Context: an optimization exercise on an open-source flow, tuned for small area. The choices shown serve that exercise and are no tape-out recipe.
Where RTL was checked, it was by simulation tests only, not by an equivalence proof against the original.
Not every run is shown, and edits may drop behaviour that the tests do not exercise.
The RTL of runs 2 and 3 was laid out without a check of its function.

==> flow/design.v <==
`timescale 1ns / 1ps
`default_nettype none
module saa1099s
(
   input wire   clk_sys,
   input wire   ce,       
   input wire   rst_n,
   input wire   cs_n,
   input wire   a0,       
   input wire   wr_n,
   input wire   [7:0] din,
   output wire  [7:0] out_l,
   output wire  [7:0] out_r
);
reg [7:0] amplit0, amplit1, amplit2, amplit3, amplit4, amplit5;
reg [7:0] freq0, freq1, freq2, freq3, freq4, freq5;
reg [7:0] oct10, oct32, oct54;
reg [7:0] freqenable;
reg [7:0] noiseenable;
reg [7:0] noisegen;
reg [7:0] envelope0, envelope1;
reg [7:0] ctrl;
reg [4:0] addr;
wire      rst = ~rst_n | ctrl[1];
reg       wr;
reg       old_wr;
always @(posedge clk_sys) begin
	old_wr <= wr_n;
	wr <= 0;
	if(~rst_n) begin
		addr <= 0;
		{amplit0, amplit1, amplit2, amplit3, amplit4, amplit5} <= 0;
		{freq0, freq1, freq2, freq3, freq4, freq5} <= 0;
		{oct10, oct32, oct54} <= 0;
		{freqenable, noiseenable, noisegen} <= 0;
		{envelope0, envelope1} <= 0;
		ctrl <= 0;
	end
	else begin
		if(!cs_n & old_wr & !wr_n) begin
			wr <= 1;
			if(a0) addr <= din[4:0];
			else begin
				case (addr)
                    5'h00: amplit0    <= din;
                    5'h01: amplit1    <= din;
                    5'h02: amplit2    <= din;
                    5'h03: amplit3    <= din;
                    5'h04: amplit4    <= din;
                    5'h05: amplit5    <= din;
                    5'h08: freq0      <= din;
                    5'h09: freq1      <= din;
                    5'h0A: freq2      <= din;
                    5'h0B: freq3      <= din;
                    5'h0C: freq4      <= din;
                    5'h0D: freq5      <= din;
                    5'h10: oct10      <= din;
                    5'h11: oct32      <= din;
                    5'h12: oct54      <= din;
                    5'h14: freqenable <= din;
                    5'h15: noiseenable<= din;
                    5'h16: noisegen   <= din;
                    5'h18: envelope0  <= din;
                    5'h19: envelope1  <= din;
                    5'h1C: ctrl       <= din;
				endcase
			end
		end
	end
end
wire [21:0] out0;
saa1099_triplet top
(
    .rst        (rst        				),
    .clk_sys    (clk_sys    				),
    .ce         (ce         				),
	.vol		   ({amplit0, amplit1, amplit2}),
	.env			(envelope0					),
	.freq			({freq0, freq1, freq2}	),
	.octave		({oct10[2:0], oct10[6:4], oct32[2:0]}),
	.freq_en		(freqenable [2:0]			),
	.noise_en	(noiseenable[2:0]			),
	.noise_freq	(noisegen   [1:0]			),
	.wr_addr		(wr &  a0 & (din[4:0] == 'h18)),
	.wr_data		(wr & !a0 & (addr == 'h18)),
	.out			(out0							)
);
wire [21:0] out1;
saa1099_triplet bottom
(
    .rst        (rst        				),
    .clk_sys    (clk_sys    				),
    .ce         (ce         				),
	.vol		({amplit3, amplit4, amplit5}),
	.env			(envelope1					),
	.freq			({freq3, freq4, freq5}	),
	.octave		({oct32[6:4], oct54[2:0], oct54[6:4]}),
	.freq_en		(freqenable [5:3]			),
	.noise_en	(noiseenable[5:3]			),
	.noise_freq	(noisegen   [5:4]			),
	.wr_addr		(wr &  a0 & (din[4:0] == 'h19)),
	.wr_data		(wr & !a0 & (addr == 'h19)),
	.out			(out1							)
);
saa1099_output_mixer outmix_l(.ce(ce), .clk_sys(clk_sys), .en(ctrl[0]), .in0(out0[10:0]),  .in1(out1[10:0]),  .out(out_l));
saa1099_output_mixer outmix_r(.ce(ce), .clk_sys(clk_sys), .en(ctrl[0]), .in0(out0[21:11]), .in1(out1[21:11]), .out(out_r));
endmodule
module saa1099_triplet
(
    input wire   rst,
    input wire   clk_sys,
    input wire   ce,
    input wire [23:0] vol,
    input wire [7:0] env,
    input wire [23:0] freq,
    input wire [8:0] octave,
    input wire [2:0] freq_en,
    input wire [2:0] noise_en,
    input wire [1:0] noise_freq,
    input wire  wr_addr,
    input wire  wr_data,
    output wire [21:0] out
);
wire       tone0, tone1, tone2, noise;
wire       pulse_noise, pulse_envelope;
wire[21:0] out0, out1, out2;
saa1099_tone  freq_gen0(.rst(rst), .clk_sys(clk_sys), .ce(ce), .out(tone0), .octave(octave[8:6]), .freq(freq[23:16]), .pulse(pulse_noise));
saa1099_tone  freq_gen1(.rst(rst), .clk_sys(clk_sys), .ce(ce), .out(tone1), .octave(octave[5:3]), .freq(freq[15: 8]), .pulse(pulse_envelope));
saa1099_tone  freq_gen2(.rst(rst), .clk_sys(clk_sys), .ce(ce), .out(tone2), .octave(octave[2:0]), .freq(freq[ 7: 0]), .pulse());
saa1099_noise noise_gen(.rst(rst), .clk_sys(clk_sys), .ce(ce), .pulse_noise(pulse_noise), .noise_freq(noise_freq), .out(noise));
saa1099_amp amp0(.rst(rst), .clk_sys(clk_sys), .noise(noise), .wr_addr(wr_addr), .wr_data(wr_data), .pulse_envelope(pulse_envelope), .mixmode({noise_en[0], freq_en[0]}), .tone(tone0), .envreg(0),   .vol(vol[23:16]), .out(out0));
saa1099_amp amp1(.rst(rst), .clk_sys(clk_sys), .noise(noise), .wr_addr(wr_addr), .wr_data(wr_data), .pulse_envelope(pulse_envelope), .mixmode({noise_en[1], freq_en[1]}), .tone(tone1), .envreg(0),   .vol(vol[15: 8]), .out(out1));
saa1099_amp amp2(.rst(rst), .clk_sys(clk_sys), .noise(noise), .wr_addr(wr_addr), .wr_data(wr_data), .pulse_envelope(pulse_envelope), .mixmode({noise_en[2], freq_en[2]}), .tone(tone2), .envreg(env), .vol(vol[ 7: 0]), .out(out2));
assign out[10: 0] = out0[ 8:0] + out1[ 8:0] + out2[ 8:0];
assign out[21:11] = out0[17:9] + out1[17:9] + out2[17:9];
endmodule
module saa1099_tone
(
    input wire  rst,
    input wire  clk_sys,
    input wire  ce,
    input wire  [ 8:0] octave,
    input wire  [23:0] freq,
    output reg  out,
    output reg  pulse
);
wire [16:0] fcount = ((17'd511 - freq) << (4'd8 - octave)) - 1'd1;
    reg [16:0] count;
always @(posedge clk_sys) begin
    pulse <= 0;
	if(rst) begin
		count <= fcount;
		out   <= 0;
	end else if(ce) begin
		if(!count) begin
			count <= fcount;
			pulse <= 1;
			out <= ~out;
		end else begin
			count <= count - 1'd1;
		end
	end
end
endmodule
module saa1099_noise
(
    input wire       rst,
    input wire       clk_sys,
    input wire       ce,
    input wire       pulse_noise,
    input wire [1:0] noise_freq,
    output wire      out
);
reg  [16:0] lfsr;
wire [16:0] new_lfsr = {(lfsr[0] ^ lfsr[2] ^ !lfsr), lfsr[16:1]};
wire [10:0] fcount = (11'd256 << noise_freq) - 1'b1;
reg [10:0] count;
always @(posedge clk_sys) begin
	if(rst) begin
		count <= fcount;
		lfsr  <= 0;
	end else
	if(noise_freq != 3) begin
		if(ce) begin
			if(!count) begin
				count <= fcount;
				lfsr <= new_lfsr;
			end else begin
				count <= count - 1'd1;
			end
		end
	end else if(pulse_noise) begin
		lfsr <= new_lfsr;
	end
end
assign out = lfsr[0];
endmodule
module saa1099_amp
(
    input wire        rst,
    input wire        clk_sys,
    input wire  [7:0] envreg,
    input wire  [1:0] mixmode,
    input wire        tone,
    input wire        noise,
    input wire        wr_addr,
    input wire        wr_data,
    input wire        pulse_envelope,
    input wire [23:0] vol,
    output reg [17:0] out
);
wire    phases[0:7];
assign  phases[0] = 0;
assign  phases[1] = 0;
assign  phases[2] = 0;
assign  phases[3] = 0;
assign  phases[4] = 1;
assign  phases[5] = 1;
assign  phases[6] = 0;
assign  phases[7] = 0;
wire [1:0] env[0:7][0:1];
assign  env[0][0] = 0;
assign  env[0][1] = 0;
assign  env[1][0] = 1;
assign  env[1][1] = 1;
assign  env[2][0] = 2;
assign  env[2][1] = 0;
assign  env[3][0] = 2;
assign  env[3][1] = 0;
assign  env[4][0] = 3;
assign  env[4][1] = 2;
assign  env[5][0] = 3;
assign  env[5][1] = 2;
assign  env[6][0] = 3;
assign  env[6][1] = 0;
assign  env[7][0] = 3;
assign  env[7][1] = 0;
wire [3:0] levels[0:3][0:15];
assign  levels[0][0]  =  0;
assign  levels[0][1]  =  0;
assign  levels[0][2]  =  0;
assign  levels[0][3]  =  0;
assign  levels[0][4]  =  0;
assign  levels[0][5]  =  0;
assign  levels[0][6]  =  0;
assign  levels[0][7]  =  0;
assign  levels[0][8]  =  0;
assign  levels[0][9]  =  0;
assign  levels[0][10] =  0;
assign  levels[0][11] =  0;
assign  levels[0][12] =  0;
assign  levels[0][13] =  0;
assign  levels[0][14] =  0;
assign  levels[0][15] =  0;
assign  levels[1][0]  =  15;
assign  levels[1][1]  =  15;
assign  levels[1][2]  =  15;
assign  levels[1][3]  =  15;
assign  levels[1][4]  =  15;
assign  levels[1][5]  =  15;
assign  levels[1][6]  =  15;
assign  levels[1][7]  =  15;
assign  levels[1][8]  =  15;
assign  levels[1][9]  =  15;
assign  levels[1][10] =  15;
assign  levels[1][11] =  15;
assign  levels[1][12] =  15;
assign  levels[1][13] =  15;
assign  levels[1][14] =  15;
assign  levels[1][15] =  15;
assign  levels[2][0]  =  15;
assign  levels[2][1]  =  14;
assign  levels[2][2]  =  13;
assign  levels[2][3]  =  12;
assign  levels[2][4]  =  11;
assign  levels[2][5]  =  10;
assign  levels[2][6]  =  9;
assign  levels[2][7]  =  8;
assign  levels[2][8]  =  7;
assign  levels[2][9]  =  6;
assign  levels[2][10] =  5;
assign  levels[2][11] =  4;
assign  levels[2][12] =  3;
assign  levels[2][13] =  2;
assign  levels[2][14] =  1;
assign  levels[2][15] =  0;
assign  levels[3][0]  =  0;
assign  levels[3][1]  =  1;
assign  levels[3][2]  =  2;
assign  levels[3][3]  =  3;
assign  levels[3][4]  =  4;
assign  levels[3][5]  =  5;
assign  levels[3][6]  =  6;
assign  levels[3][7]  =  7;
assign  levels[3][8]  =  8;
assign  levels[3][9]  =  9;
assign  levels[3][10] =  10;
assign  levels[3][11] =  11;
assign  levels[3][12] =  12;
assign  levels[3][13] =  13;
assign  levels[3][14] =  14;
assign  levels[3][15] =  15;
reg [2:0] shape;
reg       stereo;
wire      resolution = envreg[4];
wire      enable     = envreg[7];
reg [3:0] counter;
reg       phase;
wire[3:0] mask = {3'b000, resolution};
    reg clock;
    reg new_data;
always @(posedge clk_sys) begin
	if(rst | ~enable) begin
		new_data <= 0;
		stereo   <= envreg[0];
		shape    <= envreg[3:1];
		clock    <= envreg[5];
		phase    <= 0;
		counter  <= 0;
	end
	else begin
		if(wr_data) new_data <= 1;
		if(clock ? wr_addr : pulse_envelope) begin   
			counter <= counter + resolution + 1'd1;
			if((counter | mask) == 15) begin
				if(phase >= phases[shape]) begin
					if(~shape[0]) counter <= 15;
					if(new_data | shape[0]) begin  
						new_data <= 0;
						stereo   <= envreg[0];
						shape    <= envreg[3:1];
						clock    <= envreg[5];
						phase    <= 0;
						if(new_data) counter <= 0;
					end
				end else begin
					phase <= 1;
				end
			end
		end
	end
end
wire [3:0] env_l = levels[env[shape][phase]][counter] & ~mask;
wire [3:0] env_r = stereo ? (4'd15 & ~mask) - env_l : env_l;  
reg  [1:0] outmix;
    always @* begin
	case(mixmode)
		0: outmix <= 0;
		1: outmix <= {tone,  1'b0};
		2: outmix <= {noise, 1'b0};
		3: outmix <= {tone & ~noise, tone & noise};
	endcase
end
wire [8:0] vol_mix_l = {vol[3:1], vol[0] & ~enable, 5'b00000} >> outmix[0];
wire [8:0] vol_mix_r = {vol[7:5], vol[4] & ~enable, 5'b00000} >> outmix[0];
wire [8:0] env_out_l;
wire [8:0] env_out_r;
saa1099_mul_env mod_l(.vol(vol_mix_l[8:4]), .env(env_l), .out(env_out_l));
saa1099_mul_env mod_r(.vol(vol_mix_r[8:4]), .env(env_r), .out(env_out_r));
    always @* begin
	case({enable, outmix})
        3'b100:       out = {env_out_r, env_out_l};
        3'b101:       out = {env_out_r, env_out_l};
        3'b001:       out = {vol_mix_r, vol_mix_l};
        3'b010:       out = {vol_mix_r, vol_mix_l};
		     default: out = 0;
	endcase
end
endmodule
module saa1099_mul_env
(
    input wire  [4:0] vol,
    input wire  [3:0] env,
    output wire [8:0] out
);
assign out = (env[0] ? {4'b0000, vol        } : 9'd0)+
             (env[1] ? {3'b000 , vol, 1'b0  } : 9'd0)+
             (env[2] ? {2'b00  , vol, 2'b00 } : 9'd0)+
             (env[3] ? {1'b0   , vol, 3'b000} : 9'd0);
endmodule
module saa1099_output_mixer
(
    input wire        clk_sys,
    input wire        ce,
    input wire        en,
    input wire [10:0] in0,
    input wire [10:0] in1,
    output reg [ 7:0] out
);
wire [17:0] o = 18'd91 * ({1'b0,in0} + {1'b0,in1});
    reg ced;
always @(posedge clk_sys) begin
	ced <= ce;
	if(ced) out <= ~en ? 8'h00 : o[17:10];
end
endmodule
==> flow/run.sh <==
#!/bin/bash
# synth_recipe.tcl (not shown) runs the flow's synth.tcl, then flattens the netlist and writes it again
# the make line also repeats each setting of config.mk as NAME=value (left out here)
make -C /OpenROAD-flow-scripts/flow DESIGN_CONFIG=/design/flow/config.mk WORK_HOME=/design/flow/orfs CLKGATE_MAP_FILE= SYNTH_SCRIPT=/design/flow/synth_recipe.tcl finish
==> flow/config.mk <==
export PLATFORM = sky130hd
export DESIGN_NAME = saa1099s
export DESIGN_NICKNAME = saa1099s
export VERILOG_FILES = /design/flow/design.v
export SDC_FILE = /design/flow/constraint.sdc
export NUM_CORES = 4
export LEC_CHECK = 0
export CAP_MARGIN = 20
export CORE_MARGIN = 2
export CORE_UTILIZATION = 40
export SLEW_MARGIN = 20
==> flow/constraint.sdc <==
create_clock -name core_clock -period 20.0 [get_ports {clk_sys}]
set_input_delay 4.0000 -clock core_clock [delete_from_list [all_inputs] [get_ports {clk_sys}]]
set_output_delay 4.0000 -clock core_clock [all_outputs]
set_load 0.01 [all_outputs]
==> results.txt, run 1 <==
- Status: finished clean
- Asr flop ratio synth: 0%
- Design area: 33,300 µm²
- Place WS: 10.09 ns
- Min Hold Slack: 0.430 ns
- R2R Path Start: bottom.amp2.shape[2]$_DFFE_PP_
- DRT antenna net count: 0
- Sink Count: 360
- Total global routing overflow: 0
- Final worst-path cycle share: 49.6%
- PortBufs: 29
- Critical path class: reg -> reg
- Reg clk slew, reported paths: 0.06 ns
- Fin Clk Skew: 0.0261 ns
- Cell taking the most area after synthesis: edfxtp_1
- MaxCap Viol Count: 0
- Chip width: 280 µm
- Worst reg2reg path endpoint: outmix_r.out[6]$_SDFFCE_PN0P_
- Most frequent cell after synthesis: nand2_1
- Mux cell area share after synthesis: 10.5%
- Cell Count, Final, Fillers Out: 4,415
- HP Class: reg -> reg
- Met2 WL post-DR: 33,000 µm
- Final Hold Vio Count: 0
- H-tree levels: 2
- Tightest Pin Transition: 1.10 ns
- DR WL met3: 2320 µm
- Synth top area share: 14.7%
- Hold Crit Endpoint: bottom.amp2.shape[2]$_DFFE_PP_
- # nets final: 3,722
- Largest net degree at the start of global routing: 123
- Drt drc: 0
- Adder-Cell Fraction of Synth Area: 14.7%
- Initial antenna violation count: 2
- Reg2reg setup slack: 10.08 ns
- CTS Buf Count: 45
- Synth Area in XOR/XNOR: 7.51%
- Critical Path End: outmix_r.out[6]$_SDFFCE_PN0P_
- Synth cell types: 94
- Rel. slew slack: 26.5%
- Dominant synthesized flop cell: dfxtp_1
- Commonest non-fill, non-tap cell in the layout: nand2_1
- Placed Cells: 4,330
## run 1: area by class of cell
class,instances,area (µm²)
timing repair buffer,59,517
fill,7410,42600
sequential,360,8710
clock buffer,61,1350
inverter,207,777
clock inverter,23,236
multi-input combinational,2727,20400
tap,978,1220
## run 1: flip-flops by register name, summed over array words and instances, names as in the netlist, 11 cells and up
name and count:
bottom.freq_gen0.count 17, top.freq_gen1.count 17, bottom.noise_gen.count 11, top.noise_gen.lfsr 17, bottom.noise_gen.lfsr 17, top.noise_gen.count 11
top.freq_gen2.count 17, bottom.freq_gen1.count 17, bottom.freq_gen2.count 17, top.freq_gen0.count 17
## run 1: worst max-delay path, delay by kind of cell (launching register included)
family | cells | cell delay [ns]
AO/OA/AOI/OAI | 13 | 2.63
XOR/XNOR | 1 | 0.16
adder cells (fa/ha/maj) | 13 | 4.79
buffers and inverters | 8 | 0.56
flip-flops | 1 | 0.46
AND/OR/NAND/NOR | 9 | 1.04
Run 1, M2 wires:
(1.5 px per µm) Cells faint in the background.
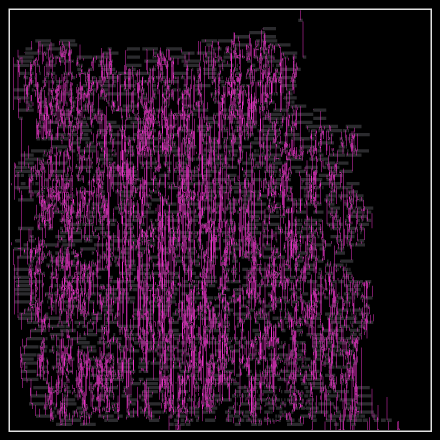
nets with wire on the layer: 2,964
share of all routed wire: 46%

Run 1, wire density map:
(1.5 px per µm) The die is cut into 28 by 28 equal tiles; dark purple is low, yellow is high, scaled to the fullest tile. Values are wire area over tile area, all layers added.
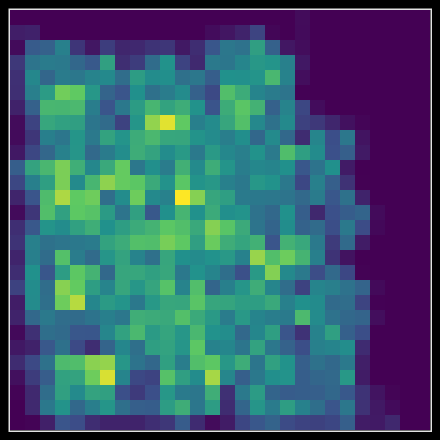
emptiest ninth of the die: top right
nearly empty tiles: 22%
fullest tile: 0.43

Run 1, nets reached from selected ports:
(1.5 px per µm)
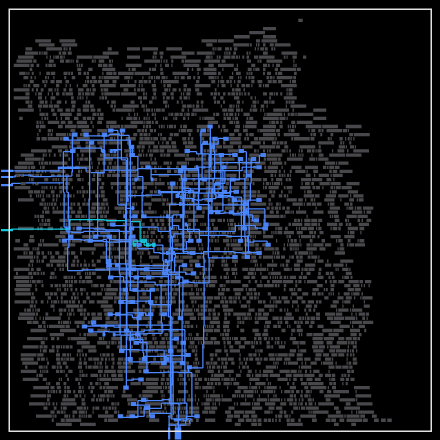
legend:
  a0:
    colour: cyan
    bits: 1
    direction: input
    end_cells: 5
    buffers: 1
    wire: 123 µm
  din:
    colour: blue
    bits: 8
    direction: input
    end_cells: 155
    buffers: 14
    wire: 4,960 µm

Run 1, logic cells by family:
(1.5 px per µm)
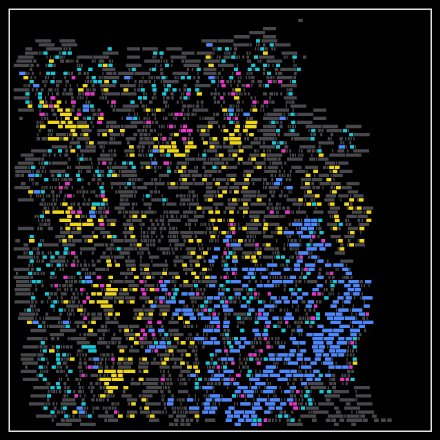

## Run 2: files that changed since run 1, shown whole
==> flow/design.v <==
`timescale 1ns / 1ps
`default_nettype none
module saa1099s
(
   input wire   clk_sys,
   input wire   ce,       
   input wire   rst_n,
   input wire   cs_n,
   input wire   a0,       
   input wire   wr_n,
   input wire   [7:0] din,
   output wire  [7:0] out_l,
   output wire  [7:0] out_r
);
reg [7:0] amplit0, amplit1, amplit2, amplit3, amplit4, amplit5;
reg [7:0] freq0, freq1, freq2, freq3, freq4, freq5;
reg [2:0] oct0, oct1, oct2, oct3, oct4, oct5;
reg [5:0] freqenable;
reg [5:0] noiseenable;
reg [1:0] noisegen0, noisegen1;
reg [7:0] envelope0, envelope1;    
reg [1:0] ctrl;
reg [4:0] addr;
reg       wr;
reg       old_wr;
wire      we  = !cs_n & old_wr & !wr_n;
wire      wd  = rst_n & we & !a0;
wire [7:0] dw = din & {8{rst_n}};
wire      rst = ~rst_n | ctrl[1];
always @(posedge clk_sys) begin
	old_wr <= wr_n;
	wr     <= rst_n & we;
	if(~rst_n)        addr <= 0;
	else if(we & a0)  addr <= din[4:0];
	if(~rst_n | (wd & (addr == 5'h00))) amplit0 <= dw;
	if(~rst_n | (wd & (addr == 5'h01))) amplit1 <= dw;
	if(~rst_n | (wd & (addr == 5'h02))) amplit2 <= dw;
	if(~rst_n | (wd & (addr == 5'h03))) amplit3 <= dw;
	if(~rst_n | (wd & (addr == 5'h04))) amplit4 <= dw;
	if(~rst_n | (wd & (addr == 5'h05))) amplit5 <= dw;
	if(~rst_n | (wd & (addr == 5'h08))) freq0 <= dw;
	if(~rst_n | (wd & (addr == 5'h09))) freq1 <= dw;
	if(~rst_n | (wd & (addr == 5'h0A))) freq2 <= dw;
	if(~rst_n | (wd & (addr == 5'h0B))) freq3 <= dw;
	if(~rst_n | (wd & (addr == 5'h0C))) freq4 <= dw;
	if(~rst_n | (wd & (addr == 5'h0D))) freq5 <= dw;
	if(~rst_n | (wd & (addr == 5'h10))) {oct1, oct0} <= {dw[6:4], dw[2:0]};
	if(~rst_n | (wd & (addr == 5'h11))) {oct3, oct2} <= {dw[6:4], dw[2:0]};
	if(~rst_n | (wd & (addr == 5'h12))) {oct5, oct4} <= {dw[6:4], dw[2:0]};
	if(~rst_n | (wd & (addr == 5'h14))) freqenable  <= dw[5:0];
	if(~rst_n | (wd & (addr == 5'h15))) noiseenable <= dw[5:0];
	if(~rst_n | (wd & (addr == 5'h16))) {noisegen1, noisegen0} <= {dw[5:4], dw[1:0]};
	if(~rst_n | (wd & (addr == 5'h18))) envelope0 <= dw;
	if(~rst_n | (wd & (addr == 5'h19))) envelope1 <= dw;
	if(~rst_n | (wd & (addr == 5'h1C))) ctrl <= dw[1:0];
end
wire [2:0] tone0, tone1;
wire       noise0, noise1;
wire [3:0] envl0, envr0, envl1, envr1;
saa1099_triplet top
(
	.rst        (rst),
	.clk_sys    (clk_sys),
	.ce         (ce),
	.env        (envelope0),
	.freq0      (freq0),
	.freq1      (freq1),
	.freq2      (freq2),
	.oct0       (oct0),
	.oct1       (oct1),
	.oct2       (oct2),
	.noise_freq (noisegen0),
	.wr_addr    (wr &  a0 & (din[4:0] == 5'h18)),
	.wr_data    (wr & !a0 & (addr == 5'h18)),
	.tone       (tone0),
	.noise      (noise0),
	.env_l      (envl0),
	.env_r      (envr0)
);
saa1099_triplet bottom
(
	.rst        (rst),
	.clk_sys    (clk_sys),
	.ce         (ce),
	.env        (envelope1),
	.freq0      (freq3),
	.freq1      (freq4),
	.freq2      (freq5),
	.oct0       (oct3),
	.oct1       (oct4),
	.oct2       (oct5),
	.noise_freq (noisegen1),
	.wr_addr    (wr &  a0 & (din[4:0] == 5'h19)),
	.wr_data    (wr & !a0 & (addr == 5'h19)),
	.tone       (tone1),
	.noise      (noise1),
	.env_l      (envl1),
	.env_r      (envr1)
);
wire [5:0] tone  = {tone1, tone0};
wire [5:0] noise = {{3{noise1}}, {3{noise0}}};
wire [5:0] fe    = freqenable;
wire [5:0] ne    = noiseenable;
wire [5:0] on_a  = (fe & ~ne & tone) | (ne & ~fe & noise) | (fe & ne & tone & ~noise);
wire [5:0] half_a = fe & ne & tone & noise;
wire       een0  = envelope0[7];
wire       een1  = envelope1[7];
wire [5:0] on    = on_a   & ~{een1, 2'b00, een0, 2'b00};
wire [5:0] half  = half_a & ~{een1, 2'b00, een0, 2'b00};
wire       sh2_0 = een0 & ~on_a[2] & ~half_a[2];
wire       sh1_0 = een0 & half_a[2];
wire       sh2_1 = een1 & ~on_a[5] & ~half_a[5];
wire       sh1_1 = een1 & half_a[5];
wire [4:0] epl2  = ({5{sh2_0}} & {envl0, 1'b0}) | ({5{sh1_0}} & {1'b0, envl0});
wire [4:0] epr2  = ({5{sh2_0}} & {envr0, 1'b0}) | ({5{sh1_0}} & {1'b0, envr0});
wire [4:0] epl5  = ({5{sh2_1}} & {envl1, 1'b0}) | ({5{sh1_1}} & {1'b0, envl1});
wire [4:0] epr5  = ({5{sh2_1}} & {envr1, 1'b0}) | ({5{sh1_1}} & {1'b0, envr1});
wire [7:0] ol, orr;
saa1099_mix mix_l(.v0(amplit0[3:0]), .v1(amplit1[3:0]), .v2(amplit2[3:0]), .v3(amplit3[3:0]), .v4(amplit4[3:0]), .v5(amplit5[3:0]),
                  .on(on), .half(half), .ep2(epl2), .ep5(epl5), .o(ol));
saa1099_mix mix_r(.v0(amplit0[7:4]), .v1(amplit1[7:4]), .v2(amplit2[7:4]), .v3(amplit3[7:4]), .v4(amplit4[7:4]), .v5(amplit5[7:4]),
                  .on(on), .half(half), .ep2(epr2), .ep5(epr5), .o(orr));
reg       ced;
reg [7:0] out_l_r, out_r_r;
always @(posedge clk_sys) begin
	ced <= ce;
	if(ced) begin
		out_l_r <= ol  & {8{ctrl[0]}};
		out_r_r <= orr & {8{ctrl[0]}};
	end
end
assign out_l = out_l_r;
assign out_r = out_r_r;
endmodule
module saa1099_triplet
(
	input  wire       rst,
	input  wire       clk_sys,
	input  wire       ce,
	input  wire [7:0] env,
	input  wire [7:0] freq0, freq1, freq2,
	input  wire [2:0] oct0, oct1, oct2,
	input  wire [1:0] noise_freq,
	input  wire       wr_addr,
	input  wire       wr_data,
	output wire [2:0] tone,
	output wire       noise,
	output wire [3:0] env_l,
	output wire [3:0] env_r
);
wire pulse_noise, pulse_envelope;
saa1099_tone  freq_gen0(.rst(rst), .clk_sys(clk_sys), .ce(ce), .oct(oct0), .freq(freq0), .out(tone[0]), .pulse(pulse_noise));
saa1099_tone  freq_gen1(.rst(rst), .clk_sys(clk_sys), .ce(ce), .oct(oct1), .freq(freq1), .out(tone[1]), .pulse(pulse_envelope));
saa1099_tone  freq_gen2(.rst(rst), .clk_sys(clk_sys), .ce(ce), .oct(oct2), .freq(freq2), .out(tone[2]), .pulse());
saa1099_noise noise_gen(.rst(rst), .clk_sys(clk_sys), .ce(ce), .pulse_noise(pulse_noise), .noise_freq(noise_freq), .out(noise));
saa1099_env   env_gen  (.rst(rst), .clk_sys(clk_sys), .envreg(env), .wr_addr(wr_addr), .wr_data(wr_data),
                        .pulse_envelope(pulse_envelope), .env_l(env_l), .env_r(env_r));
endmodule
module saa1099_tone
(
	input  wire       rst,
	input  wire       clk_sys,
	input  wire       ce,
	input  wire [2:0] oct,
	input  wire [7:0] freq,
	output reg        out,
	output reg        pulse
);
reg [8:0] hi;
reg [7:0] lo;
reg [2:0] octl;
wire       lo_z  = (lo == 8'd0);
wire       zero  = lo_z & (hi == 9'd1);
wire       fire  = ce & zero;
wire       load  = rst | fire;
wire [7:0] lo_d  = lo - {7'd0, ce};
wire [8:0] hi_d  = hi - {8'd0, ce & lo_z};
wire [2:0] octn  = load ? oct : octl;
always @(posedge clk_sys) begin
	octl  <= octn;
	lo    <= (lo_d | {8{rst}}) & (8'hFF >> octn);
	hi    <= load ? {1'b1, ~freq} : hi_d;
	pulse <= ~rst & fire;
	out   <= ~rst & (out ^ fire);
end
endmodule
module saa1099_noise
(
	input  wire       rst,
	input  wire       clk_sys,
	input  wire       ce,
	input  wire       pulse_noise,
	input  wire [1:0] noise_freq,
	output wire       out
);
reg  [16:0] lfsr;
wire [16:0] new_lfsr = {(lfsr[0] ^ lfsr[2] ^ !lfsr), lfsr[16:1]};
reg  [10:0] count;
wire        ext   = (noise_freq == 2'd3);
wire        run   = ce & ~ext;
wire        cz    = (count == 11'd0);
wire [10:0] dec   = count - {10'd0, run};
wire [2:0]  m     = {ext, noise_freq[1], noise_freq != 2'd0};
wire        ld    = rst | (run & cz);
wire        step  = ext ? pulse_noise : (run & cz);
always @(posedge clk_sys) begin
	count[7:0]  <= dec[7:0] | {8{rst}};
	count[10:8] <= ld ? m : dec[10:8];
	if(rst)       lfsr <= 0;
	else if(step) lfsr <= new_lfsr;
end
assign out = lfsr[0];
endmodule
module saa1099_env
(
	input  wire       rst,
	input  wire       clk_sys,
	input  wire [7:0] envreg,
	input  wire       wr_addr,
	input  wire       wr_data,
	input  wire       pulse_envelope,
	output wire [3:0] env_l,
	output wire [3:0] env_r
);
reg [2:0] shape;
reg       stereo;
wire      resolution = envreg[4];
wire      enable     = envreg[7];
reg [3:0] counter;
reg       phase;
wire[3:0] mask = {3'b000, resolution};
reg       clock;
reg       new_data;
wire      phase_ok = ~(shape[2] & ~shape[1]) | phase;    
always @(posedge clk_sys) begin
	if(rst | ~enable) begin
		new_data <= 0;
		stereo   <= envreg[0];
		shape    <= envreg[3:1];
		clock    <= envreg[5];
		phase    <= 0;
		counter  <= 0;
	end
	else begin
		if(wr_data) new_data <= 1;
		if(clock ? wr_addr : pulse_envelope) begin
			counter <= counter + resolution + 1'd1;
			if((counter | mask) == 15) begin
				if(phase_ok) begin
					if(~shape[0]) counter <= 15;
					if(new_data | shape[0]) begin
						new_data <= 0;
						stereo   <= envreg[0];
						shape    <= envreg[3:1];
						clock    <= envreg[5];
						phase    <= 0;
						if(new_data) counter <= 0;
					end
				end else begin
					phase <= 1;
				end
			end
		end
	end
end
reg [1:0] sel;
always @* begin
	case(shape)
		3'd0:       sel = 2'd0;
		3'd1:       sel = 2'd1;
		3'd2, 3'd3: sel = phase ? 2'd0 : 2'd2;
		3'd4, 3'd5: sel = phase ? 2'd2 : 2'd3;
		default:    sel = phase ? 2'd0 : 2'd3;
	endcase
end
wire [3:0] lev = (sel == 2'd0) ? 4'd0 :
                 (sel == 2'd1) ? 4'd15 :
                 (sel == 2'd2) ? ~counter : counter;
assign env_l = lev & ~mask;
assign env_r = env_l ^ ({4{stereo}} & ~mask);
endmodule
module saa1099_mix
(
	input  wire [3:0] v0, v1, v2, v3, v4, v5,
	input  wire [5:0] on,
	input  wire [5:0] half,
	input  wire [4:0] ep2, ep5,
	output wire [7:0] o
);
wire s1 = (v2[1] & ep2[0]) ^ (v5[1] & ep5[0]);
wire s2 = (v2[1] & ep2[0]) & (v5[1] & ep5[0]);
wire s3 = (v2[1] & ep2[1]) ^ (v2[2] & ep2[0]) ^ (v5[1] & ep5[1]);
wire s4 = ((v2[1] & ep2[1]) & (v2[2] & ep2[0])) | ((v2[1] & ep2[1]) & (v5[1] & ep5[1])) | ((v2[2] & ep2[0]) & (v5[1] & ep5[1]));
wire s5 = (v5[2] & ep5[0]) ^ s2 ^ s3;
wire s6 = ((v5[2] & ep5[0]) & s2) | ((v5[2] & ep5[0]) & s3) | (s2 & s3);
wire s7 = (v2[1] & ep2[2]) ^ (v2[2] & ep2[1]) ^ (v2[3] & ep2[0]);
wire s8 = ((v2[1] & ep2[2]) & (v2[2] & ep2[1])) | ((v2[1] & ep2[2]) & (v2[3] & ep2[0])) | ((v2[2] & ep2[1]) & (v2[3] & ep2[0]));
wire s9 = (v5[1] & ep5[2]) ^ (v5[2] & ep5[1]) ^ (v5[3] & ep5[0]);
wire s10 = ((v5[1] & ep5[2]) & (v5[2] & ep5[1])) | ((v5[1] & ep5[2]) & (v5[3] & ep5[0])) | ((v5[2] & ep5[1]) & (v5[3] & ep5[0]));
wire s11 = s4 ^ s7 ^ s9;
wire s12 = (s4 & s7) | (s4 & s9) | (s7 & s9);
wire s13 = s6 ^ s11;
wire s14 = s6 & s11;
wire s15 = (half[0] & v0[0]) ^ (half[1] & v1[0]) ^ (half[3] & v3[0]);
wire s16 = ((half[0] & v0[0]) & (half[1] & v1[0])) | ((half[0] & v0[0]) & (half[3] & v3[0])) | ((half[1] & v1[0]) & (half[3] & v3[0]));
wire s17 = (half[4] & v4[0]) ^ ((v2[1] & ep2[3]) | (half[2] & v2[0])) ^ (v2[2] & ep2[2]);
wire s18 = ((half[4] & v4[0]) & ((v2[1] & ep2[3]) | (half[2] & v2[0]))) | ((half[4] & v4[0]) & (v2[2] & ep2[2])) | (((v2[1] & ep2[3]) | (half[2] & v2[0])) & (v2[2] & ep2[2]));
wire s19 = (v2[3] & ep2[1]) ^ ((v5[1] & ep5[3]) | (half[5] & v5[0])) ^ (v5[2] & ep5[2]);
wire s20 = ((v2[3] & ep2[1]) & ((v5[1] & ep5[3]) | (half[5] & v5[0]))) | ((v2[3] & ep2[1]) & (v5[2] & ep5[2])) | (((v5[1] & ep5[3]) | (half[5] & v5[0])) & (v5[2] & ep5[2]));
wire s21 = (v5[3] & ep5[1]) ^ s15 ^ s8;
wire s22 = ((v5[3] & ep5[1]) & s15) | ((v5[3] & ep5[1]) & s8) | (s15 & s8);
wire s23 = s10 ^ s17 ^ s19;
wire s24 = (s10 & s17) | (s10 & s19) | (s17 & s19);
wire s25 = s12 ^ s21 ^ s23;
wire s26 = (s12 & s21) | (s12 & s23) | (s21 & s23);
wire s27 = s14 ^ s25;
wire s28 = s14 & s25;
wire s29 = ((on[0] & v0[0]) | (half[0] & v0[1])) ^ ((on[1] & v1[0]) | (half[1] & v1[1])) ^ ((on[3] & v3[0]) | (half[3] & v3[1]));
wire s30 = (((on[0] & v0[0]) | (half[0] & v0[1])) & ((on[1] & v1[0]) | (half[1] & v1[1]))) | (((on[0] & v0[0]) | (half[0] & v0[1])) & ((on[3] & v3[0]) | (half[3] & v3[1]))) | (((on[1] & v1[0]) | (half[1] & v1[1])) & ((on[3] & v3[0]) | (half[3] & v3[1])));
wire s31 = ((on[4] & v4[0]) | (half[4] & v4[1])) ^ ((v2[1] & ep2[4]) | ((on[2] & v2[0]) | (half[2] & v2[1]))) ^ (v2[2] & ep2[3]);
wire s32 = (((on[4] & v4[0]) | (half[4] & v4[1])) & ((v2[1] & ep2[4]) | ((on[2] & v2[0]) | (half[2] & v2[1])))) | (((on[4] & v4[0]) | (half[4] & v4[1])) & (v2[2] & ep2[3])) | (((v2[1] & ep2[4]) | ((on[2] & v2[0]) | (half[2] & v2[1]))) & (v2[2] & ep2[3]));
wire s33 = (v2[3] & ep2[2]) ^ ((v5[1] & ep5[4]) | ((on[5] & v5[0]) | (half[5] & v5[1]))) ^ (v5[2] & ep5[3]);
wire s34 = ((v2[3] & ep2[2]) & ((v5[1] & ep5[4]) | ((on[5] & v5[0]) | (half[5] & v5[1])))) | ((v2[3] & ep2[2]) & (v5[2] & ep5[3])) | (((v5[1] & ep5[4]) | ((on[5] & v5[0]) | (half[5] & v5[1]))) & (v5[2] & ep5[3]));
wire s35 = (v5[3] & ep5[2]) ^ s16 ^ s29;
wire s36 = ((v5[3] & ep5[2]) & s16) | ((v5[3] & ep5[2]) & s29) | (s16 & s29);
wire s37 = s18 ^ s20 ^ s31;
wire s38 = (s18 & s20) | (s18 & s31) | (s20 & s31);
wire s39 = s33 ^ s22 ^ s35;
wire s40 = (s33 & s22) | (s33 & s35) | (s22 & s35);
wire s41 = s24 ^ s37 ^ s39;
wire s42 = (s24 & s37) | (s24 & s39) | (s37 & s39);
wire s43 = s26 ^ s28 ^ s41;
wire s44 = (s26 & s28) | (s26 & s41) | (s28 & s41);
wire s45 = ((on[0] & v0[1]) | (half[0] & v0[2])) ^ ((on[1] & v1[1]) | (half[1] & v1[2])) ^ ((on[3] & v3[1]) | (half[3] & v3[2]));
wire s46 = (((on[0] & v0[1]) | (half[0] & v0[2])) & ((on[1] & v1[1]) | (half[1] & v1[2]))) | (((on[0] & v0[1]) | (half[0] & v0[2])) & ((on[3] & v3[1]) | (half[3] & v3[2]))) | (((on[1] & v1[1]) | (half[1] & v1[2])) & ((on[3] & v3[1]) | (half[3] & v3[2])));
wire s47 = ((on[4] & v4[1]) | (half[4] & v4[2])) ^ ((v2[2] & ep2[4]) | ((on[2] & v2[1]) | (half[2] & v2[2]))) ^ (v2[3] & ep2[3]);
wire s48 = (((on[4] & v4[1]) | (half[4] & v4[2])) & ((v2[2] & ep2[4]) | ((on[2] & v2[1]) | (half[2] & v2[2])))) | (((on[4] & v4[1]) | (half[4] & v4[2])) & (v2[3] & ep2[3])) | (((v2[2] & ep2[4]) | ((on[2] & v2[1]) | (half[2] & v2[2]))) & (v2[3] & ep2[3]));
wire s49 = ((v5[2] & ep5[4]) | ((on[5] & v5[1]) | (half[5] & v5[2]))) ^ (v5[3] & ep5[3]) ^ s30;
wire s50 = (((v5[2] & ep5[4]) | ((on[5] & v5[1]) | (half[5] & v5[2]))) & (v5[3] & ep5[3])) | (((v5[2] & ep5[4]) | ((on[5] & v5[1]) | (half[5] & v5[2]))) & s30) | ((v5[3] & ep5[3]) & s30);
wire s51 = s45 ^ s32 ^ s34;
wire s52 = (s45 & s32) | (s45 & s34) | (s32 & s34);
wire s53 = s47 ^ s36 ^ s49;
wire s54 = (s47 & s36) | (s47 & s49) | (s36 & s49);
wire s55 = s38 ^ s51 ^ s40;
wire s56 = (s38 & s51) | (s38 & s40) | (s51 & s40);
wire s57 = s53 ^ s42 ^ s55;
wire s58 = (s53 & s42) | (s53 & s55) | (s42 & s55);
wire s59 = s44 ^ s57;
wire s60 = s44 & s57;
wire s61 = ((on[0] & v0[2]) | (half[0] & v0[3])) ^ ((on[1] & v1[2]) | (half[1] & v1[3])) ^ ((on[3] & v3[2]) | (half[3] & v3[3]));
wire s62 = (((on[0] & v0[2]) | (half[0] & v0[3])) & ((on[1] & v1[2]) | (half[1] & v1[3]))) | (((on[0] & v0[2]) | (half[0] & v0[3])) & ((on[3] & v3[2]) | (half[3] & v3[3]))) | (((on[1] & v1[2]) | (half[1] & v1[3])) & ((on[3] & v3[2]) | (half[3] & v3[3])));
wire s63 = ((on[4] & v4[2]) | (half[4] & v4[3])) ^ ((v2[3] & ep2[4]) | ((on[2] & v2[2]) | (half[2] & v2[3]))) ^ ((v5[3] & ep5[4]) | ((on[5] & v5[2]) | (half[5] & v5[3])));
wire s64 = (((on[4] & v4[2]) | (half[4] & v4[3])) & ((v2[3] & ep2[4]) | ((on[2] & v2[2]) | (half[2] & v2[3])))) | (((on[4] & v4[2]) | (half[4] & v4[3])) & ((v5[3] & ep5[4]) | ((on[5] & v5[2]) | (half[5] & v5[3])))) | (((v2[3] & ep2[4]) | ((on[2] & v2[2]) | (half[2] & v2[3]))) & ((v5[3] & ep5[4]) | ((on[5] & v5[2]) | (half[5] & v5[3]))));
wire s65 = s46 ^ s61 ^ s48;
wire s66 = (s46 & s61) | (s46 & s48) | (s61 & s48);
wire s67 = s50 ^ s63 ^ s52;
wire s68 = (s50 & s63) | (s50 & s52) | (s63 & s52);
wire s69 = s65 ^ s54 ^ s67;
wire s70 = (s65 & s54) | (s65 & s67) | (s54 & s67);
wire s71 = s56 ^ s69 ^ s58;
wire s72 = (s56 & s69) | (s56 & s58) | (s69 & s58);
wire s73 = s60 ^ s71;
wire s74 = s60 & s71;
wire s75 = (on[0] & v0[3]) ^ (on[1] & v1[3]) ^ (on[3] & v3[3]);
wire s76 = ((on[0] & v0[3]) & (on[1] & v1[3])) | ((on[0] & v0[3]) & (on[3] & v3[3])) | ((on[1] & v1[3]) & (on[3] & v3[3]));
wire s77 = (on[4] & v4[3]) ^ (on[2] & v2[3]) ^ (on[5] & v5[3]);
wire s78 = ((on[4] & v4[3]) & (on[2] & v2[3])) | ((on[4] & v4[3]) & (on[5] & v5[3])) | ((on[2] & v2[3]) & (on[5] & v5[3]));
wire s79 = s62 ^ s75 ^ s64;
wire s80 = (s62 & s75) | (s62 & s64) | (s75 & s64);
wire s81 = s77 ^ s66 ^ s79;
wire s82 = (s77 & s66) | (s77 & s79) | (s66 & s79);
wire s83 = s68 ^ s81 ^ s70;
wire s84 = (s68 & s81) | (s68 & s70) | (s81 & s70);
wire s85 = s83 ^ s72 ^ s74;
wire s86 = (s83 & s72) | (s83 & s74) | (s72 & s74);
wire s87 = s76 ^ s78 ^ s80;
wire s88 = (s76 & s78) | (s76 & s80) | (s78 & s80);
wire s89 = s82 ^ s87 ^ s84;
wire s90 = (s82 & s87) | (s82 & s84) | (s87 & s84);
wire s91 = s89 ^ s86;
wire s92 = s89 & s86;
wire s93 = s88 ^ s90 ^ s92;
wire s94 = (s88 & s90) | (s88 & s92) | (s90 & s92);
wire p95 = s1 ^ s5;
wire p96 = s1 & s5;
wire p97 = s5 ^ s13 ^ p96;
wire p98 = (s5 & s13) | (s5 & p96) | (s13 & p96);
wire p99 = s1 ^ s13 ^ p98;
wire p100 = (s1 & s13) | (s1 & p98) | (s13 & p98);
wire p101 = s27 ^ p99;
wire p102 = s27 & p99;
wire p103 = s1 ^ s5 ^ s27;
wire p104 = (s1 & s5) | (s1 & s27) | (s5 & s27);
wire p105 = p100 ^ s43 ^ p103;
wire p106 = (p100 & s43) | (p100 & p103) | (s43 & p103);
wire p107 = p102 ^ p105;
wire p108 = p102 & p105;
wire p109 = s5 ^ s13 ^ p104;
wire p110 = (s5 & s13) | (s5 & p104) | (s13 & p104);
wire p111 = s43 ^ s59 ^ p106;
wire p112 = (s43 & s59) | (s43 & p106) | (s59 & p106);
wire p113 = p109 ^ p108 ^ p111;
wire p114 = (p109 & p108) | (p109 & p111) | (p108 & p111);
wire p115 = s1 ^ s13 ^ s27;
wire p116 = (s1 & s13) | (s1 & s27) | (s13 & s27);
wire p117 = p115 ^ s59 ^ p110;
wire p118 = (p115 & s59) | (p115 & p110) | (s59 & p110);
wire p119 = s73 ^ p112 ^ p117;
wire p120 = (s73 & p112) | (s73 & p117) | (p112 & p117);
wire p121 = p114 ^ p119;
wire p122 = p114 & p119;
wire p123 = s5 ^ s27 ^ p116;
wire p124 = (s5 & s27) | (s5 & p116) | (s27 & p116);
wire p125 = s43 ^ p123 ^ s73;
wire p126 = (s43 & p123) | (s43 & s73) | (p123 & s73);
wire p127 = p118 ^ s85 ^ p125;
wire p128 = (p118 & s85) | (p118 & p125) | (s85 & p125);
wire p129 = p120 ^ p122 ^ p127;
wire p130 = (p120 & p122) | (p120 & p127) | (p122 & p127);
wire p131 = s13 ^ s43 ^ s59;
wire p132 = (s13 & s43) | (s13 & s59) | (s43 & s59);
wire p133 = p124 ^ p131 ^ p126;
wire p134 = (p124 & p131) | (p124 & p126) | (p131 & p126);
wire p135 = s85 ^ s91 ^ p128;
wire p136 = (s85 & s91) | (s85 & p128) | (s91 & p128);
wire p137 = p133 ^ p130 ^ p135;
wire p138 = (p133 & p130) | (p133 & p135) | (p130 & p135);
wire p139 = s27 ^ s59 ^ s73;
wire p140 = (s27 & s59) | (s27 & s73) | (s59 & s73);
wire p141 = p132 ^ p139 ^ s91;
wire p142 = (p132 & p139) | (p132 & s91) | (p139 & s91);
wire p143 = p134 ^ s93 ^ p141;
wire p144 = (p134 & s93) | (p134 & p141) | (s93 & p141);
wire p145 = p136 ^ p143 ^ p138;
wire p146 = (p136 & p143) | (p136 & p138) | (p143 & p138);
wire p147 = s43 ^ s73 ^ p140;
wire p148 = (s43 & s73) | (s43 & p140) | (s73 & p140);
wire p149 = s85 ^ p147 ^ s94;
wire p150 = (s85 & p147) | (s85 & s94) | (p147 & s94);
wire p151 = p142 ^ s93 ^ p144;
wire p152 = (p142 & s93) | (p142 & p144) | (s93 & p144);
wire p153 = p149 ^ p151 ^ p146;
wire p154 = (p149 & p151) | (p149 & p146) | (p151 & p146);
wire p155 = s59 ^ s85 ^ s91;
wire p156 = (s59 & s85) | (s59 & s91) | (s85 & s91);
wire p157 = p148 ^ s94 ^ p155;
wire p158 = (p148 & s94) | (p148 & p155) | (s94 & p155);
wire p159 = p150 ^ p157 ^ p152;
wire p160 = (p150 & p157) | (p150 & p152) | (p157 & p152);
wire p161 = p159 ^ p154;
wire p162 = p159 & p154;
wire p163 = s73 ^ s91 ^ p156;
wire p164 = (s73 & s91) | (s73 & p156) | (s91 & p156);
wire p165 = s93 ^ p158 ^ p163;
wire p166 = (s93 & p158) | (s93 & p163) | (p158 & p163);
wire p167 = p165 ^ p160 ^ p162;
wire p168 = (p165 & p160) | (p165 & p162) | (p160 & p162);
wire p169 = s85 ^ s94 ^ s93;
wire p170 = (s85 & s94) | (s85 & s93) | (s94 & s93);
wire p171 = p164 ^ p169 ^ p166;
wire p172 = (p164 & p169) | (p164 & p166) | (p169 & p166);
wire p173 = p171 ^ p168;
wire p174 = p171 & p168;
wire p175 = s91 ^ s94 ^ p170;
wire p176 = (s91 & s94) | (s91 & p170) | (s94 & p170);
wire p177 = p175 ^ p172 ^ p174;
wire p178 = (p175 & p172) | (p175 & p174) | (p172 & p174);
wire p179 = s93 ^ p176 ^ p178;
wire p180 = (s93 & p176) | (s93 & p178) | (p176 & p178);
wire p181 = s94 ^ p180;
wire p182 = s94 & p180;
assign o = {p181, p179, p177, p173, p167, p161, p153, p145};
endmodule
Run 2, logic cells by family:
(2 px per µm)
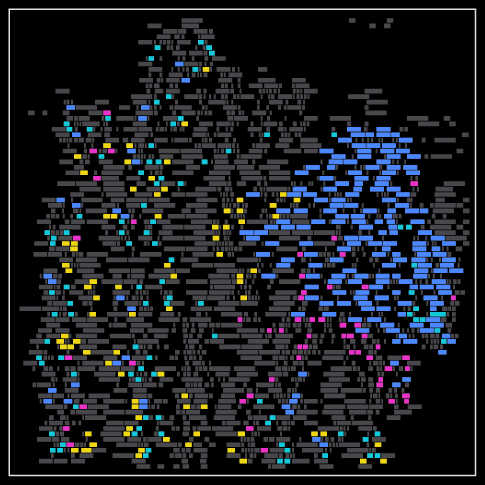
legend:
  mux cells:
    colour: yellow
    cells: 80
  xor and xnor cells:
    colour: cyan
    cells: 98
    where: all over the die
  fa/ha/maj cells:
    colour: blue
    cells: 200
  non-inverting ao/oa cells:
    colour: magenta
    cells: 53

Run 2, clock tree after CTS:
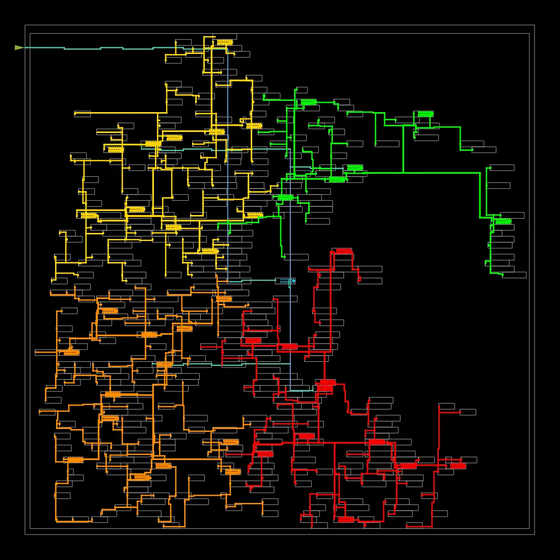
H-tree levels: 2
seq_cells: 378
CTS Buf Count: 42
Sink Count: 378
CTS root buffer: clkbuf_16

Run 2, wire density map:
(1.5 px per µm) The die is cut into 23 by 23 equal tiles; dark purple is low, yellow is high, scaled to the fullest tile. Values are wire area over tile area, all layers added.
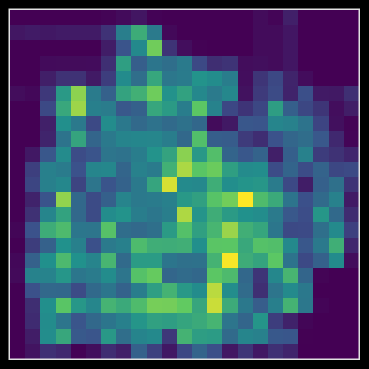
nearly empty tiles: 18%
tiles over half the peak: 22%
mean over tiles: 0.13
emptiest ninth of the die: top right
fullest tile: 0.42

==> results.txt, run 2 <==
- MaxCap Viol Count: 0 (unchanged)
- N_taps: 680 (was 978)
- Reg clk slew, reported paths: 0.06 ns (about the same)
- Largest net degree at the start of global routing: 64 (was 123)
- Place WS: 10.15 ns (was 10.09 ns)
- Crit end category: flop (unchanged)
- Gate Count Post-Synth: 1,962 (was 3,451)
- Most frequent cells in the layout: 212 x inv_1, 206 x dfxtp_1, 172 x edfxtp_1 (was 304 x nand2_1, 297 x nor2_1, 230 x mux2i_1)
- Post-route setup slack: 10.09 ns (was 10.08 ns)
- Cell Count, Final, Fillers Out: 2,724 (was 4,415)
- Yosys warns: 4 (was 19)
- PortBufs: 29 (unchanged)
- Commonest non-fill, non-tap cell in the layout: inv_1 (was nand2_1)
- Final Hold Vio Count: 0 (unchanged)
- P&R area growth vs syn: 12.8% (was 8.88%)
- Total global routing overflow: 0 (unchanged)
- Top post-synthesis cells by area: edfxtp_1 25%, dfxtp_1 20%, fa_1 13%, inv_1 3.8%, ha_1 3.5% (was edfxtp_1 15%, dfxtp_1 14%, ha_1 9.1%, mux2i_1 7.5%, fa_1 5.6%)
- Die area: 54,000 µm² (was 78,600 µm²)
- Compound-Gate Fraction of Synth Area: 10.2% (was 13.5%)
- Worst EP required: 20.29 ns (was 20.33 ns)
- Crit start category: flop (unchanged)
- Synth Area in XOR/XNOR: 4.18% (was 7.51%)
- Worst path max stage delay: 0.57 ns (was 0.53 ns)
- Routed WL: 44,800 µm (was 71,800 µm)
- Non-clock buffer share: 1.99% (was 1.55%)
- Row cnt: 83 (was 101)
- Dominant synthesized flop cell: dfxtp_1 (unchanged)
- Number of detailed-route iterations in the first pass: 5 (unchanged)
- Final worst-path cycle share: 49.5% (was 49.6%)
- CTS Buffer Depth: 3 (unchanged)
- Routed vias: 14,147 (was 23,856)
- Adder-Cell Fraction of Synth Area: 17.0% (was 14.7%)
- Post-Synthesis Cell Area: 20,900 µm² (was 30,500 µm²)
- Clock buffer cells: 56 (was 61)
- Synth cell types: 86 (was 94)
- Critical path class: reg -> reg (unchanged)
- Fillers: 4,780 (was 7,410)
- Cts repair resizes: 0 (unchanged)
- Post-CTS setup buffer count: 0 (unchanged)
- Clk tree area frac: 6.44% (was 4.78%)
- Min Hold Slack: 0.412 ns (was 0.430 ns)
- Inverters: 212 (was 207)
- Mux cell area share after synthesis: 3.97% (was 10.5%)
- Chip width: 232 µm (was 280 µm)
- Die Ht: 232 µm (was 280 µm)
- Drt drc: 0 (unchanged)
- HP Class: reg -> reg (unchanged)
- Non-clk bufs: 53 (was 59)
- # nets final: 2,223 (was 3,722)
- Synth top area share: 24.8% (was 14.7%)
- Synth Register Bits: 378 (was 360)
- Worst path arrival time: 10.20 ns (was 10.25 ns)
- Seq/total area: 39.5% (was 26.2%)
- Asr flop ratio synth: 0% (unchanged)
- Rel. slew slack: 26.2% (was 26.5%)
- # IOs: 30 (unchanged)
- Top cell category: multi-input combinational cells (unchanged)
- Cell taking the most area after synthesis: edfxtp_1 (unchanged)
- Core Area: 51,400 µm² (was 75,800 µm²)
- Reg2reg setup slack: 10.09 ns (was 10.08 ns)
- Top cells by instance count after synthesis: 212 x inv_1, 206 x dfxtp_1, 172 x edfxtp_1 (was 304 x nand2_1, 299 x nor2_1, 230 x mux2i_1)
- Regs by FF count: bottom.noise_gen.lfsr: 17 flops, top.noise_gen.lfsr: 17 flops
- Most numerous cell on the critical path: fa_1 (was inv_1)
- Starting density of the core: 40.6% (was 40.3%)
- Placed Cells: 2,646 (was 4,330)
- Largest family of logic cells by synthesized area: adder cells (was simple AND/OR/NAND/NOR gates)
- Multi-input gate share of the layout cell area: 45.1% (was 61.5%)
- Routability cong.: 0.852 (was 0.851)
- Status: finished clean (unchanged)
- Clk latency of the worst-skew pair: 0.57 ns (was 0.61 ns)
- Vias in the first global route: 14,338 (was 22,455)
- Post-DP HPWL: 31,800 µm (was 52,200 µm)
- FF/Latch Area: 9290 µm² (was 8710 µm²)
- Initial DRC count: 955 (was 1,418)
- Comb_multi_in: 1,323 (was 2,727)
- Most frequent cell after synthesis: inv_1 (was nand2_1)
- Diode count: 0 (unchanged)
- Worst Path Max Fanout: 12 (was 7)
- Fin Clk Skew: 0.0414 ns (was 0.0261 ns)
- Initial antenna violation count: 0 (was 2)
- Area of the multi-input gates: 10,600 µm² (was 20,400 µm²)
- R2R Path Start: top.env_gen.shape[2]$_DFFE_PP_ (was bottom.amp2.shape[2]$_DFFE_PP_)
- Tightest Pin Transition: 1.10 ns (about the same)
- DRT antenna net count: 0 (unchanged)
- FMAX: 101 MHz (about the same)
- Worst path top cell family by delay: adder cells (unchanged)
- CP bufs+invs: 5 (was 8)
- RSZ-0062 raised after global routing: false (unchanged)
- Seq/Total Area, Yosys: 44.5% (was 28.5%)
-- run 2: cell count changes after synthesis, sizes merged, moves of 80 or more --
cell,change
nor2,-187
mux2i,-168
ha,-164
nor2b,-146
nand2,-140
xnor2,-82
clkbuf,-80
-- run 2: final timing paths --
kind                                                       end  depth (start not counted)
worst min register to register  bottom.freq_gen1.hi[6]$_DFF_P_                          1
worst min-delay path            bottom.freq_gen1.hi[6]$_DFF_P_                          1
worst max-delay path                      out_r_r[7]$_DFFE_PP_                         32
worst max register to register            out_r_r[7]$_DFFE_PP_                         32
-- run 2: routing by layer --
layer / share of wire, % / track usage [%] / up-vias
li1: - / - / 6924
met1: 45 / 22.8 / 6912
met2: 48 / 29.3 / 258
met3: 4.5 / 3.02 / 53
met4: 1.7 / 4.09 / 0
met5: 0 / 0 / -
-- run 2: through the flow --
| step | area (µm²) |
|---|---|
| after CTS | 23500 |
| after global routing | 23500 |
| final | 23500 |
| after floorplan | 20900 |
| after global placement | 22000 |
| after detailed placement | 22000 |
Run 2, M2 wires:
(2 px per µm) Cells faint in the background.
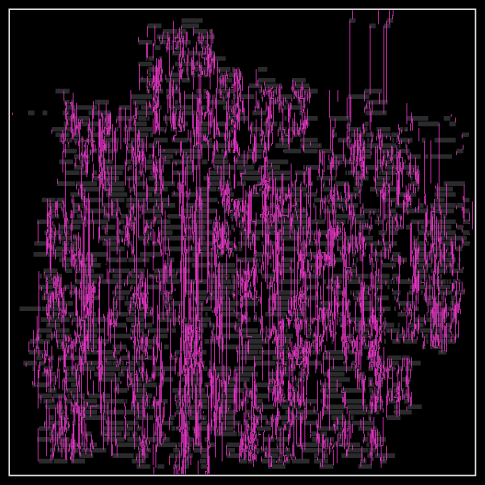

==> run 3: changes to the inputs <==
--- a/flow/config.mk
+++ b/flow/config.mk
@@ -7,5 +7,6 @@
 export LEC_CHECK = 0
 export CAP_MARGIN = 20
 export CORE_MARGIN = 2
-export CORE_UTILIZATION = 40
+export CORE_UTILIZATION = 60
+export CTS_BUF_LIST = sky130_fd_sc_hd__clkbuf_2 sky130_fd_sc_hd__clkbuf_4
 export SLEW_MARGIN = 20
Run 3, M2 wires:
(2 px per µm) Cells faint in the background.
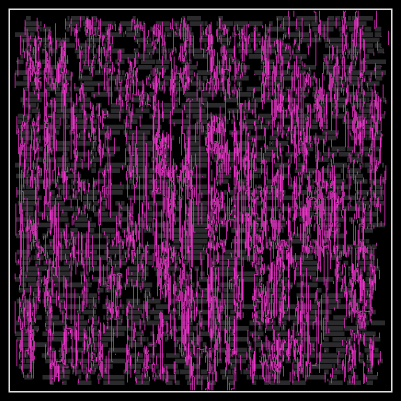
wire length on this layer: 20.8 mm
main direction: vertical
share of all routed wire: 47%
longest straight run: 98.9 µm

Run 3, nets reached from selected ports:
(2 px per µm)
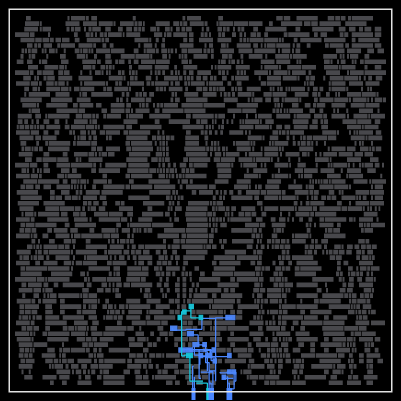
legend:
  a0:
    colour: cyan
    bits: 1
    direction: input
    end_cells: 5
    buffers: 1
    wire: 70.5 µm
  din:
    colour: blue
    bits: 8
    direction: input
    end_cells: 16
    buffers: 8
    wire: 283 µm

Run 3, logic cells by family:
(2 px per µm)
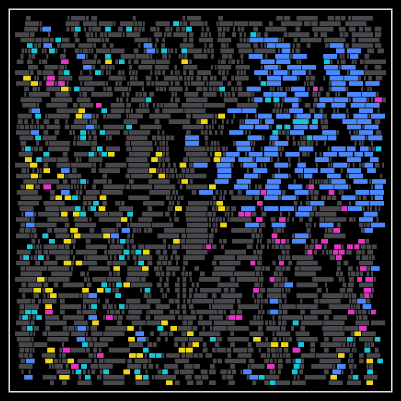
legend:
  fa/ha/maj cells:
    colour: blue
    cells: 200
  xor and xnor cells:
    colour: cyan
    cells: 98
    where: all over the die
  mux cells:
    colour: yellow
    cells: 80
  non-inverting ao/oa cells:
    colour: magenta
    cells: 53

==> results.txt, run 3 <==
- Place WS: 10.23 ns (was 10.15 ns)
- Seq_cells: 378 (unchanged)
- Total global routing overflow: 0 (unchanged)
- Status: finished clean (unchanged)
- Fillers: 2,731 (was 4,780)
- Synth Register Bits: 378 (unchanged)
- Largest net degree at the start of global routing: 53 (was 64)
- CTS Buf Count: 97 (was 42)
- FF/Latch Area: 9290 µm² (unchanged)
- Worst reg2reg path endpoint: out_r_r[7]$_DFFE_PP_ (unchanged)
- Critical path class: reg -> reg (unchanged)
- Number of stages on the worst setup path: 32 (unchanged)
- Crit end category: flop (unchanged)
- Cells on worst reg2reg path: 32 (unchanged)
- Max Used Layer: met4 (unchanged)
- Design area: 23,000 µm² (was 23,500 µm²)
- Final worst-path cycle share: 48.9% (was 49.5%)
- Worst EP required: 20.51 ns (was 20.29 ns)
- Worst path max stage delay: 0.57 ns (about the same)
- Met2 usage: 41.4% (was 29.3%)
- Vias in the first global route: 14,491 (was 14,338)
- Dominant synthesized flop cell: dfxtp_1 (unchanged)
- Reg2reg setup slack: 10.22 ns (was 10.09 ns)
- Fin Clk Skew: 0.0782 ns (was 0.0414 ns)
- Chip width: 190 µm (was 232 µm)
- Die area: 36,300 µm² (was 54,000 µm²)
- Rel. slew slack: 23.7% (was 26.2%)
- Number of detailed-route iterations in the first pass: 5 (unchanged)
- CTS root buffer: clkbuf_4 (was clkbuf_16)
- Worst path top cell family by delay: adder cells (unchanged)
- Met1 wire length: 19,600 µm (was 20,400 µm)
- Cell taking the most area after synthesis: edfxtp_1 (unchanged)
- Routed vias: 14,562 (was 14,147)
- Non-clock buffer share: 1.98% (was 1.99%)
- Post-CTS setup buffer count: 0 (unchanged)
- Sink Count: 378 (unchanged)
- Initial DRC count: 759 (was 955)
==> run 3: changes by cell type in the layout (fill, tap and decap cells not counted), sizes merged <==
cell,previous run,this run
buf,24,22
diode,0,1
bufinv,7,1
clkinvlp,3,0
clkbuf,56,158
clkinv,9,19
==> run 3: kinds of logic after synthesis <==
logic type / share of synthesized area, %
adders and majority gates: 17.0
and+or+nand+nor: 15.3
muxes: 3.97
xor gates and xnor gates: 4.18
DFF: 44.5
AOI/OAI and AO/OA: 10.2
buffers and inverters: 4.81
==> run 3: worst min path at each step <==
stage	start	to	slack, ns	depth (start not counted)
final	freq2[1]$_DFFE_PP_	top.freq_gen2.hi[1]$_DFF_P_	0.38	1
after CTS	freq2[1]$_DFFE_PP_	top.freq_gen2.hi[1]$_DFF_P_	0.39	1
after global routing	freq2[2]$_DFFE_PP_	top.freq_gen2.hi[2]$_DFF_P_	0.42	1
after global placement	envelope1[0]$_DFFE_PP_	bottom.env_gen.stereo$_DFFE_PP_	0.40	0
after floorplan	freq3[2]$_DFFE_PP_	bottom.freq_gen0.hi[2]$_DFF_P_	0.40	1
after detailed placement	envelope1[1]$_DFFE_PP_	bottom.env_gen.shape[0]$_DFFE_PP_	0.40	0
Run 3, clock tree after CTS:
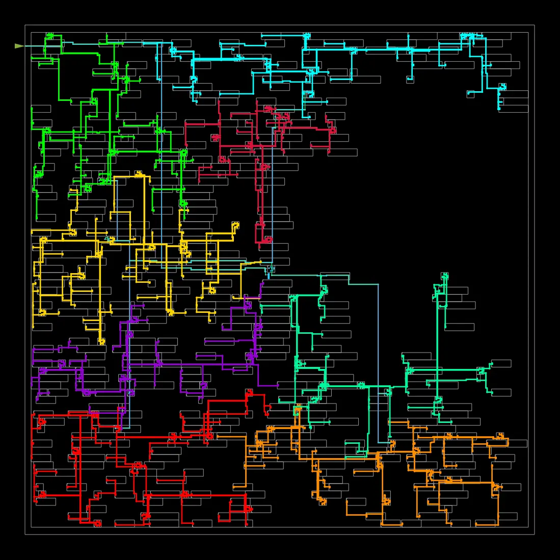

==> run 4: changes to the inputs <==
--- a/flow/design.v
+++ b/flow/design.v
@@ -166,20 +166,27 @@
 	output reg        out,
 	output reg        pulse
 );
-reg [8:0] hi;
-reg [7:0] lo;
+reg [8:0] nh;
+reg [7:0] nl;
 reg [2:0] octl;
-wire       lo_z  = (lo == 8'd0);
-wire       zero  = lo_z & (hi == 9'd1);
-wire       fire  = ce & zero;
+reg [17:0] c;
+reg [16:0] s;
+integer i;
+always @* begin
+	c[0] = ce;
+	for(i = 0; i < 17; i = i + 1) begin
+		s[i]   = (i < 8 ? nl[i] : nh[i-8]) ^ c[i];
+		c[i+1] = c[i] & (i < 8 ? nl[i] : nh[i-8]);
+	end
+end
+wire       fire  = c[8] & ~nh[0] & &nh[8:1];      
 wire       load  = rst | fire;
-wire [7:0] lo_d  = lo - {7'd0, ce};
-wire [8:0] hi_d  = hi - {8'd0, ce & lo_z};
 wire [2:0] octn  = load ? oct : octl;
+wire [7:0] nmask = ~(8'hFF >> octn);
 always @(posedge clk_sys) begin
 	octl  <= octn;
-	lo    <= (lo_d | {8{rst}}) & (8'hFF >> octn);
-	hi    <= load ? {1'b1, ~freq} : hi_d;
+	nl    <= (s[7:0] & {8{~rst}}) | nmask;
+	nh    <= load ? {1'b0, freq} : s[16:8];
 	pulse <= ~rst & fire;
 	out   <= ~rst & (out ^ fire);
 end
@@ -195,17 +202,24 @@
 );
 reg  [16:0] lfsr;
 wire [16:0] new_lfsr = {(lfsr[0] ^ lfsr[2] ^ !lfsr), lfsr[16:1]};
-reg  [10:0] count;
+reg  [10:0] ncount;
 wire        ext   = (noise_freq == 2'd3);
-wire        run   = ce & ~ext;
-wire        cz    = (count == 11'd0);
-wire [10:0] dec   = count - {10'd0, run};
-wire [2:0]  m     = {ext, noise_freq[1], noise_freq != 2'd0};
-wire        ld    = rst | (run & cz);
-wire        step  = ext ? pulse_noise : (run & cz);
+reg  [11:0] c;
+reg  [10:0] s;
+integer i;
+always @* begin
+	c[0] = ce & ~ext;
+	for(i = 0; i < 11; i = i + 1) begin
+		s[i]   = ncount[i] ^ c[i];
+		c[i+1] = c[i] & ncount[i];
+	end
+end
+wire [2:0]  nm    = ~{ext, noise_freq[1], noise_freq != 2'd0};
+wire        ld    = rst | c[11];
+wire        step  = ext ? pulse_noise : c[11];
 always @(posedge clk_sys) begin
-	count[7:0]  <= dec[7:0] | {8{rst}};
-	count[10:8] <= ld ? m : dec[10:8];
+	ncount[7:0]  <= s[7:0] & {8{~rst}};
+	ncount[10:8] <= ld ? nm : s[10:8];
 	if(rst)       lfsr <= 0;
 	else if(step) lfsr <= new_lfsr;
 end
==> flow/config.mk (replaced) <==
export PLATFORM = sky130hd
export DESIGN_NAME = saa1099s
export DESIGN_NICKNAME = saa1099s
export VERILOG_FILES = /design/flow/design.v
export SDC_FILE = /design/flow/constraint.sdc
export NUM_CORES = 4
export LEC_CHECK = 0
export ABC_AREA = 1
export CAP_MARGIN = 20
export CORE_MARGIN = 2
export CORE_UTILIZATION = 60
export CTS_BUF_LIST = sky130_fd_sc_hd__clkbuf_16
export CTS_CLUSTER_DIAMETER = 100
export CTS_CLUSTER_SIZE = 30
export SLEW_MARGIN = 20
Run 4, clock tree after CTS:
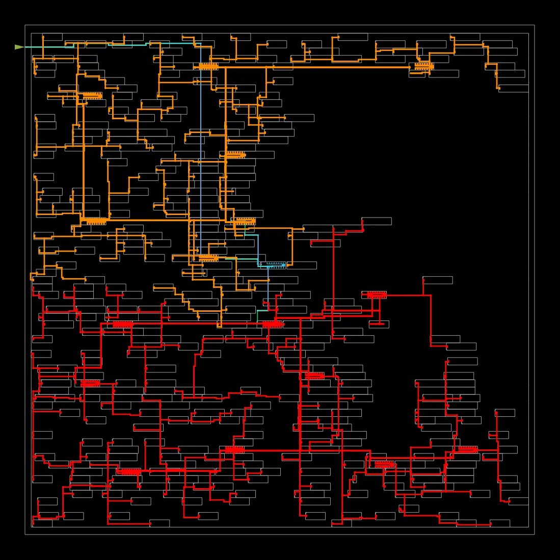
H-tree levels: 1
CTS Buf Count: 17

Run 4, nets reached from selected ports:
(2 px per µm)
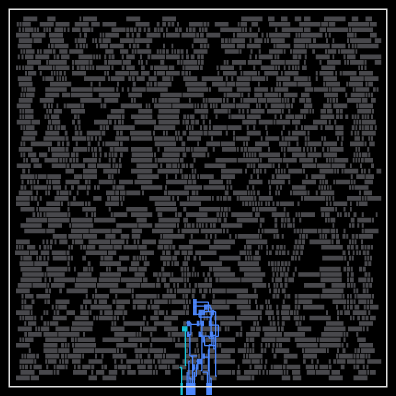
legend:
  a0:
    colour: cyan
    bits: 1
    direction: input
    end_cells: 2
    buffers: 1
    wire: 30.6 µm
  din:
    colour: blue
    bits: 8
    direction: input
    end_cells: 20
    buffers: 8
    wire: 296 µm

Run 4, M2 wires:
(2 px per µm) Cells faint in the background.
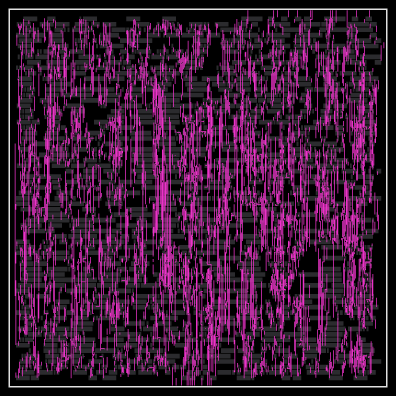
nets with wire on the layer: 1,975
main direction: vertical
share of all routed wire: 49%
longest straight run: 81.9 µm

==> results.txt, run 4 <==
- Status: finished clean (unchanged)
- Final worst-path cycle share: 44.1% (was 48.9%)
- Rel. slew slack: 24.6% (was 23.7%)
- Initial DRC count: 699 (was 759)
- Cells on worst reg2reg path: 35 (was 32)
- Area of the multi-input gates: 9340 µm² (was 10,600 µm²)
- Cell Count, Final, Fillers Out: 2,572 (was 2,601)
- Post-CTS setup buffer count: 0 (unchanged)
- # nets final: 2,423 (was 2,276)
- Reg2reg setup slack: 11.17 ns (was 10.22 ns)
- Min Hold Slack: 0.425 ns (was 0.376 ns)
- Asr flop ratio synth: 0% (unchanged)
- Non-clock buffer share: 1.82% (was 1.98%)
- Place WS: 11.20 ns (was 10.23 ns)
- Post-route setup slack: 11.17 ns (was 10.22 ns)
- Max Used Layer: met4 (unchanged)
- CP bufs+invs: 6 (was 5)
- Clk latency of the worst-skew pair: 0.54 ns (was 0.78 ns)
- Chip width: 188 µm (was 190 µm)
- Vias in the first global route: 13,562 (was 14,491)
- Regs by FF count: bottom.noise_gen.lfsr: 17 flops, top.noise_gen.lfsr: 17 flops (unchanged)
- Placed Cells: 2,543 (was 2,419)
- Gate Count Post-Synth: 2,093 (was 1,962)
- Non-clk bufs: 44 (was 51)
- Worst path arrival time: 9.09 ns (was 10.29 ns)
- Clock buffer cells: 17 (was 158)
- CTS Buffer Depth: 3 (unchanged)
- Hold path startpoint: freq1[2]$_DFFE_PP_ (was freq2[1]$_DFFE_PP_)
- Multi-input gate share of the layout cell area: 43.3% (was 46.0%)
- Hold Path Depth: 2 (was 1)
- DRT antenna net count: 0 (unchanged)
- Crit end category: flop (unchanged)
- FMAX: 113 MHz (was 102 MHz)
- PortBufs: 29 (unchanged)
- Total global routing overflow: 0 (unchanged)
- Dominant synthesized flop cell: dfxtp_1 (unchanged)
- HP Class: reg -> reg (unchanged)
- Most frequent cell after synthesis: nand2_1 (was inv_1)
- Synth Register Bits: 378 (unchanged)
- P&R area growth vs syn: 6.24% (was 10.3%)
- Die Ht: 188 µm (was 190 µm)
- Design area: 21,600 µm² (was 23,000 µm²)
- Critical path class: reg -> reg (unchanged)
- MaxCap Viol Count: 0 (unchanged)
- Top cells by instance count after synthesis: 414 x nand2_1, 391 x inv_1, 206 x dfxtp_1 (was 212 x inv_1, 206 x dfxtp_1, 172 x edfxtp_1)
- Met2 WL post-DR: 19,000 µm (was 20,800 µm)
- Cell taking the most area after synthesis: edfxtp_1 (unchanged)
- Drt drc: 0 (unchanged)
- # IOs: 30 (unchanged)
- Initial antenna violation count: 0 (was 2)
- Most numerous cell on the critical path: fa_1 (unchanged)
- Dpl cell area: 21,100 µm² (was 21,700 µm²)
- FF/Latch Area: 9290 µm² (unchanged)
- Most frequent cells in the layout: 414 x nand2_1, 398 x inv_1, 206 x dfxtp_1 (was 212 x inv_1, 206 x dfxtp_1, 172 x edfxtp_1)
- Number of stages on the worst setup path: 35 (was 32)
- Tightest Pin Transition: 1.12 ns (was 1.13 ns)
- Worst reg2reg path endpoint: out_r_r[7]$_DFFE_PP_ (unchanged)
- Top post-synthesis cells by area: edfxtp_1 25%, dfxtp_1 20%, fa_1 14%, ha_1 9.5%, nand2_1 7.6% (was edfxtp_1 25%, dfxtp_1 20%, fa_1 13%, inv_1 3.8%, ha_1 3.5%)
- CTS root buffer: clkbuf_16 (was clkbuf_4)
- Routability cong.: 0.892 (was 0.912)
- Diode count: 0 (was 1)
- Critical Path End: out_r_r[7]$_DFFE_PP_ (unchanged)
- Commonest non-fill, non-tap cell in the layout: nand2_1 (was inv_1)
- Hold Crit Endpoint: top.freq_gen1.nh[2]$_DFF_P_ (was top.freq_gen2.hi[1]$_DFF_P_)
- Seq/total area: 43.0% (was 40.4%)
- Inverters: 396 (was 212)
- Seq_cells: 378 (unchanged)
- Clk tree area frac: 2.39% (was 5.68%)
- Fin Clk Skew: 0.0312 ns (was 0.0782 ns)
- Starting density of the core: 60.7% (about the same)
- Final Hold Vio Count: 0 (unchanged)
- Routed WL: 38,700 µm (was 43,900 µm)
- Post-DP HPWL: 28,800 µm (was 31,000 µm)
- DR WL met3: 1410 µm (was 2320 µm)
- Synth top area share: 25.4% (was 24.8%)
- Met1 wire length: 17,600 µm (was 19,600 µm)
- Core Area: 33,400 µm² (was 34,400 µm²)
- Routed vias: 13,412 (was 14,562)
- Cts repair resizes: 0 (unchanged)
- Synth cell types: 44 (was 86)
- Yosys warns: 4 (unchanged)
- Crit start category: flop (unchanged)
- Seq/Total Area, Yosys: 45.7% (was 44.5%)
- Worst path max stage delay: 0.58 ns (was 0.57 ns)
- Worst EP required: 20.26 ns (was 20.51 ns)
- Fillers: 2,785 (was 2,731)
## run 4: changes by cell type after synthesis, sizes merged, moves of 36 or more
cell | previous run | this run
mux2i | 62 | 0
xor2 | 41 | 5
a21oi | 113 | 77
nand2 | 164 | 417
and2 | 47 | 0
ha | 59 | 155
nand3 | 81 | 130
nor4 | 38 | 2
inv | 212 | 396
xnor2 | 56 | 11
## run 4: routing by layer
layer | global-route usage (%) | vias to the layer above
met5 | 0 | -
met2 | 41.2 | 196
met1 | 31.0 | 6446
li1 | - | 6734
met4 | 4.63 | 0
met3 | 2.23 | 36
## run 4: logic make-up after synthesis
logic type,synth area share (%)
multiplexers,0.517
AO/OA/AOI/OAI,6.36
buffers and inverters,8.38
adder cells (fa/ha/maj),23.3
flip-flops,45.7
AND/OR/NAND/NOR,15.0
XOR/XNOR,0.690
## run 4: worst min-delay path: cells and delay by family, from the launching register on
family / cells / cell delay, ns
simple gates: 2 / 0.09
flops: 1 / 0.33
Run 4, wire density map:
(2 px per µm) The die is cut into 38 by 38 equal tiles; dark purple is low, yellow is high, scaled to the fullest tile. Values are wire area over tile area, all layers added.
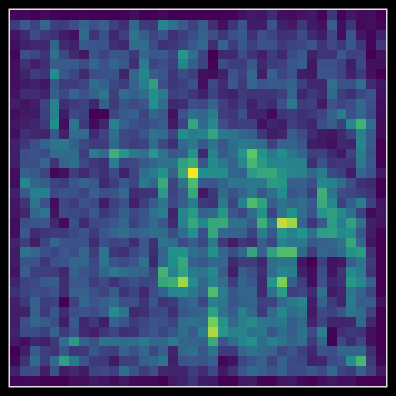

==> run 5: changes to the inputs <==
--- a/flow/design.v
+++ b/flow/design.v
@@ -395,93 +395,85 @@
 wire s92 = s89 & s86;
 wire s93 = s88 ^ s90 ^ s92;
 wire s94 = (s88 & s90) | (s88 & s92) | (s90 & s92);
-wire p95 = s1 ^ s5;
-wire p96 = s1 & s5;
-wire p97 = s5 ^ s13 ^ p96;
-wire p98 = (s5 & s13) | (s5 & p96) | (s13 & p96);
-wire p99 = s1 ^ s13 ^ p98;
-wire p100 = (s1 & s13) | (s1 & p98) | (s13 & p98);
-wire p101 = s27 ^ p99;
-wire p102 = s27 & p99;
-wire p103 = s1 ^ s5 ^ s27;
-wire p104 = (s1 & s5) | (s1 & s27) | (s5 & s27);
-wire p105 = p100 ^ s43 ^ p103;
-wire p106 = (p100 & s43) | (p100 & p103) | (s43 & p103);
-wire p107 = p102 ^ p105;
-wire p108 = p102 & p105;
-wire p109 = s5 ^ s13 ^ p104;
-wire p110 = (s5 & s13) | (s5 & p104) | (s13 & p104);
-wire p111 = s43 ^ s59 ^ p106;
-wire p112 = (s43 & s59) | (s43 & p106) | (s59 & p106);
-wire p113 = p109 ^ p108 ^ p111;
-wire p114 = (p109 & p108) | (p109 & p111) | (p108 & p111);
-wire p115 = s1 ^ s13 ^ s27;
-wire p116 = (s1 & s13) | (s1 & s27) | (s13 & s27);
-wire p117 = p115 ^ s59 ^ p110;
-wire p118 = (p115 & s59) | (p115 & p110) | (s59 & p110);
-wire p119 = s73 ^ p112 ^ p117;
-wire p120 = (s73 & p112) | (s73 & p117) | (p112 & p117);
-wire p121 = p114 ^ p119;
-wire p122 = p114 & p119;
-wire p123 = s5 ^ s27 ^ p116;
-wire p124 = (s5 & s27) | (s5 & p116) | (s27 & p116);
-wire p125 = s43 ^ p123 ^ s73;
-wire p126 = (s43 & p123) | (s43 & s73) | (p123 & s73);
-wire p127 = p118 ^ s85 ^ p125;
-wire p128 = (p118 & s85) | (p118 & p125) | (s85 & p125);
-wire p129 = p120 ^ p122 ^ p127;
-wire p130 = (p120 & p122) | (p120 & p127) | (p122 & p127);
-wire p131 = s13 ^ s43 ^ s59;
-wire p132 = (s13 & s43) | (s13 & s59) | (s43 & s59);
-wire p133 = p124 ^ p131 ^ p126;
-wire p134 = (p124 & p131) | (p124 & p126) | (p131 & p126);
-wire p135 = s85 ^ s91 ^ p128;
-wire p136 = (s85 & s91) | (s85 & p128) | (s91 & p128);
-wire p137 = p133 ^ p130 ^ p135;
-wire p138 = (p133 & p130) | (p133 & p135) | (p130 & p135);
-wire p139 = s27 ^ s59 ^ s73;
-wire p140 = (s27 & s59) | (s27 & s73) | (s59 & s73);
-wire p141 = p132 ^ p139 ^ s91;
-wire p142 = (p132 & p139) | (p132 & s91) | (p139 & s91);
-wire p143 = p134 ^ s93 ^ p141;
-wire p144 = (p134 & s93) | (p134 & p141) | (s93 & p141);
-wire p145 = p136 ^ p143 ^ p138;
-wire p146 = (p136 & p143) | (p136 & p138) | (p143 & p138);
-wire p147 = s43 ^ s73 ^ p140;
-wire p148 = (s43 & s73) | (s43 & p140) | (s73 & p140);
-wire p149 = s85 ^ p147 ^ s94;
-wire p150 = (s85 & p147) | (s85 & s94) | (p147 & s94);
-wire p151 = p142 ^ s93 ^ p144;
-wire p152 = (p142 & s93) | (p142 & p144) | (s93 & p144);
-wire p153 = p149 ^ p151 ^ p146;
-wire p154 = (p149 & p151) | (p149 & p146) | (p151 & p146);
-wire p155 = s59 ^ s85 ^ s91;
-wire p156 = (s59 & s85) | (s59 & s91) | (s85 & s91);
-wire p157 = p148 ^ s94 ^ p155;
-wire p158 = (p148 & s94) | (p148 & p155) | (s94 & p155);
-wire p159 = p150 ^ p157 ^ p152;
-wire p160 = (p150 & p157) | (p150 & p152) | (p157 & p152);
-wire p161 = p159 ^ p154;
-wire p162 = p159 & p154;
-wire p163 = s73 ^ s91 ^ p156;
-wire p164 = (s73 & s91) | (s73 & p156) | (s91 & p156);
-wire p165 = s93 ^ p158 ^ p163;
-wire p166 = (s93 & p158) | (s93 & p163) | (p158 & p163);
-wire p167 = p165 ^ p160 ^ p162;
-wire p168 = (p165 & p160) | (p165 & p162) | (p160 & p162);
-wire p169 = s85 ^ s94 ^ s93;
-wire p170 = (s85 & s94) | (s85 & s93) | (s94 & s93);
-wire p171 = p164 ^ p169 ^ p166;
-wire p172 = (p164 & p169) | (p164 & p166) | (p169 & p166);
-wire p173 = p171 ^ p168;
-wire p174 = p171 & p168;
-wire p175 = s91 ^ s94 ^ p170;
-wire p176 = (s91 & s94) | (s91 & p170) | (s94 & p170);
-wire p177 = p175 ^ p172 ^ p174;
-wire p178 = (p175 & p172) | (p175 & p174) | (p172 & p174);
-wire p179 = s93 ^ p176 ^ p178;
-wire p180 = (s93 & p176) | (s93 & p178) | (p176 & p178);
-wire p181 = s94 ^ p180;
-wire p182 = s94 & p180;
-assign o = {p181, p179, p177, p173, p167, p161, p153, p145};
+wire p95 = 1'b1 ^ ~s1;
+wire p96 = 1'b1 & ~s1;
+wire p97 = p96 ^ ~s5;
+wire p98 = p96 & ~s5;
+wire p99 = 1'b1 ^ ~s1 ^ ~s13;
+wire p100 = (1'b1 & ~s1) | (1'b1 & ~s13) | (~s1 & ~s13);
+wire p101 = p98 ^ p99;
+wire p102 = p98 & p99;
+wire p103 = ~s5 ^ p100 ^ ~s27;
+wire p104 = (~s5 & p100) | (~s5 & ~s27) | (p100 & ~s27);
+wire p105 = p102 ^ p103;
+wire p106 = p102 & p103;
+wire p107 = ~s13 ^ p104 ^ ~s43;
+wire p108 = (~s13 & p104) | (~s13 & ~s43) | (p104 & ~s43);
+wire p109 = p106 ^ p107;
+wire p110 = p106 & p107;
+wire p111 = s1 ^ ~s27 ^ ~s59;
+wire p112 = (s1 & ~s27) | (s1 & ~s59) | (~s27 & ~s59);
+wire p113 = p108 ^ p111 ^ p110;
+wire p114 = (p108 & p111) | (p108 & p110) | (p111 & p110);
+wire p115 = s1 ^ s5 ^ ~s43;
+wire p116 = (s1 & s5) | (s1 & ~s43) | (s5 & ~s43);
+wire p117 = ~s73 ^ p112 ^ p115;
+wire p118 = (~s73 & p112) | (~s73 & p115) | (p112 & p115);
+wire p119 = p117 ^ p114;
+wire p120 = p117 & p114;
+wire p121 = s5 ^ s13 ^ ~s59;
+wire p122 = (s5 & s13) | (s5 & ~s59) | (s13 & ~s59);
+wire p123 = p116 ^ p121 ^ p118;
+wire p124 = (p116 & p121) | (p116 & p118) | (p121 & p118);
+wire p125 = ~s85 ^ p120 ^ p123;
+wire p126 = (~s85 & p120) | (~s85 & p123) | (p120 & p123);
+wire p127 = s13 ^ s27 ^ ~s73;
+wire p128 = (s13 & s27) | (s13 & ~s73) | (s27 & ~s73);
+wire p129 = p122 ^ p127 ^ ~s91;
+wire p130 = (p122 & p127) | (p122 & ~s91) | (p127 & ~s91);
+wire p131 = p124 ^ p129 ^ p126;
+wire p132 = (p124 & p129) | (p124 & p126) | (p129 & p126);
+wire p133 = s27 ^ s43 ^ p128;
+wire p134 = (s27 & s43) | (s27 & p128) | (s43 & p128);
+wire p135 = ~s85 ^ p133 ^ p130;
+wire p136 = (~s85 & p133) | (~s85 & p130) | (p133 & p130);
+wire p137 = ~s93 ^ p135 ^ p132;
+wire p138 = (~s93 & p135) | (~s93 & p132) | (p135 & p132);
+wire p139 = s43 ^ s59 ^ ~s91;
+wire p140 = (s43 & s59) | (s43 & ~s91) | (s59 & ~s91);
+wire p141 = p134 ^ ~s94 ^ p139;
+wire p142 = (p134 & ~s94) | (p134 & p139) | (~s94 & p139);
+wire p143 = p136 ^ p141 ^ p138;
+wire p144 = (p136 & p141) | (p136 & p138) | (p141 & p138);
+wire p145 = 1'b1 ^ s59 ^ s73;
+wire p146 = (1'b1 & s59) | (1'b1 & s73) | (s59 & s73);
+wire p147 = p145 ^ p140 ^ ~s93;
+wire p148 = (p145 & p140) | (p145 & ~s93) | (p140 & ~s93);
+wire p149 = p142 ^ p147 ^ p144;
+wire p150 = (p142 & p147) | (p142 & p144) | (p147 & p144);
+wire p151 = 1'b1 ^ s73 ^ p146;
+wire p152 = (1'b1 & s73) | (1'b1 & p146) | (s73 & p146);
+wire p153 = s85 ^ p151 ^ ~s94;
+wire p154 = (s85 & p151) | (s85 & ~s94) | (p151 & ~s94);
+wire p155 = p148 ^ p153 ^ p150;
+wire p156 = (p148 & p153) | (p148 & p150) | (p153 & p150);
+wire p157 = s85 ^ s91 ^ p152;
+wire p158 = (s85 & s91) | (s85 & p152) | (s91 & p152);
+wire p159 = p157 ^ p154 ^ p156;
+wire p160 = (p157 & p154) | (p157 & p156) | (p154 & p156);
+wire p161 = 1'b1 ^ s91 ^ s93;
+wire p162 = (1'b1 & s91) | (1'b1 & s93) | (s91 & s93);
+wire p163 = p158 ^ p161 ^ p160;
+wire p164 = (p158 & p161) | (p158 & p160) | (p161 & p160);
+wire p165 = 1'b1 ^ s94 ^ s93;
+wire p166 = (1'b1 & s94) | (1'b1 & s93) | (s94 & s93);
+wire p167 = p162 ^ p165 ^ p164;
+wire p168 = (p162 & p165) | (p162 & p164) | (p165 & p164);
+wire p169 = 1'b1 ^ s94 ^ p166;
+wire p170 = (1'b1 & s94) | (1'b1 & p166) | (s94 & p166);
+wire p171 = p169 ^ p168;
+wire p172 = p169 & p168;
+wire p173 = p170 ^ p172;
+wire p174 = p170 & p172;
+assign o = {p171, p167, p163, p159, p155, p149, p143, p137};
 endmodule
Run 5, wire density map:
(2 px per µm) The die is cut into 37 by 37 equal tiles; dark purple is low, yellow is high, scaled to the fullest tile. Values are wire area over tile area, all layers added.
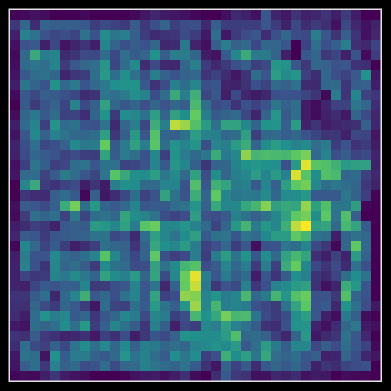
tiles over half the peak: 14%
fullest tile: 0.55
mean over tiles: 0.17
nearly empty tiles: 3.1%
emptiest ninth of the die: top right

Run 5, nets reached from selected ports:
(2 px per µm)
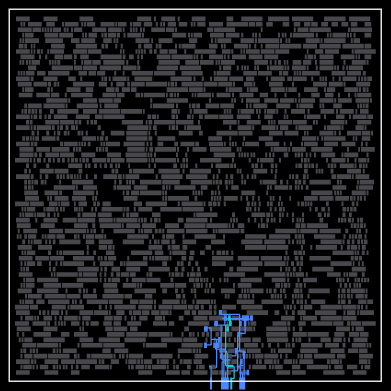
legend:
  din:
    colour: blue
    bits: 8
    direction: input
    end_cells: 19
    buffers: 8
    wire: 257 µm
  a0:
    colour: cyan
    bits: 1
    direction: input
    end_cells: 3
    buffers: 1
    wire: 42.6 µm

Run 5, M2 wires:
(2 px per µm) Cells faint in the background.
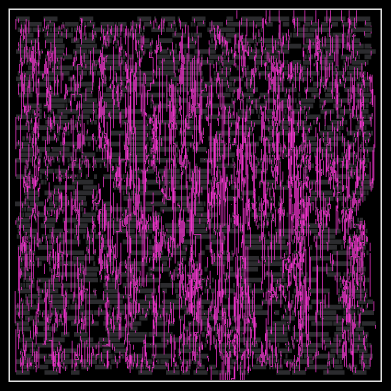
main direction: vertical
wire length on this layer: 18,800 µm
share of all routed wire: 49%
nets with wire on the layer: 1,873

==> results.txt, run 5 <==
- Initial DRC count: 692 (was 699)
- Yosys warns: 4 (unchanged)
- Worst Path Max Fanout: 8 (was 7)
- Most frequent cell after synthesis: nand2_1 (unchanged)
- Post-CTS setup buffer count: 0 (unchanged)
- Cts repair resizes: 0 (unchanged)
- Reg clk slew, reported paths: 0.11 ns (about the same)
- Placed Cells: 2,435 (was 2,543)
- Dominant synthesized flop cell: dfxtp_1 (unchanged)
- R2R Path Start: bottom.noise_gen.lfsr[0]$_SDFFE_PN0P_ (was top.env_gen.shape[2]$_DFFE_PP_)
- Design area: 21,000 µm² (was 21,600 µm²)
- Most frequent cells in the layout: 403 x nand2_1, 359 x inv_1, 206 x dfxtp_1 (was 414 x nand2_1, 398 x inv_1, 206 x dfxtp_1)
- P&R area growth vs syn: 6.53% (was 6.24%)
- Cells on worst reg2reg path: 26 (was 35)
- Critical path class: reg -> reg (unchanged)
- Cell taking the most area after synthesis: edfxtp_1 (unchanged)
- Worst path max stage delay: 0.52 ns (was 0.58 ns)
- DRT antenna net count: 0 (unchanged)
- Hold path startpoint: envelope1[3]$_DFFE_PP_ (was freq1[2]$_DFFE_PP_)
- Core Area: 32,500 µm² (was 33,400 µm²)
- Asr flop ratio synth: 0% (unchanged)
- Clk latency of the worst-skew pair: 0.54 ns (about the same)
- PortBufs: 29 (unchanged)
- Vias in the first global route: 12,659 (was 13,562)
- Area of the multi-input gates: 8880 µm² (was 9340 µm²)
- Commonest non-fill, non-tap cell in the layout: nand2_1 (unchanged)
- Largest net degree at the start of global routing: 80 (was 87)
- HP Class: reg -> reg (unchanged)
- Routed vias: 12,877 (was 13,412)
- Status: finished clean (unchanged)
- CTS Buffer Depth: 3 (unchanged)
- Post-Synthesis Cell Area: 19,700 µm² (was 20,300 µm²)
- Crit end category: flop (unchanged)
- Chip width: 185 µm (was 188 µm)
- Dpl cell area: 20,500 µm² (was 21,100 µm²)
- Worst reg2reg path endpoint: out_l_r[6]$_DFFE_PP_ (was out_r_r[7]$_DFFE_PP_)
- Critical Path End: out_l_r[6]$_DFFE_PP_ (was out_r_r[7]$_DFFE_PP_)
- Drt drc: 0 (unchanged)
- Synth cell types: 45 (was 44)
- Post-DP HPWL: 28,300 µm (was 28,800 µm)
- CP bufs+invs: 5 (was 6)
- Regs by FF count: bottom.noise_gen.lfsr: 17 flops, top.noise_gen.lfsr: 17 flops (unchanged)
- Seq/Total Area, Yosys: 47.1% (was 45.7%)
- Worst path top cell family by delay: adder cells (unchanged)
[run 5: cell count changes after synthesis, moves of 6 or more]
cell | before | now
nand2_1 | 414 | 403
mux2_2 | 0 | 14
buf_2 | 22 | 13
nor3_1 | 9 | 3
buf_4 | 2 | 10
nand3_1 | 129 | 114
o21a_1 | 7 | 0
nor2_1 | 126 | 120
o21ai_0 | 93 | 81
fa_1 | 140 | 128
inv_1 | 391 | 351
[run 5: per-layer routing]
| layer | part of all wire, % | GRT usage [%] | vias to the layer above |
|---|---|---|---|
| met4 | 1.9 | 4.79 | 0 |
| li1 | - | - | 6444 |
| met5 | 0 | 0 | - |
| met1 | 46 | 31.4 | 6196 |
| met2 | 49 | 42.1 | 195 |
| met3 | 3.5 | 1.81 | 42 |
[run 5: layout make-up]
type / instances / area share [%]
well taps: 442 / 2.63
flip-flops and latches: 378 / 44.2
repair buffers: 48 / 2.06
clock inverters: 13 / 0.417
multi-input cells: 1210 / 42.3
clock buffers: 17 / 2.02
inverters: 357 / 6.39
[run 5: cell families after synthesis]
logic type,after synthesis,synth area share (%)
compound gates,205,5.64
xor+xnor,11,0.488
flops,378,47.1
buf+inv,395,7.92
fa+ha+maj,282,22.8
mux,21,1.33
simple gates,691,14.8
Run 5, logic cells by family:
(2 px per µm)
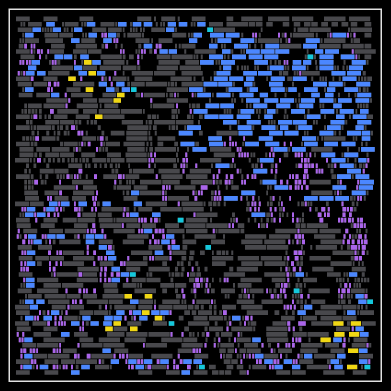

==> run 6: changes to the inputs <==
==> flow/flow/run.sh (new file) <==
#!/bin/bash
# Layout flow: the standard flow, with two changes to synthesis:
#  1. the final ABC mapping uses an area-oriented script (flow/area.abc);
#  2. after synthesis, flow/polarity.py removes inverters around full
#     adders (a full adder is self-dual) from the netlist.
# Registers are those of the standard synthesis (same RTL, same passes up
# to and including flip-flop mapping). Each step logs to its own file here.
set -euo pipefail
F=$(pwd)
R=$F/orfs/results/$FLOW_PLATFORM/saa1099s/base

# synthesis script: the standard flow's, with abc's -script argument pointed at area.abc
{
  echo "proc abc {args} { set i [lsearch \$args -script]; if {\$i >= 0} { lset args [expr {\$i + 1}] $F/flow/area.abc }; yosys abc {*}\$args }"
  cat $F/synth_recipe.tcl
} > $F/own_synth.tcl
sed "s#SYNTH_SCRIPT=[^ ]*#SYNTH_SCRIPT=$F/own_synth.tcl#" $F/standard.sh > $F/own_standard.sh

bash $F/own_standard.sh synth > $F/log_synth.txt 2>&1
cp $R/1_2_yosys.v $F/synth_before_polarity.v
python3 $F/flow/polarity.py $F/synth_before_polarity.v $R/1_2_yosys.v > $F/log_polarity.txt 2>&1
rm -f $R/1_synth.odb $R/1_synth.sdc
bash $F/own_standard.sh > $F/log_layout.txt 2>&1
test -f $FLOW_OUT/final.def
==> flow/flow/area.abc (new file) <==
&get -n
&st
&dch
&nf -a
&put
topo
dnsize -c
==> flow/flow/polarity.py (new file) <==
#!/usr/bin/env python3
"""Remove inverters around full adders in a Yosys-written flat netlist.

A full adder is self-dual: FA(~a, ~b, ~c) = ~FA(a, b, c) on both outputs.
Synthesis (extract_fa after a generic ABC pass) leaves many full adders whose
inputs come through inverters. This pass flips such adders when that lowers
the inverter count, then removes double inversions and merges inverters that
share an input. Flip-flops are not touched.

usage: polarity.py in.v out.v
"""
import re, sys, collections

INV = "sky130_fd_sc_hd__inv_1"

def parse(path):
    txt = open(path).read()
    m = re.search(r'module\s+(\S+)\s*\((.*?)\);', txt, re.S)
    head_end = m.end()
    body = txt[head_end:txt.rindex('endmodule')]
    decls = []
    cells = []
    pos = 0
    cell_re = re.compile(r'\s*(sky130_fd_sc_hd__\w+)\s+(\S+(?:\s)?)\s*\((.*?)\);', re.S)
    stmt_re = re.compile(r'\s*(input|output|inout|wire)\b(.*?);', re.S)
    while True:
        mm = stmt_re.match(body, pos)
        if mm:
            decls.append((mm.group(1), mm.group(2).strip()))
            pos = mm.end(); continue
        mm = cell_re.match(body, pos)
        if mm:
            pins = collections.OrderedDict()
            for p, n in re.findall(r'\.(\w+)\(\s*((?:\\\S+\s)|[^)\s]*)\s*\)', mm.group(3)):
                pins[p] = n.strip()
            cells.append([mm.group(1), mm.group(2).strip(), pins])
            pos = mm.end(); continue
        if body[pos:].strip() == '':
            break
        raise SystemExit("parse error near: " + body[pos:pos+200])
    return txt[:head_end], decls, cells

OUTPINS = {'X', 'Y', 'Q', 'Q_N', 'SUM', 'COUT', 'HI', 'LO'}

class Net:
    pass

def main(src, dst):
    head, decls, cells = parse(src)
    ports_out = set()
    for kind, rest in decls:
        if kind == 'output':
            m = re.match(r'(\[\d+:\d+\])?\s*(.*)', rest)
            rng, name = m.group(1), m.group(2).strip()
            if rng:
                hi, lo = map(int, rng[1:-1].split(':'))
                for i in range(min(hi, lo), max(hi, lo) + 1):
                    ports_out.add('%s[%d]' % (name, i))
            else:
                ports_out.add(name)
    cells = {c[1]: c for c in cells}
    order = list(cells)
    newwires = []
    cnt = [0]
    def fresh():
        cnt[0] += 1
        n = '_pol%d_' % cnt[0]
        newwires.append(n)
        return n
    def inst():
        cnt[0] += 1
        return '_polc%d_' % cnt[0]

    def maps():
        drv = {}; loads = collections.defaultdict(list)
        for name in order:
            if name not in cells: continue
            typ, _, pins = cells[name]
            for p, n in pins.items():
                if p in OUTPINS: drv[n] = (name, p)
                else: loads[n].append((name, p))
        return drv, loads

    def is_inv(name):
        return name in cells and re.match(r'sky130_fd_sc_hd__(clk)?inv_\d+$', cells[name][0])

    def is_fa(name):
        return name in cells and re.match(r'sky130_fd_sc_hd__fa_\d+$', cells[name][0])

    def inv_of(net, drv, loads):
        """an existing inverter whose input is net, or None"""
        for (c, p) in loads.get(net, []):
            if is_inv(c) and p == 'A':
                return c
        return None

    def flip_cost(f, drv, loads):
        typ, _, pins = cells[f]
        delta = 0
        for p in ('A', 'B', 'CIN'):
            n = pins[p]
            d = drv.get(n)
            if d and is_inv(d[0]):
                # input comes through an inverter; it is freed if f is its only load
                ls = loads[n]
                if len(ls) == 1 and pins[p] == n and n not in ports_out:
                    delta -= 1
            else:
                if inv_of(n, drv, loads) is None:
                    delta += 1
        for p in ('SUM', 'COUT'):
            n = pins[p]
            ls = loads.get(n, [])
            nonInv = [l for l in ls if not (is_inv(l[0]) and l[1] == 'A')]
            invs = [l for l in ls if is_inv(l[0]) and l[1] == 'A']
            delta -= len(invs)
            if nonInv or n in ports_out:
                delta += 1
        return delta

    def do_flip(f, drv, loads):
        typ, _, pins = cells[f]
        for p in ('A', 'B', 'CIN'):
            n = pins[p]
            d = drv.get(n)
            if d and is_inv(d[0]):
                pins[p] = cells[d[0]][2]['A']
            else:
                e = inv_of(n, drv, loads)
                if e is None:
                    nn = fresh()
                    c = inst()
                    cells[c] = [INV, c, collections.OrderedDict([('A', n), ('Y', nn)])]
                    order.append(c)
                    pins[p] = nn
                else:
                    pins[p] = cells[e][2]['Y']
        for p in ('SUM', 'COUT'):
            n = pins[p]
            ls = loads.get(n, [])
            nn = fresh()
            pins[p] = nn
            keep = False
            for (c, q) in ls:
                if c == f: continue
                if is_inv(c) and q == 'A':
                    # this inverter's output equals nn now: move its loads to nn
                    y = cells[c][2]['Y']
                    if y in ports_out:
                        # keep a buffer-free path: re-drive the port from an inverter of nn... keep the inverter
                        cells[c][2]['A'] = nn  # now gives ~nn = original n ... wrong polarity
                        # undo: port needs ~n = nn; so connect through two inverters is wasteful;
                        # simply leave inverter chain: nn -> inv -> n -> inv -> y
                        cells[c][2]['A'] = n
                        keep = True
                        continue
                    for name in order:
                        if name not in cells: continue
                        for pp, nx in cells[name][2].items():
                            if nx == y and pp not in OUTPINS:
                                cells[name][2][pp] = nn
                    del cells[c]
                else:
                    keep = True
            if keep or n in ports_out:
                c = inst()
                cells[c] = [INV, c, collections.OrderedDict([('A', nn), ('Y', n)])]
                order.append(c)

    def cleanup():
        changed = True
        while changed:
            changed = False
            drv, loads = maps()
            # remove inverters without loads
            for name in list(order):
                if is_inv(name):
                    y = cells[name][2]['Y']
                    if not loads.get(y) and y not in ports_out:
                        del cells[name]; changed = True
            if changed: continue
            # double inversion: inv2(inv1(x)) -> x
            for name in list(order):
                if not is_inv(name): continue
                a = cells[name][2]['A']; y = cells[name][2]['Y']
                d = drv.get(a)
                if d and is_inv(d[0]) and y not in ports_out:
                    x = cells[d[0]][2]['A']
                    for (c, p) in loads.get(y, []):
                        cells[c][2][p] = x
                    del cells[name]
                    changed = True
                    break
            if changed: continue
            # merge inverters with the same input
            seen = {}
            for name in list(order):
                if not is_inv(name): continue
                a = cells[name][2]['A']; y = cells[name][2]['Y']
                if a in seen and y not in ports_out:
                    y0 = cells[seen[a]][2]['Y']
                    for (c, p) in loads.get(y, []):
                        cells[c][2][p] = y0
                    del cells[name]
                    changed = True
                    break
                seen.setdefault(a, name)

    def count_inv():
        return sum(1 for n in order if is_inv(n))

    before = count_inv()
    cleanup()
    improved = True
    passes = 0
    while improved and passes < 50:
        improved = False
        passes += 1
        drv, loads = maps()
        for f in [n for n in order if is_fa(n)]:
            if f not in cells: continue
            drv, loads = maps()
            c = flip_cost(f, drv, loads)
            if c < 0:
                n0 = count_inv()
                do_flip(f, drv, loads)
                cleanup()
                n1 = count_inv()
                if n1 < n0:
                    improved = True
    after = count_inv()
    sys.stderr.write("inverters: %d -> %d\n" % (before, after))

    out = [head]
    for kind, rest in decls:
        out.append('  %s %s ;' % (kind, rest))
    for n in newwires:
        out.append('  wire %s ;' % n)
    for name in order:
        if name not in cells: continue
        typ, nm, pins = cells[name]
        out.append('  %s %s (' % (typ, nm))
        out.append(',\n'.join('    .%s(%s)' % (p, (n + ' ') if n.startswith('\\') else n) for p, n in pins.items()))
        out.append('  );')
    out.append('endmodule')
    open(dst, 'w').write('\n'.join(out) + '\n')

if __name__ == '__main__':
    main(sys.argv[1], sys.argv[2])
==> flow/standard.sh (new file) <==
#!/bin/bash
# synth_recipe.tcl (not shown) runs the flow's synth.tcl, then flattens the netlist and writes it again
# the make line also repeats each setting of config.mk as NAME=value (left out here)
make -C /OpenROAD-flow-scripts/flow DESIGN_CONFIG=/design/flow/config.mk WORK_HOME=/design/flow/orfs CLKGATE_MAP_FILE= SYNTH_SCRIPT=/design/flow/synth_recipe.tcl "${@:-finish}"
removed: flow/run.sh
Run 6, logic cells by family:
(3 px per µm)
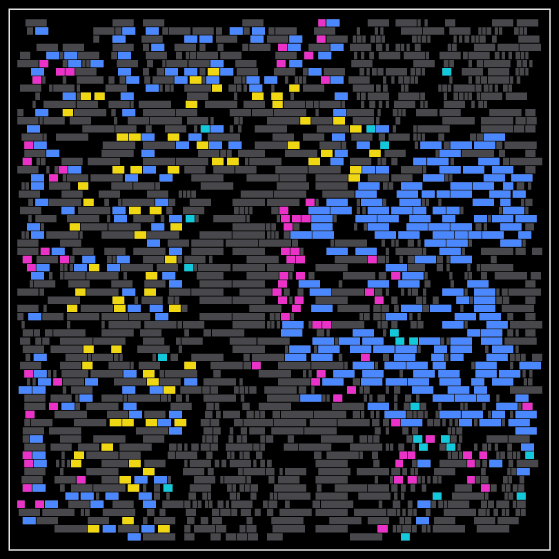
legend:
  mux cells:
    colour: yellow
    cells: 66
  xor and xnor cells:
    colour: cyan
    cells: 20
  fa/ha/maj cells:
    colour: blue
    cells: 284
    where: all over the die
  non-inverting ao/oa cells:
    colour: magenta
    cells: 72
    where: all over the die

Run 6, nets reached from selected ports:
(3 px per µm)
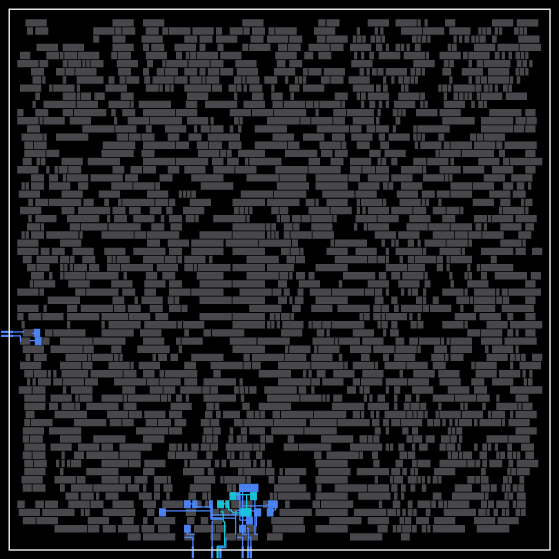
legend:
  a0:
    colour: cyan
    bits: 1
    direction: input
    end_cells: 5
    buffers: 1
    wire: 42.4 µm
  din:
    colour: blue
    bits: 8
    direction: input
    end_cells: 17
    buffers: 8
    wire: 202 µm

==> results.txt, run 6 <==
- Status: finished clean (unchanged)
- Clk latency of the worst-skew pair: 0.53 ns (was 0.54 ns)
- Met2 usage: 37.5% (was 42.1%)
- Routability cong.: 0.880 (was 0.871)
- Met2 WL post-DR: 16,300 µm (was 18,800 µm)
- Die area: 32,300 µm² (was 34,300 µm²)
- Design area: 20,100 µm² (was 21,000 µm²)
- Multi-input gate share of the layout cell area: 44.3% (was 42.3%)
- Total global routing overflow: 0 (unchanged)
- Area of the multi-input gates: 8880 µm² (about the same)
- CP bufs+invs: 2 (was 5)
- Critical path class: reg -> reg (unchanged)
- Die Ht: 180 µm (was 185 µm)
- FMAX: 103 MHz (was 112 MHz)
- HP Class: reg -> reg (unchanged)
- Worst path max stage delay: 0.52 ns (about the same)
- Top cell category: sequential cells (unchanged)
- Number of detailed-route iterations in the first pass: 5 (unchanged)
- Post-route setup slack: 10.31 ns (was 11.08 ns)
- R2R Path Start: top.env_gen.shape[1]$_DFFE_PP_ (was bottom.noise_gen.lfsr[0]$_SDFFE_PN0P_)
- Crit start category: flop (unchanged)
- Clock buffer cells: 17 (unchanged)
- Drt drc: 0 (unchanged)
- Placed Cells: 1,941 (was 2,435)
- Final worst-path cycle share: 48.4% (was 44.6%)
- Core Area: 30,500 µm² (was 32,500 µm²)
- N_taps: 396 (was 442)
- CTS Buffer Depth: 3 (unchanged)
- Crit end category: flop (unchanged)
- Met1 global-route usage: 30.8% (was 31.4%)
- Tightest Pin Transition: 1.05 ns (was 1.12 ns)
- Sink Count: 378 (unchanged)
- RSZ-0062 raised after global routing: false (unchanged)
- Routed WL: 34,300 µm (was 38,300 µm)
- Inverters: 105 (was 357)
- Min Hold Slack: 0.432 ns (about the same)
- Worst Path Max Fanout: 5 (was 8)
- Initial DRC count: 627 (was 692)
- Most frequent cells in the layout: 206 x dfxtp_1, 172 x edfxtp_1, 154 x ha_1 (was 403 x nand2_1, 359 x inv_1, 206 x dfxtp_1)
- P&R area growth vs syn: 8.34% (was 6.53%)
- Non-clk bufs: 55 (was 48)
- Largest net degree at the start of global routing: 105 (was 80)
- Row cnt: 64 (was 66)
- Max Used Layer: met4 (unchanged)
- Cells on worst reg2reg path: 27 (was 26)
- Fin Clk Skew: 0.0248 ns (was 0.0407 ns)
- # IOs: 30 (unchanged)
- Starting density of the core: 60.7% (was 60.8%)
- Dpl cell area: 19,500 µm² (was 20,500 µm²)
- # nets final: 1,860 (was 2,308)
- Chip width: 180 µm (was 185 µm)
- Routed vias: 10,995 (was 12,877)
- Most numerous cell on the critical path: fa_1 (unchanged)
- Comb_multi_in: 1,007 (was 1,210)
- MaxCap Viol Count: 0 (unchanged)
- Diode count: 0 (unchanged)
- Non-clock buffer share: 2.49% (was 2.06%)
- DR WL met3: 1180 µm (was 1340 µm)
- PortBufs: 29 (unchanged)
- Fillers: 2,392 (was 2,729)
- Clk tree area frac: 2.54% (was 2.44%)
- Rel. slew slack: 30.0% (was 25.3%)
- CTS root buffer: clkbuf_16 (unchanged)
- Worst path top cell family by delay: adder cells (unchanged)
Run 6, M2 wires:
(3 px per µm) Cells faint in the background.
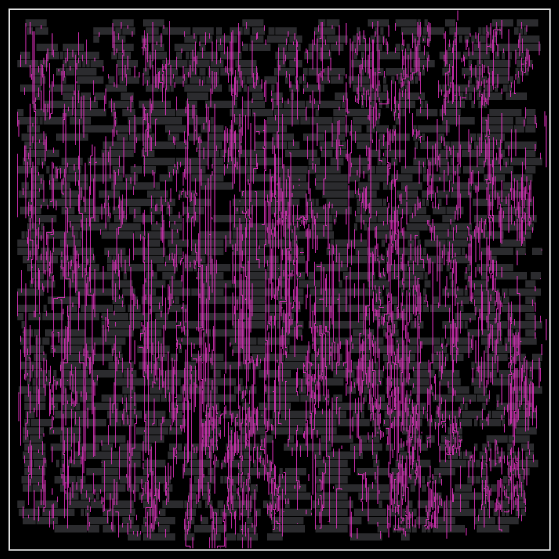
nets with wire on the layer: 1,548
share of all routed wire: 48%
longest straight run: 108 µm

run 6: changes by cell type in the layout (fill, tap and decap cells not counted), sizes merged, moves of 9 or more:
cell / delta
clkinv: +73
nand3: -86
and2: +70
inv: -326
a21oi: -49
mux2i: +18
nand2: -292
mux2: +27
a211o: +16
a22o: +44
nand4: -22
nand2b: +9
o21ai: -9
nor2b: +13
run 6: how the worst min path moves through the flow:
stage                                      start                        endpoint  slack, ns  depth (start not counted)
after floorplan           envelope1[5]$_DFFE_PP_  bottom.env_gen.clock$_DFFE_PP_       0.40                          0
after global placement    envelope0[0]$_DFFE_PP_    top.env_gen.stereo$_DFFE_PP_       0.40                          0
after detailed placement  envelope0[1]$_DFFE_PP_  top.env_gen.shape[0]$_DFFE_PP_       0.41                          0
after CTS                 envelope0[1]$_DFFE_PP_  top.env_gen.shape[0]$_DFFE_PP_       0.43                          0
after global routing      envelope0[1]$_DFFE_PP_  top.env_gen.shape[0]$_DFFE_PP_       0.44                          0
final                     envelope0[1]$_DFFE_PP_  top.env_gen.shape[0]$_DFFE_PP_       0.43                          0
Run 6, clock tree after CTS:
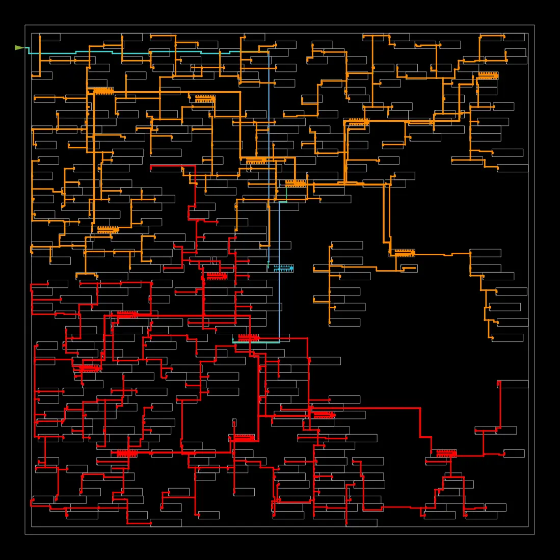

==> run 7: changes to the inputs <==
--- a/flow/flow/run.sh
+++ b/flow/flow/run.sh
@@ -14,7 +14,10 @@
   echo "proc abc {args} { set i [lsearch \$args -script]; if {\$i >= 0} { lset args [expr {\$i + 1}] $F/flow/area.abc }; yosys abc {*}\$args }"
   cat $F/synth_recipe.tcl
 } > $F/own_synth.tcl
-sed "s#SYNTH_SCRIPT=[^ ]*#SYNTH_SCRIPT=$F/own_synth.tcl#" $F/standard.sh > $F/own_standard.sh
+# and the port buffers are the smallest buffer cell
+sed -e "s#SYNTH_SCRIPT=[^ ]*#SYNTH_SCRIPT=$F/own_synth.tcl#" \
+    -e "s#\"\${@:-finish}\"#BUFFER_PORTS_ARGS='-buffer_cell sky130_fd_sc_hd__buf_1' \"\${@:-finish}\"#" \
+    $F/standard.sh > $F/own_standard.sh
 
 bash $F/own_standard.sh synth > $F/log_synth.txt 2>&1
 cp $R/1_2_yosys.v $F/synth_before_polarity.v
Run 7, clock tree after CTS:
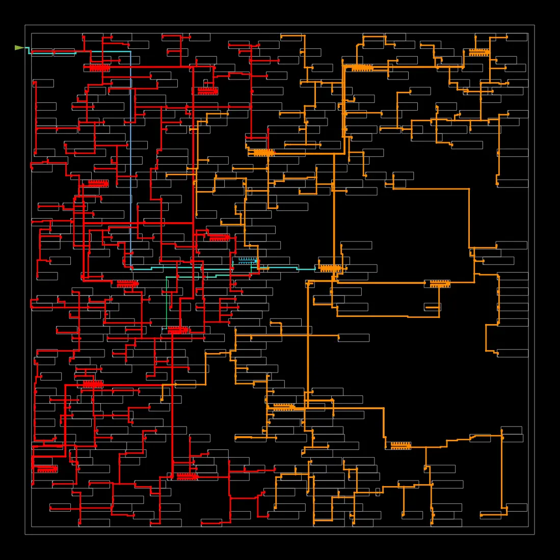

Run 7, M2 wires:
(3 px per µm) Cells faint in the background.
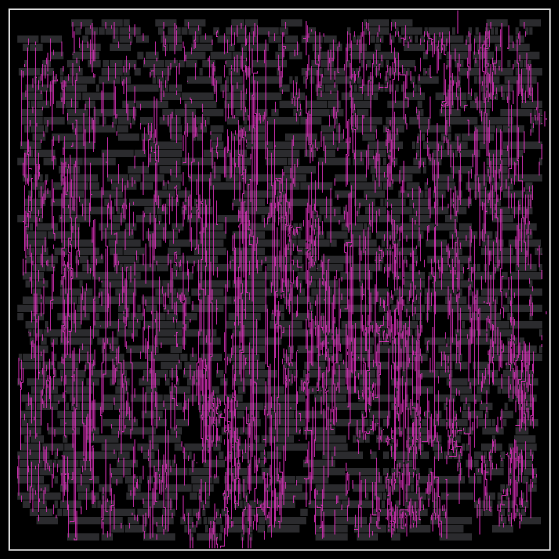
nets with wire on the layer: 1,535
wire length on this layer: 16,400 µm
main direction: vertical
longest straight run: 130 µm
share of all routed wire: 48%

Run 7, logic cells by family:
(3 px per µm)
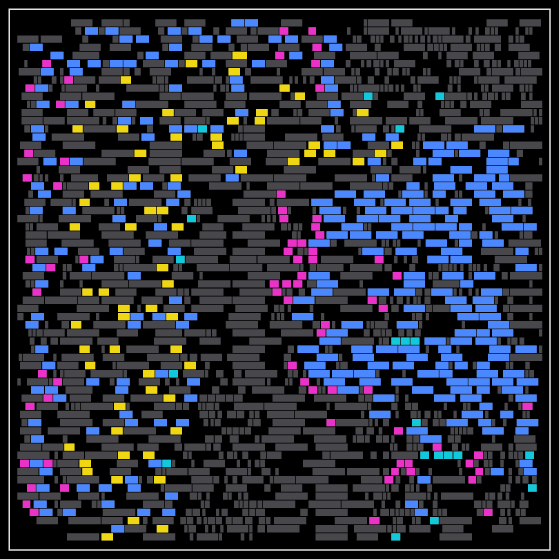
legend:
  non-inverting ao/oa cells:
    colour: magenta
    cells: 72
    where: all over the die
  xor and xnor cells:
    colour: cyan
    cells: 20
  fa/ha/maj cells:
    colour: blue
    cells: 284
    where: all over the die
  mux cells:
    colour: yellow
    cells: 66

==> results.txt, run 7 <==
- Comb_multi_in: 1,007 (unchanged)
- Fillers: 2,420 (was 2,392)
- DRT antenna net count: 0 (unchanged)
- Number of detailed-route iterations in the first pass: 5 (unchanged)
- Yosys warns: 4 (unchanged)
- Worst path top cell family by delay: adder cells (unchanged)
- Clock buffer cells: 17 (unchanged)
- DR WL met3: 1130 µm (was 1180 µm)
- Worst path arrival time: 10.09 ns (was 10.08 ns)
- Worst EP required: 20.39 ns (about the same)
- Top Usage Layer GRT: met2 (unchanged)
- CTS root buffer: clkbuf_16 (unchanged)
- Initial antenna violation count: 0 (unchanged)
- FMAX: 103 MHz (about the same)
- Commonest non-fill, non-tap cell in the layout: dfxtp_1 (unchanged)
- Die Ht: 180 µm (unchanged)
- Gate Count Post-Synth: 1,490 (unchanged)
- CTS Buf Count: 17 (unchanged)
- Rel. slew slack: 24.4% (was 30.0%)
- Cts repair resizes: 0 (unchanged)
- Met1 global-route usage: 30.2% (was 30.8%)
- Critical path class: reg -> reg (unchanged)
- # IOs: 30 (unchanged)
- Diode count: 0 (unchanged)
- Post-CTS setup buffer count: 0 (unchanged)
- Inverters: 105 (unchanged)
- Met2 WL post-DR: 16,400 µm (was 16,300 µm)
- Routed vias: 10,926 (was 10,995)
- PortBufs: 29 (unchanged)
- Largest net degree at the start of global routing: 105 (unchanged)
- Met3 Use GR: 2.35% (was 2.17%)
- Sink Count: 378 (unchanged)
- CTS Buffer Depth: 3 (unchanged)
- Total global routing overflow: 0 (unchanged)
- Non-clk bufs: 51 (was 55)
- Row cnt: 64 (unchanged)
- Drt drc: 0 (unchanged)
- N_taps: 396 (unchanged)
- MaxCap Viol Count: 0 (unchanged)
- Met2 usage: 37.9% (was 37.5%)
- Regs by FF count: bottom.noise_gen.lfsr: 17 flops, top.noise_gen.lfsr: 17 flops (unchanged)
- P&R area growth vs syn: 7.17% (was 8.34%)
- Core Area: 30,500 µm² (unchanged)
- Starting density of the core: 60.7% (unchanged)
- Post-DP HPWL: 25,300 µm (was 25,500 µm)
- Crit start category: flop (unchanged)
- Clk tree area frac: 2.61% (was 2.54%)
- Routability cong.: 0.874 (was 0.880)
- Status: finished clean (unchanged)
- Most frequent cells in the layout: 206 x dfxtp_1, 172 x edfxtp_1, 154 x ha_1 (unchanged)
- Tightest Pin Transition: 1.12 ns (was 1.05 ns)
- Vias in the first global route: 11,077 (was 11,184)
- # nets final: 1,856 (was 1,860)
- Crit end category: flop (unchanged)
- Multi-input gate share of the layout cell area: 44.8% (was 44.3%)
- Max Used Layer: met4 (unchanged)
[run 7: cell types whose count changed in the layout (fill, tap and decap cells not counted), sizes merged]
cell and change:
inv +2, clkbuf +1, clkdlybuf4s50 -29, clkinv -1
buf +24
[run 7: worst paths after layout]
path                                        from                            to  slack, ns  cells after the start
setup / recovery  top.env_gen.shape[1]$_DFFE_PP_          out_r_r[6]$_DFFE_PP_      10.30                     27
hold / removal            envelope0[0]$_DFFE_PP_  top.env_gen.stereo$_DFFE_PP_       0.44                      0
setup reg to reg  top.env_gen.shape[1]$_DFFE_PP_          out_r_r[6]$_DFFE_PP_      10.30                     27
hold reg to reg           envelope0[0]$_DFFE_PP_  top.env_gen.stereo$_DFFE_PP_       0.44                      0
[run 7: through the flow]
stage	hold WS (ns)	instance area [µm²]	util, %	worst slack, ns
2_1_floorplan	0.400	18500	-	10.86
3_3_place_gp	0.402	19300	63.3	10.50
3_5_place_dp	0.407	19300	63.3	10.29
4_1_cts	0.439	19800	65.0	10.23
5_1_grt	0.444	19900	65.1	9.83
6_report	0.437	19900	65.1	10.30

==> layout pictures side by side <==
Wire density map.
(a)
(2 px per µm) The die is cut into 36 by 36 equal tiles; dark purple is low, yellow is high, scaled to the fullest tile. Values are wire area over tile area, all layers added.
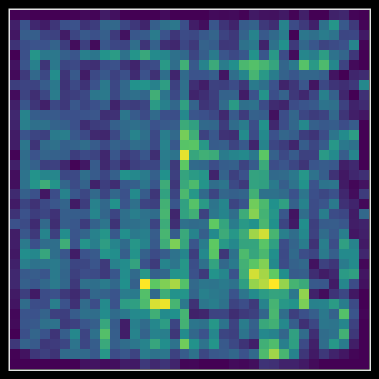
(b)
(2 px per µm) The die is cut into 38 by 38 equal tiles; dark purple is low, yellow is high, scaled to the fullest tile. Values are wire area over tile area, all layers added.
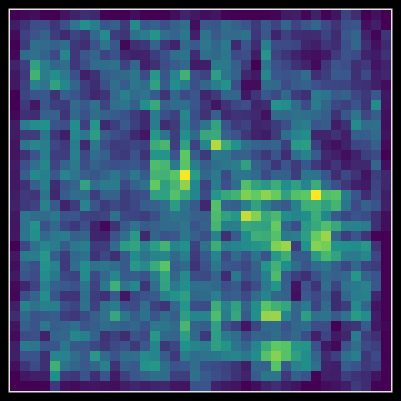
- (a) = run 6
- (b) = run 3

[re-timing with driven ports]
The results above use ideal ports. As a check the final layouts listed here were re-extracted and re-timed, cells and wires unchanged. Step 1 (the two cells are an assumption about what drives the block):
set clk [get_ports {clk_sys}]
set_driving_cell -lib_cell sky130_fd_sc_hd__clkbuf_16 $clk
set_driving_cell -lib_cell sky130_fd_sc_hd__buf_2 [delete_from_list [all_inputs] $clk]
Step 2, shift: input delay + t, output delay - t, t = (earliest + latest rising clock arrival at the registers) / 2. This alone moves slack from input paths to output paths. a / b / c = ideal / step 1 / step 2; a / b = the first two.
run | shift t [ns] | slack for setup (ns) | worst hold slack (ns) | clock arrival spread, ns | worst slew at a driven data input, ns
run 1 | 0.655 | 10.077 / 10.077 / 10.077 | 0.430 / 0.430 / 0.430 | 0.034 / 0.033 | 0.09
run 2 | 0.609 | 10.091 / 10.091 / 10.091 | 0.412 / 0.412 / 0.412 | 0.042 / 0.042 | 0.04
run 3 | 0.802 | 10.224 / 10.224 / 10.224 | 0.376 / 0.376 / 0.376 | 0.106 / 0.106 | 0.04
run 4 | 0.573 | 11.174 / 11.174 / 11.174 | 0.425 / 0.425 / 0.425 | 0.033 / 0.033 | 0.04
run 5 | 0.572 | 11.081 / 11.081 / 11.081 | 0.432 / 0.432 / 0.432 | 0.040 / 0.041 | 0.04
run 6 | 0.573 | 10.314 / 10.314 / 10.314 | 0.432 / 0.432 / 0.432 | 0.025 / 0.025 | 0.03
run 7 | 0.569 | 10.303 / 10.303 / 10.303 | 0.437 / 0.437 / 0.437 | 0.041 / 0.041 | 0.03
After both steps setup and hold are still met in every run listed.
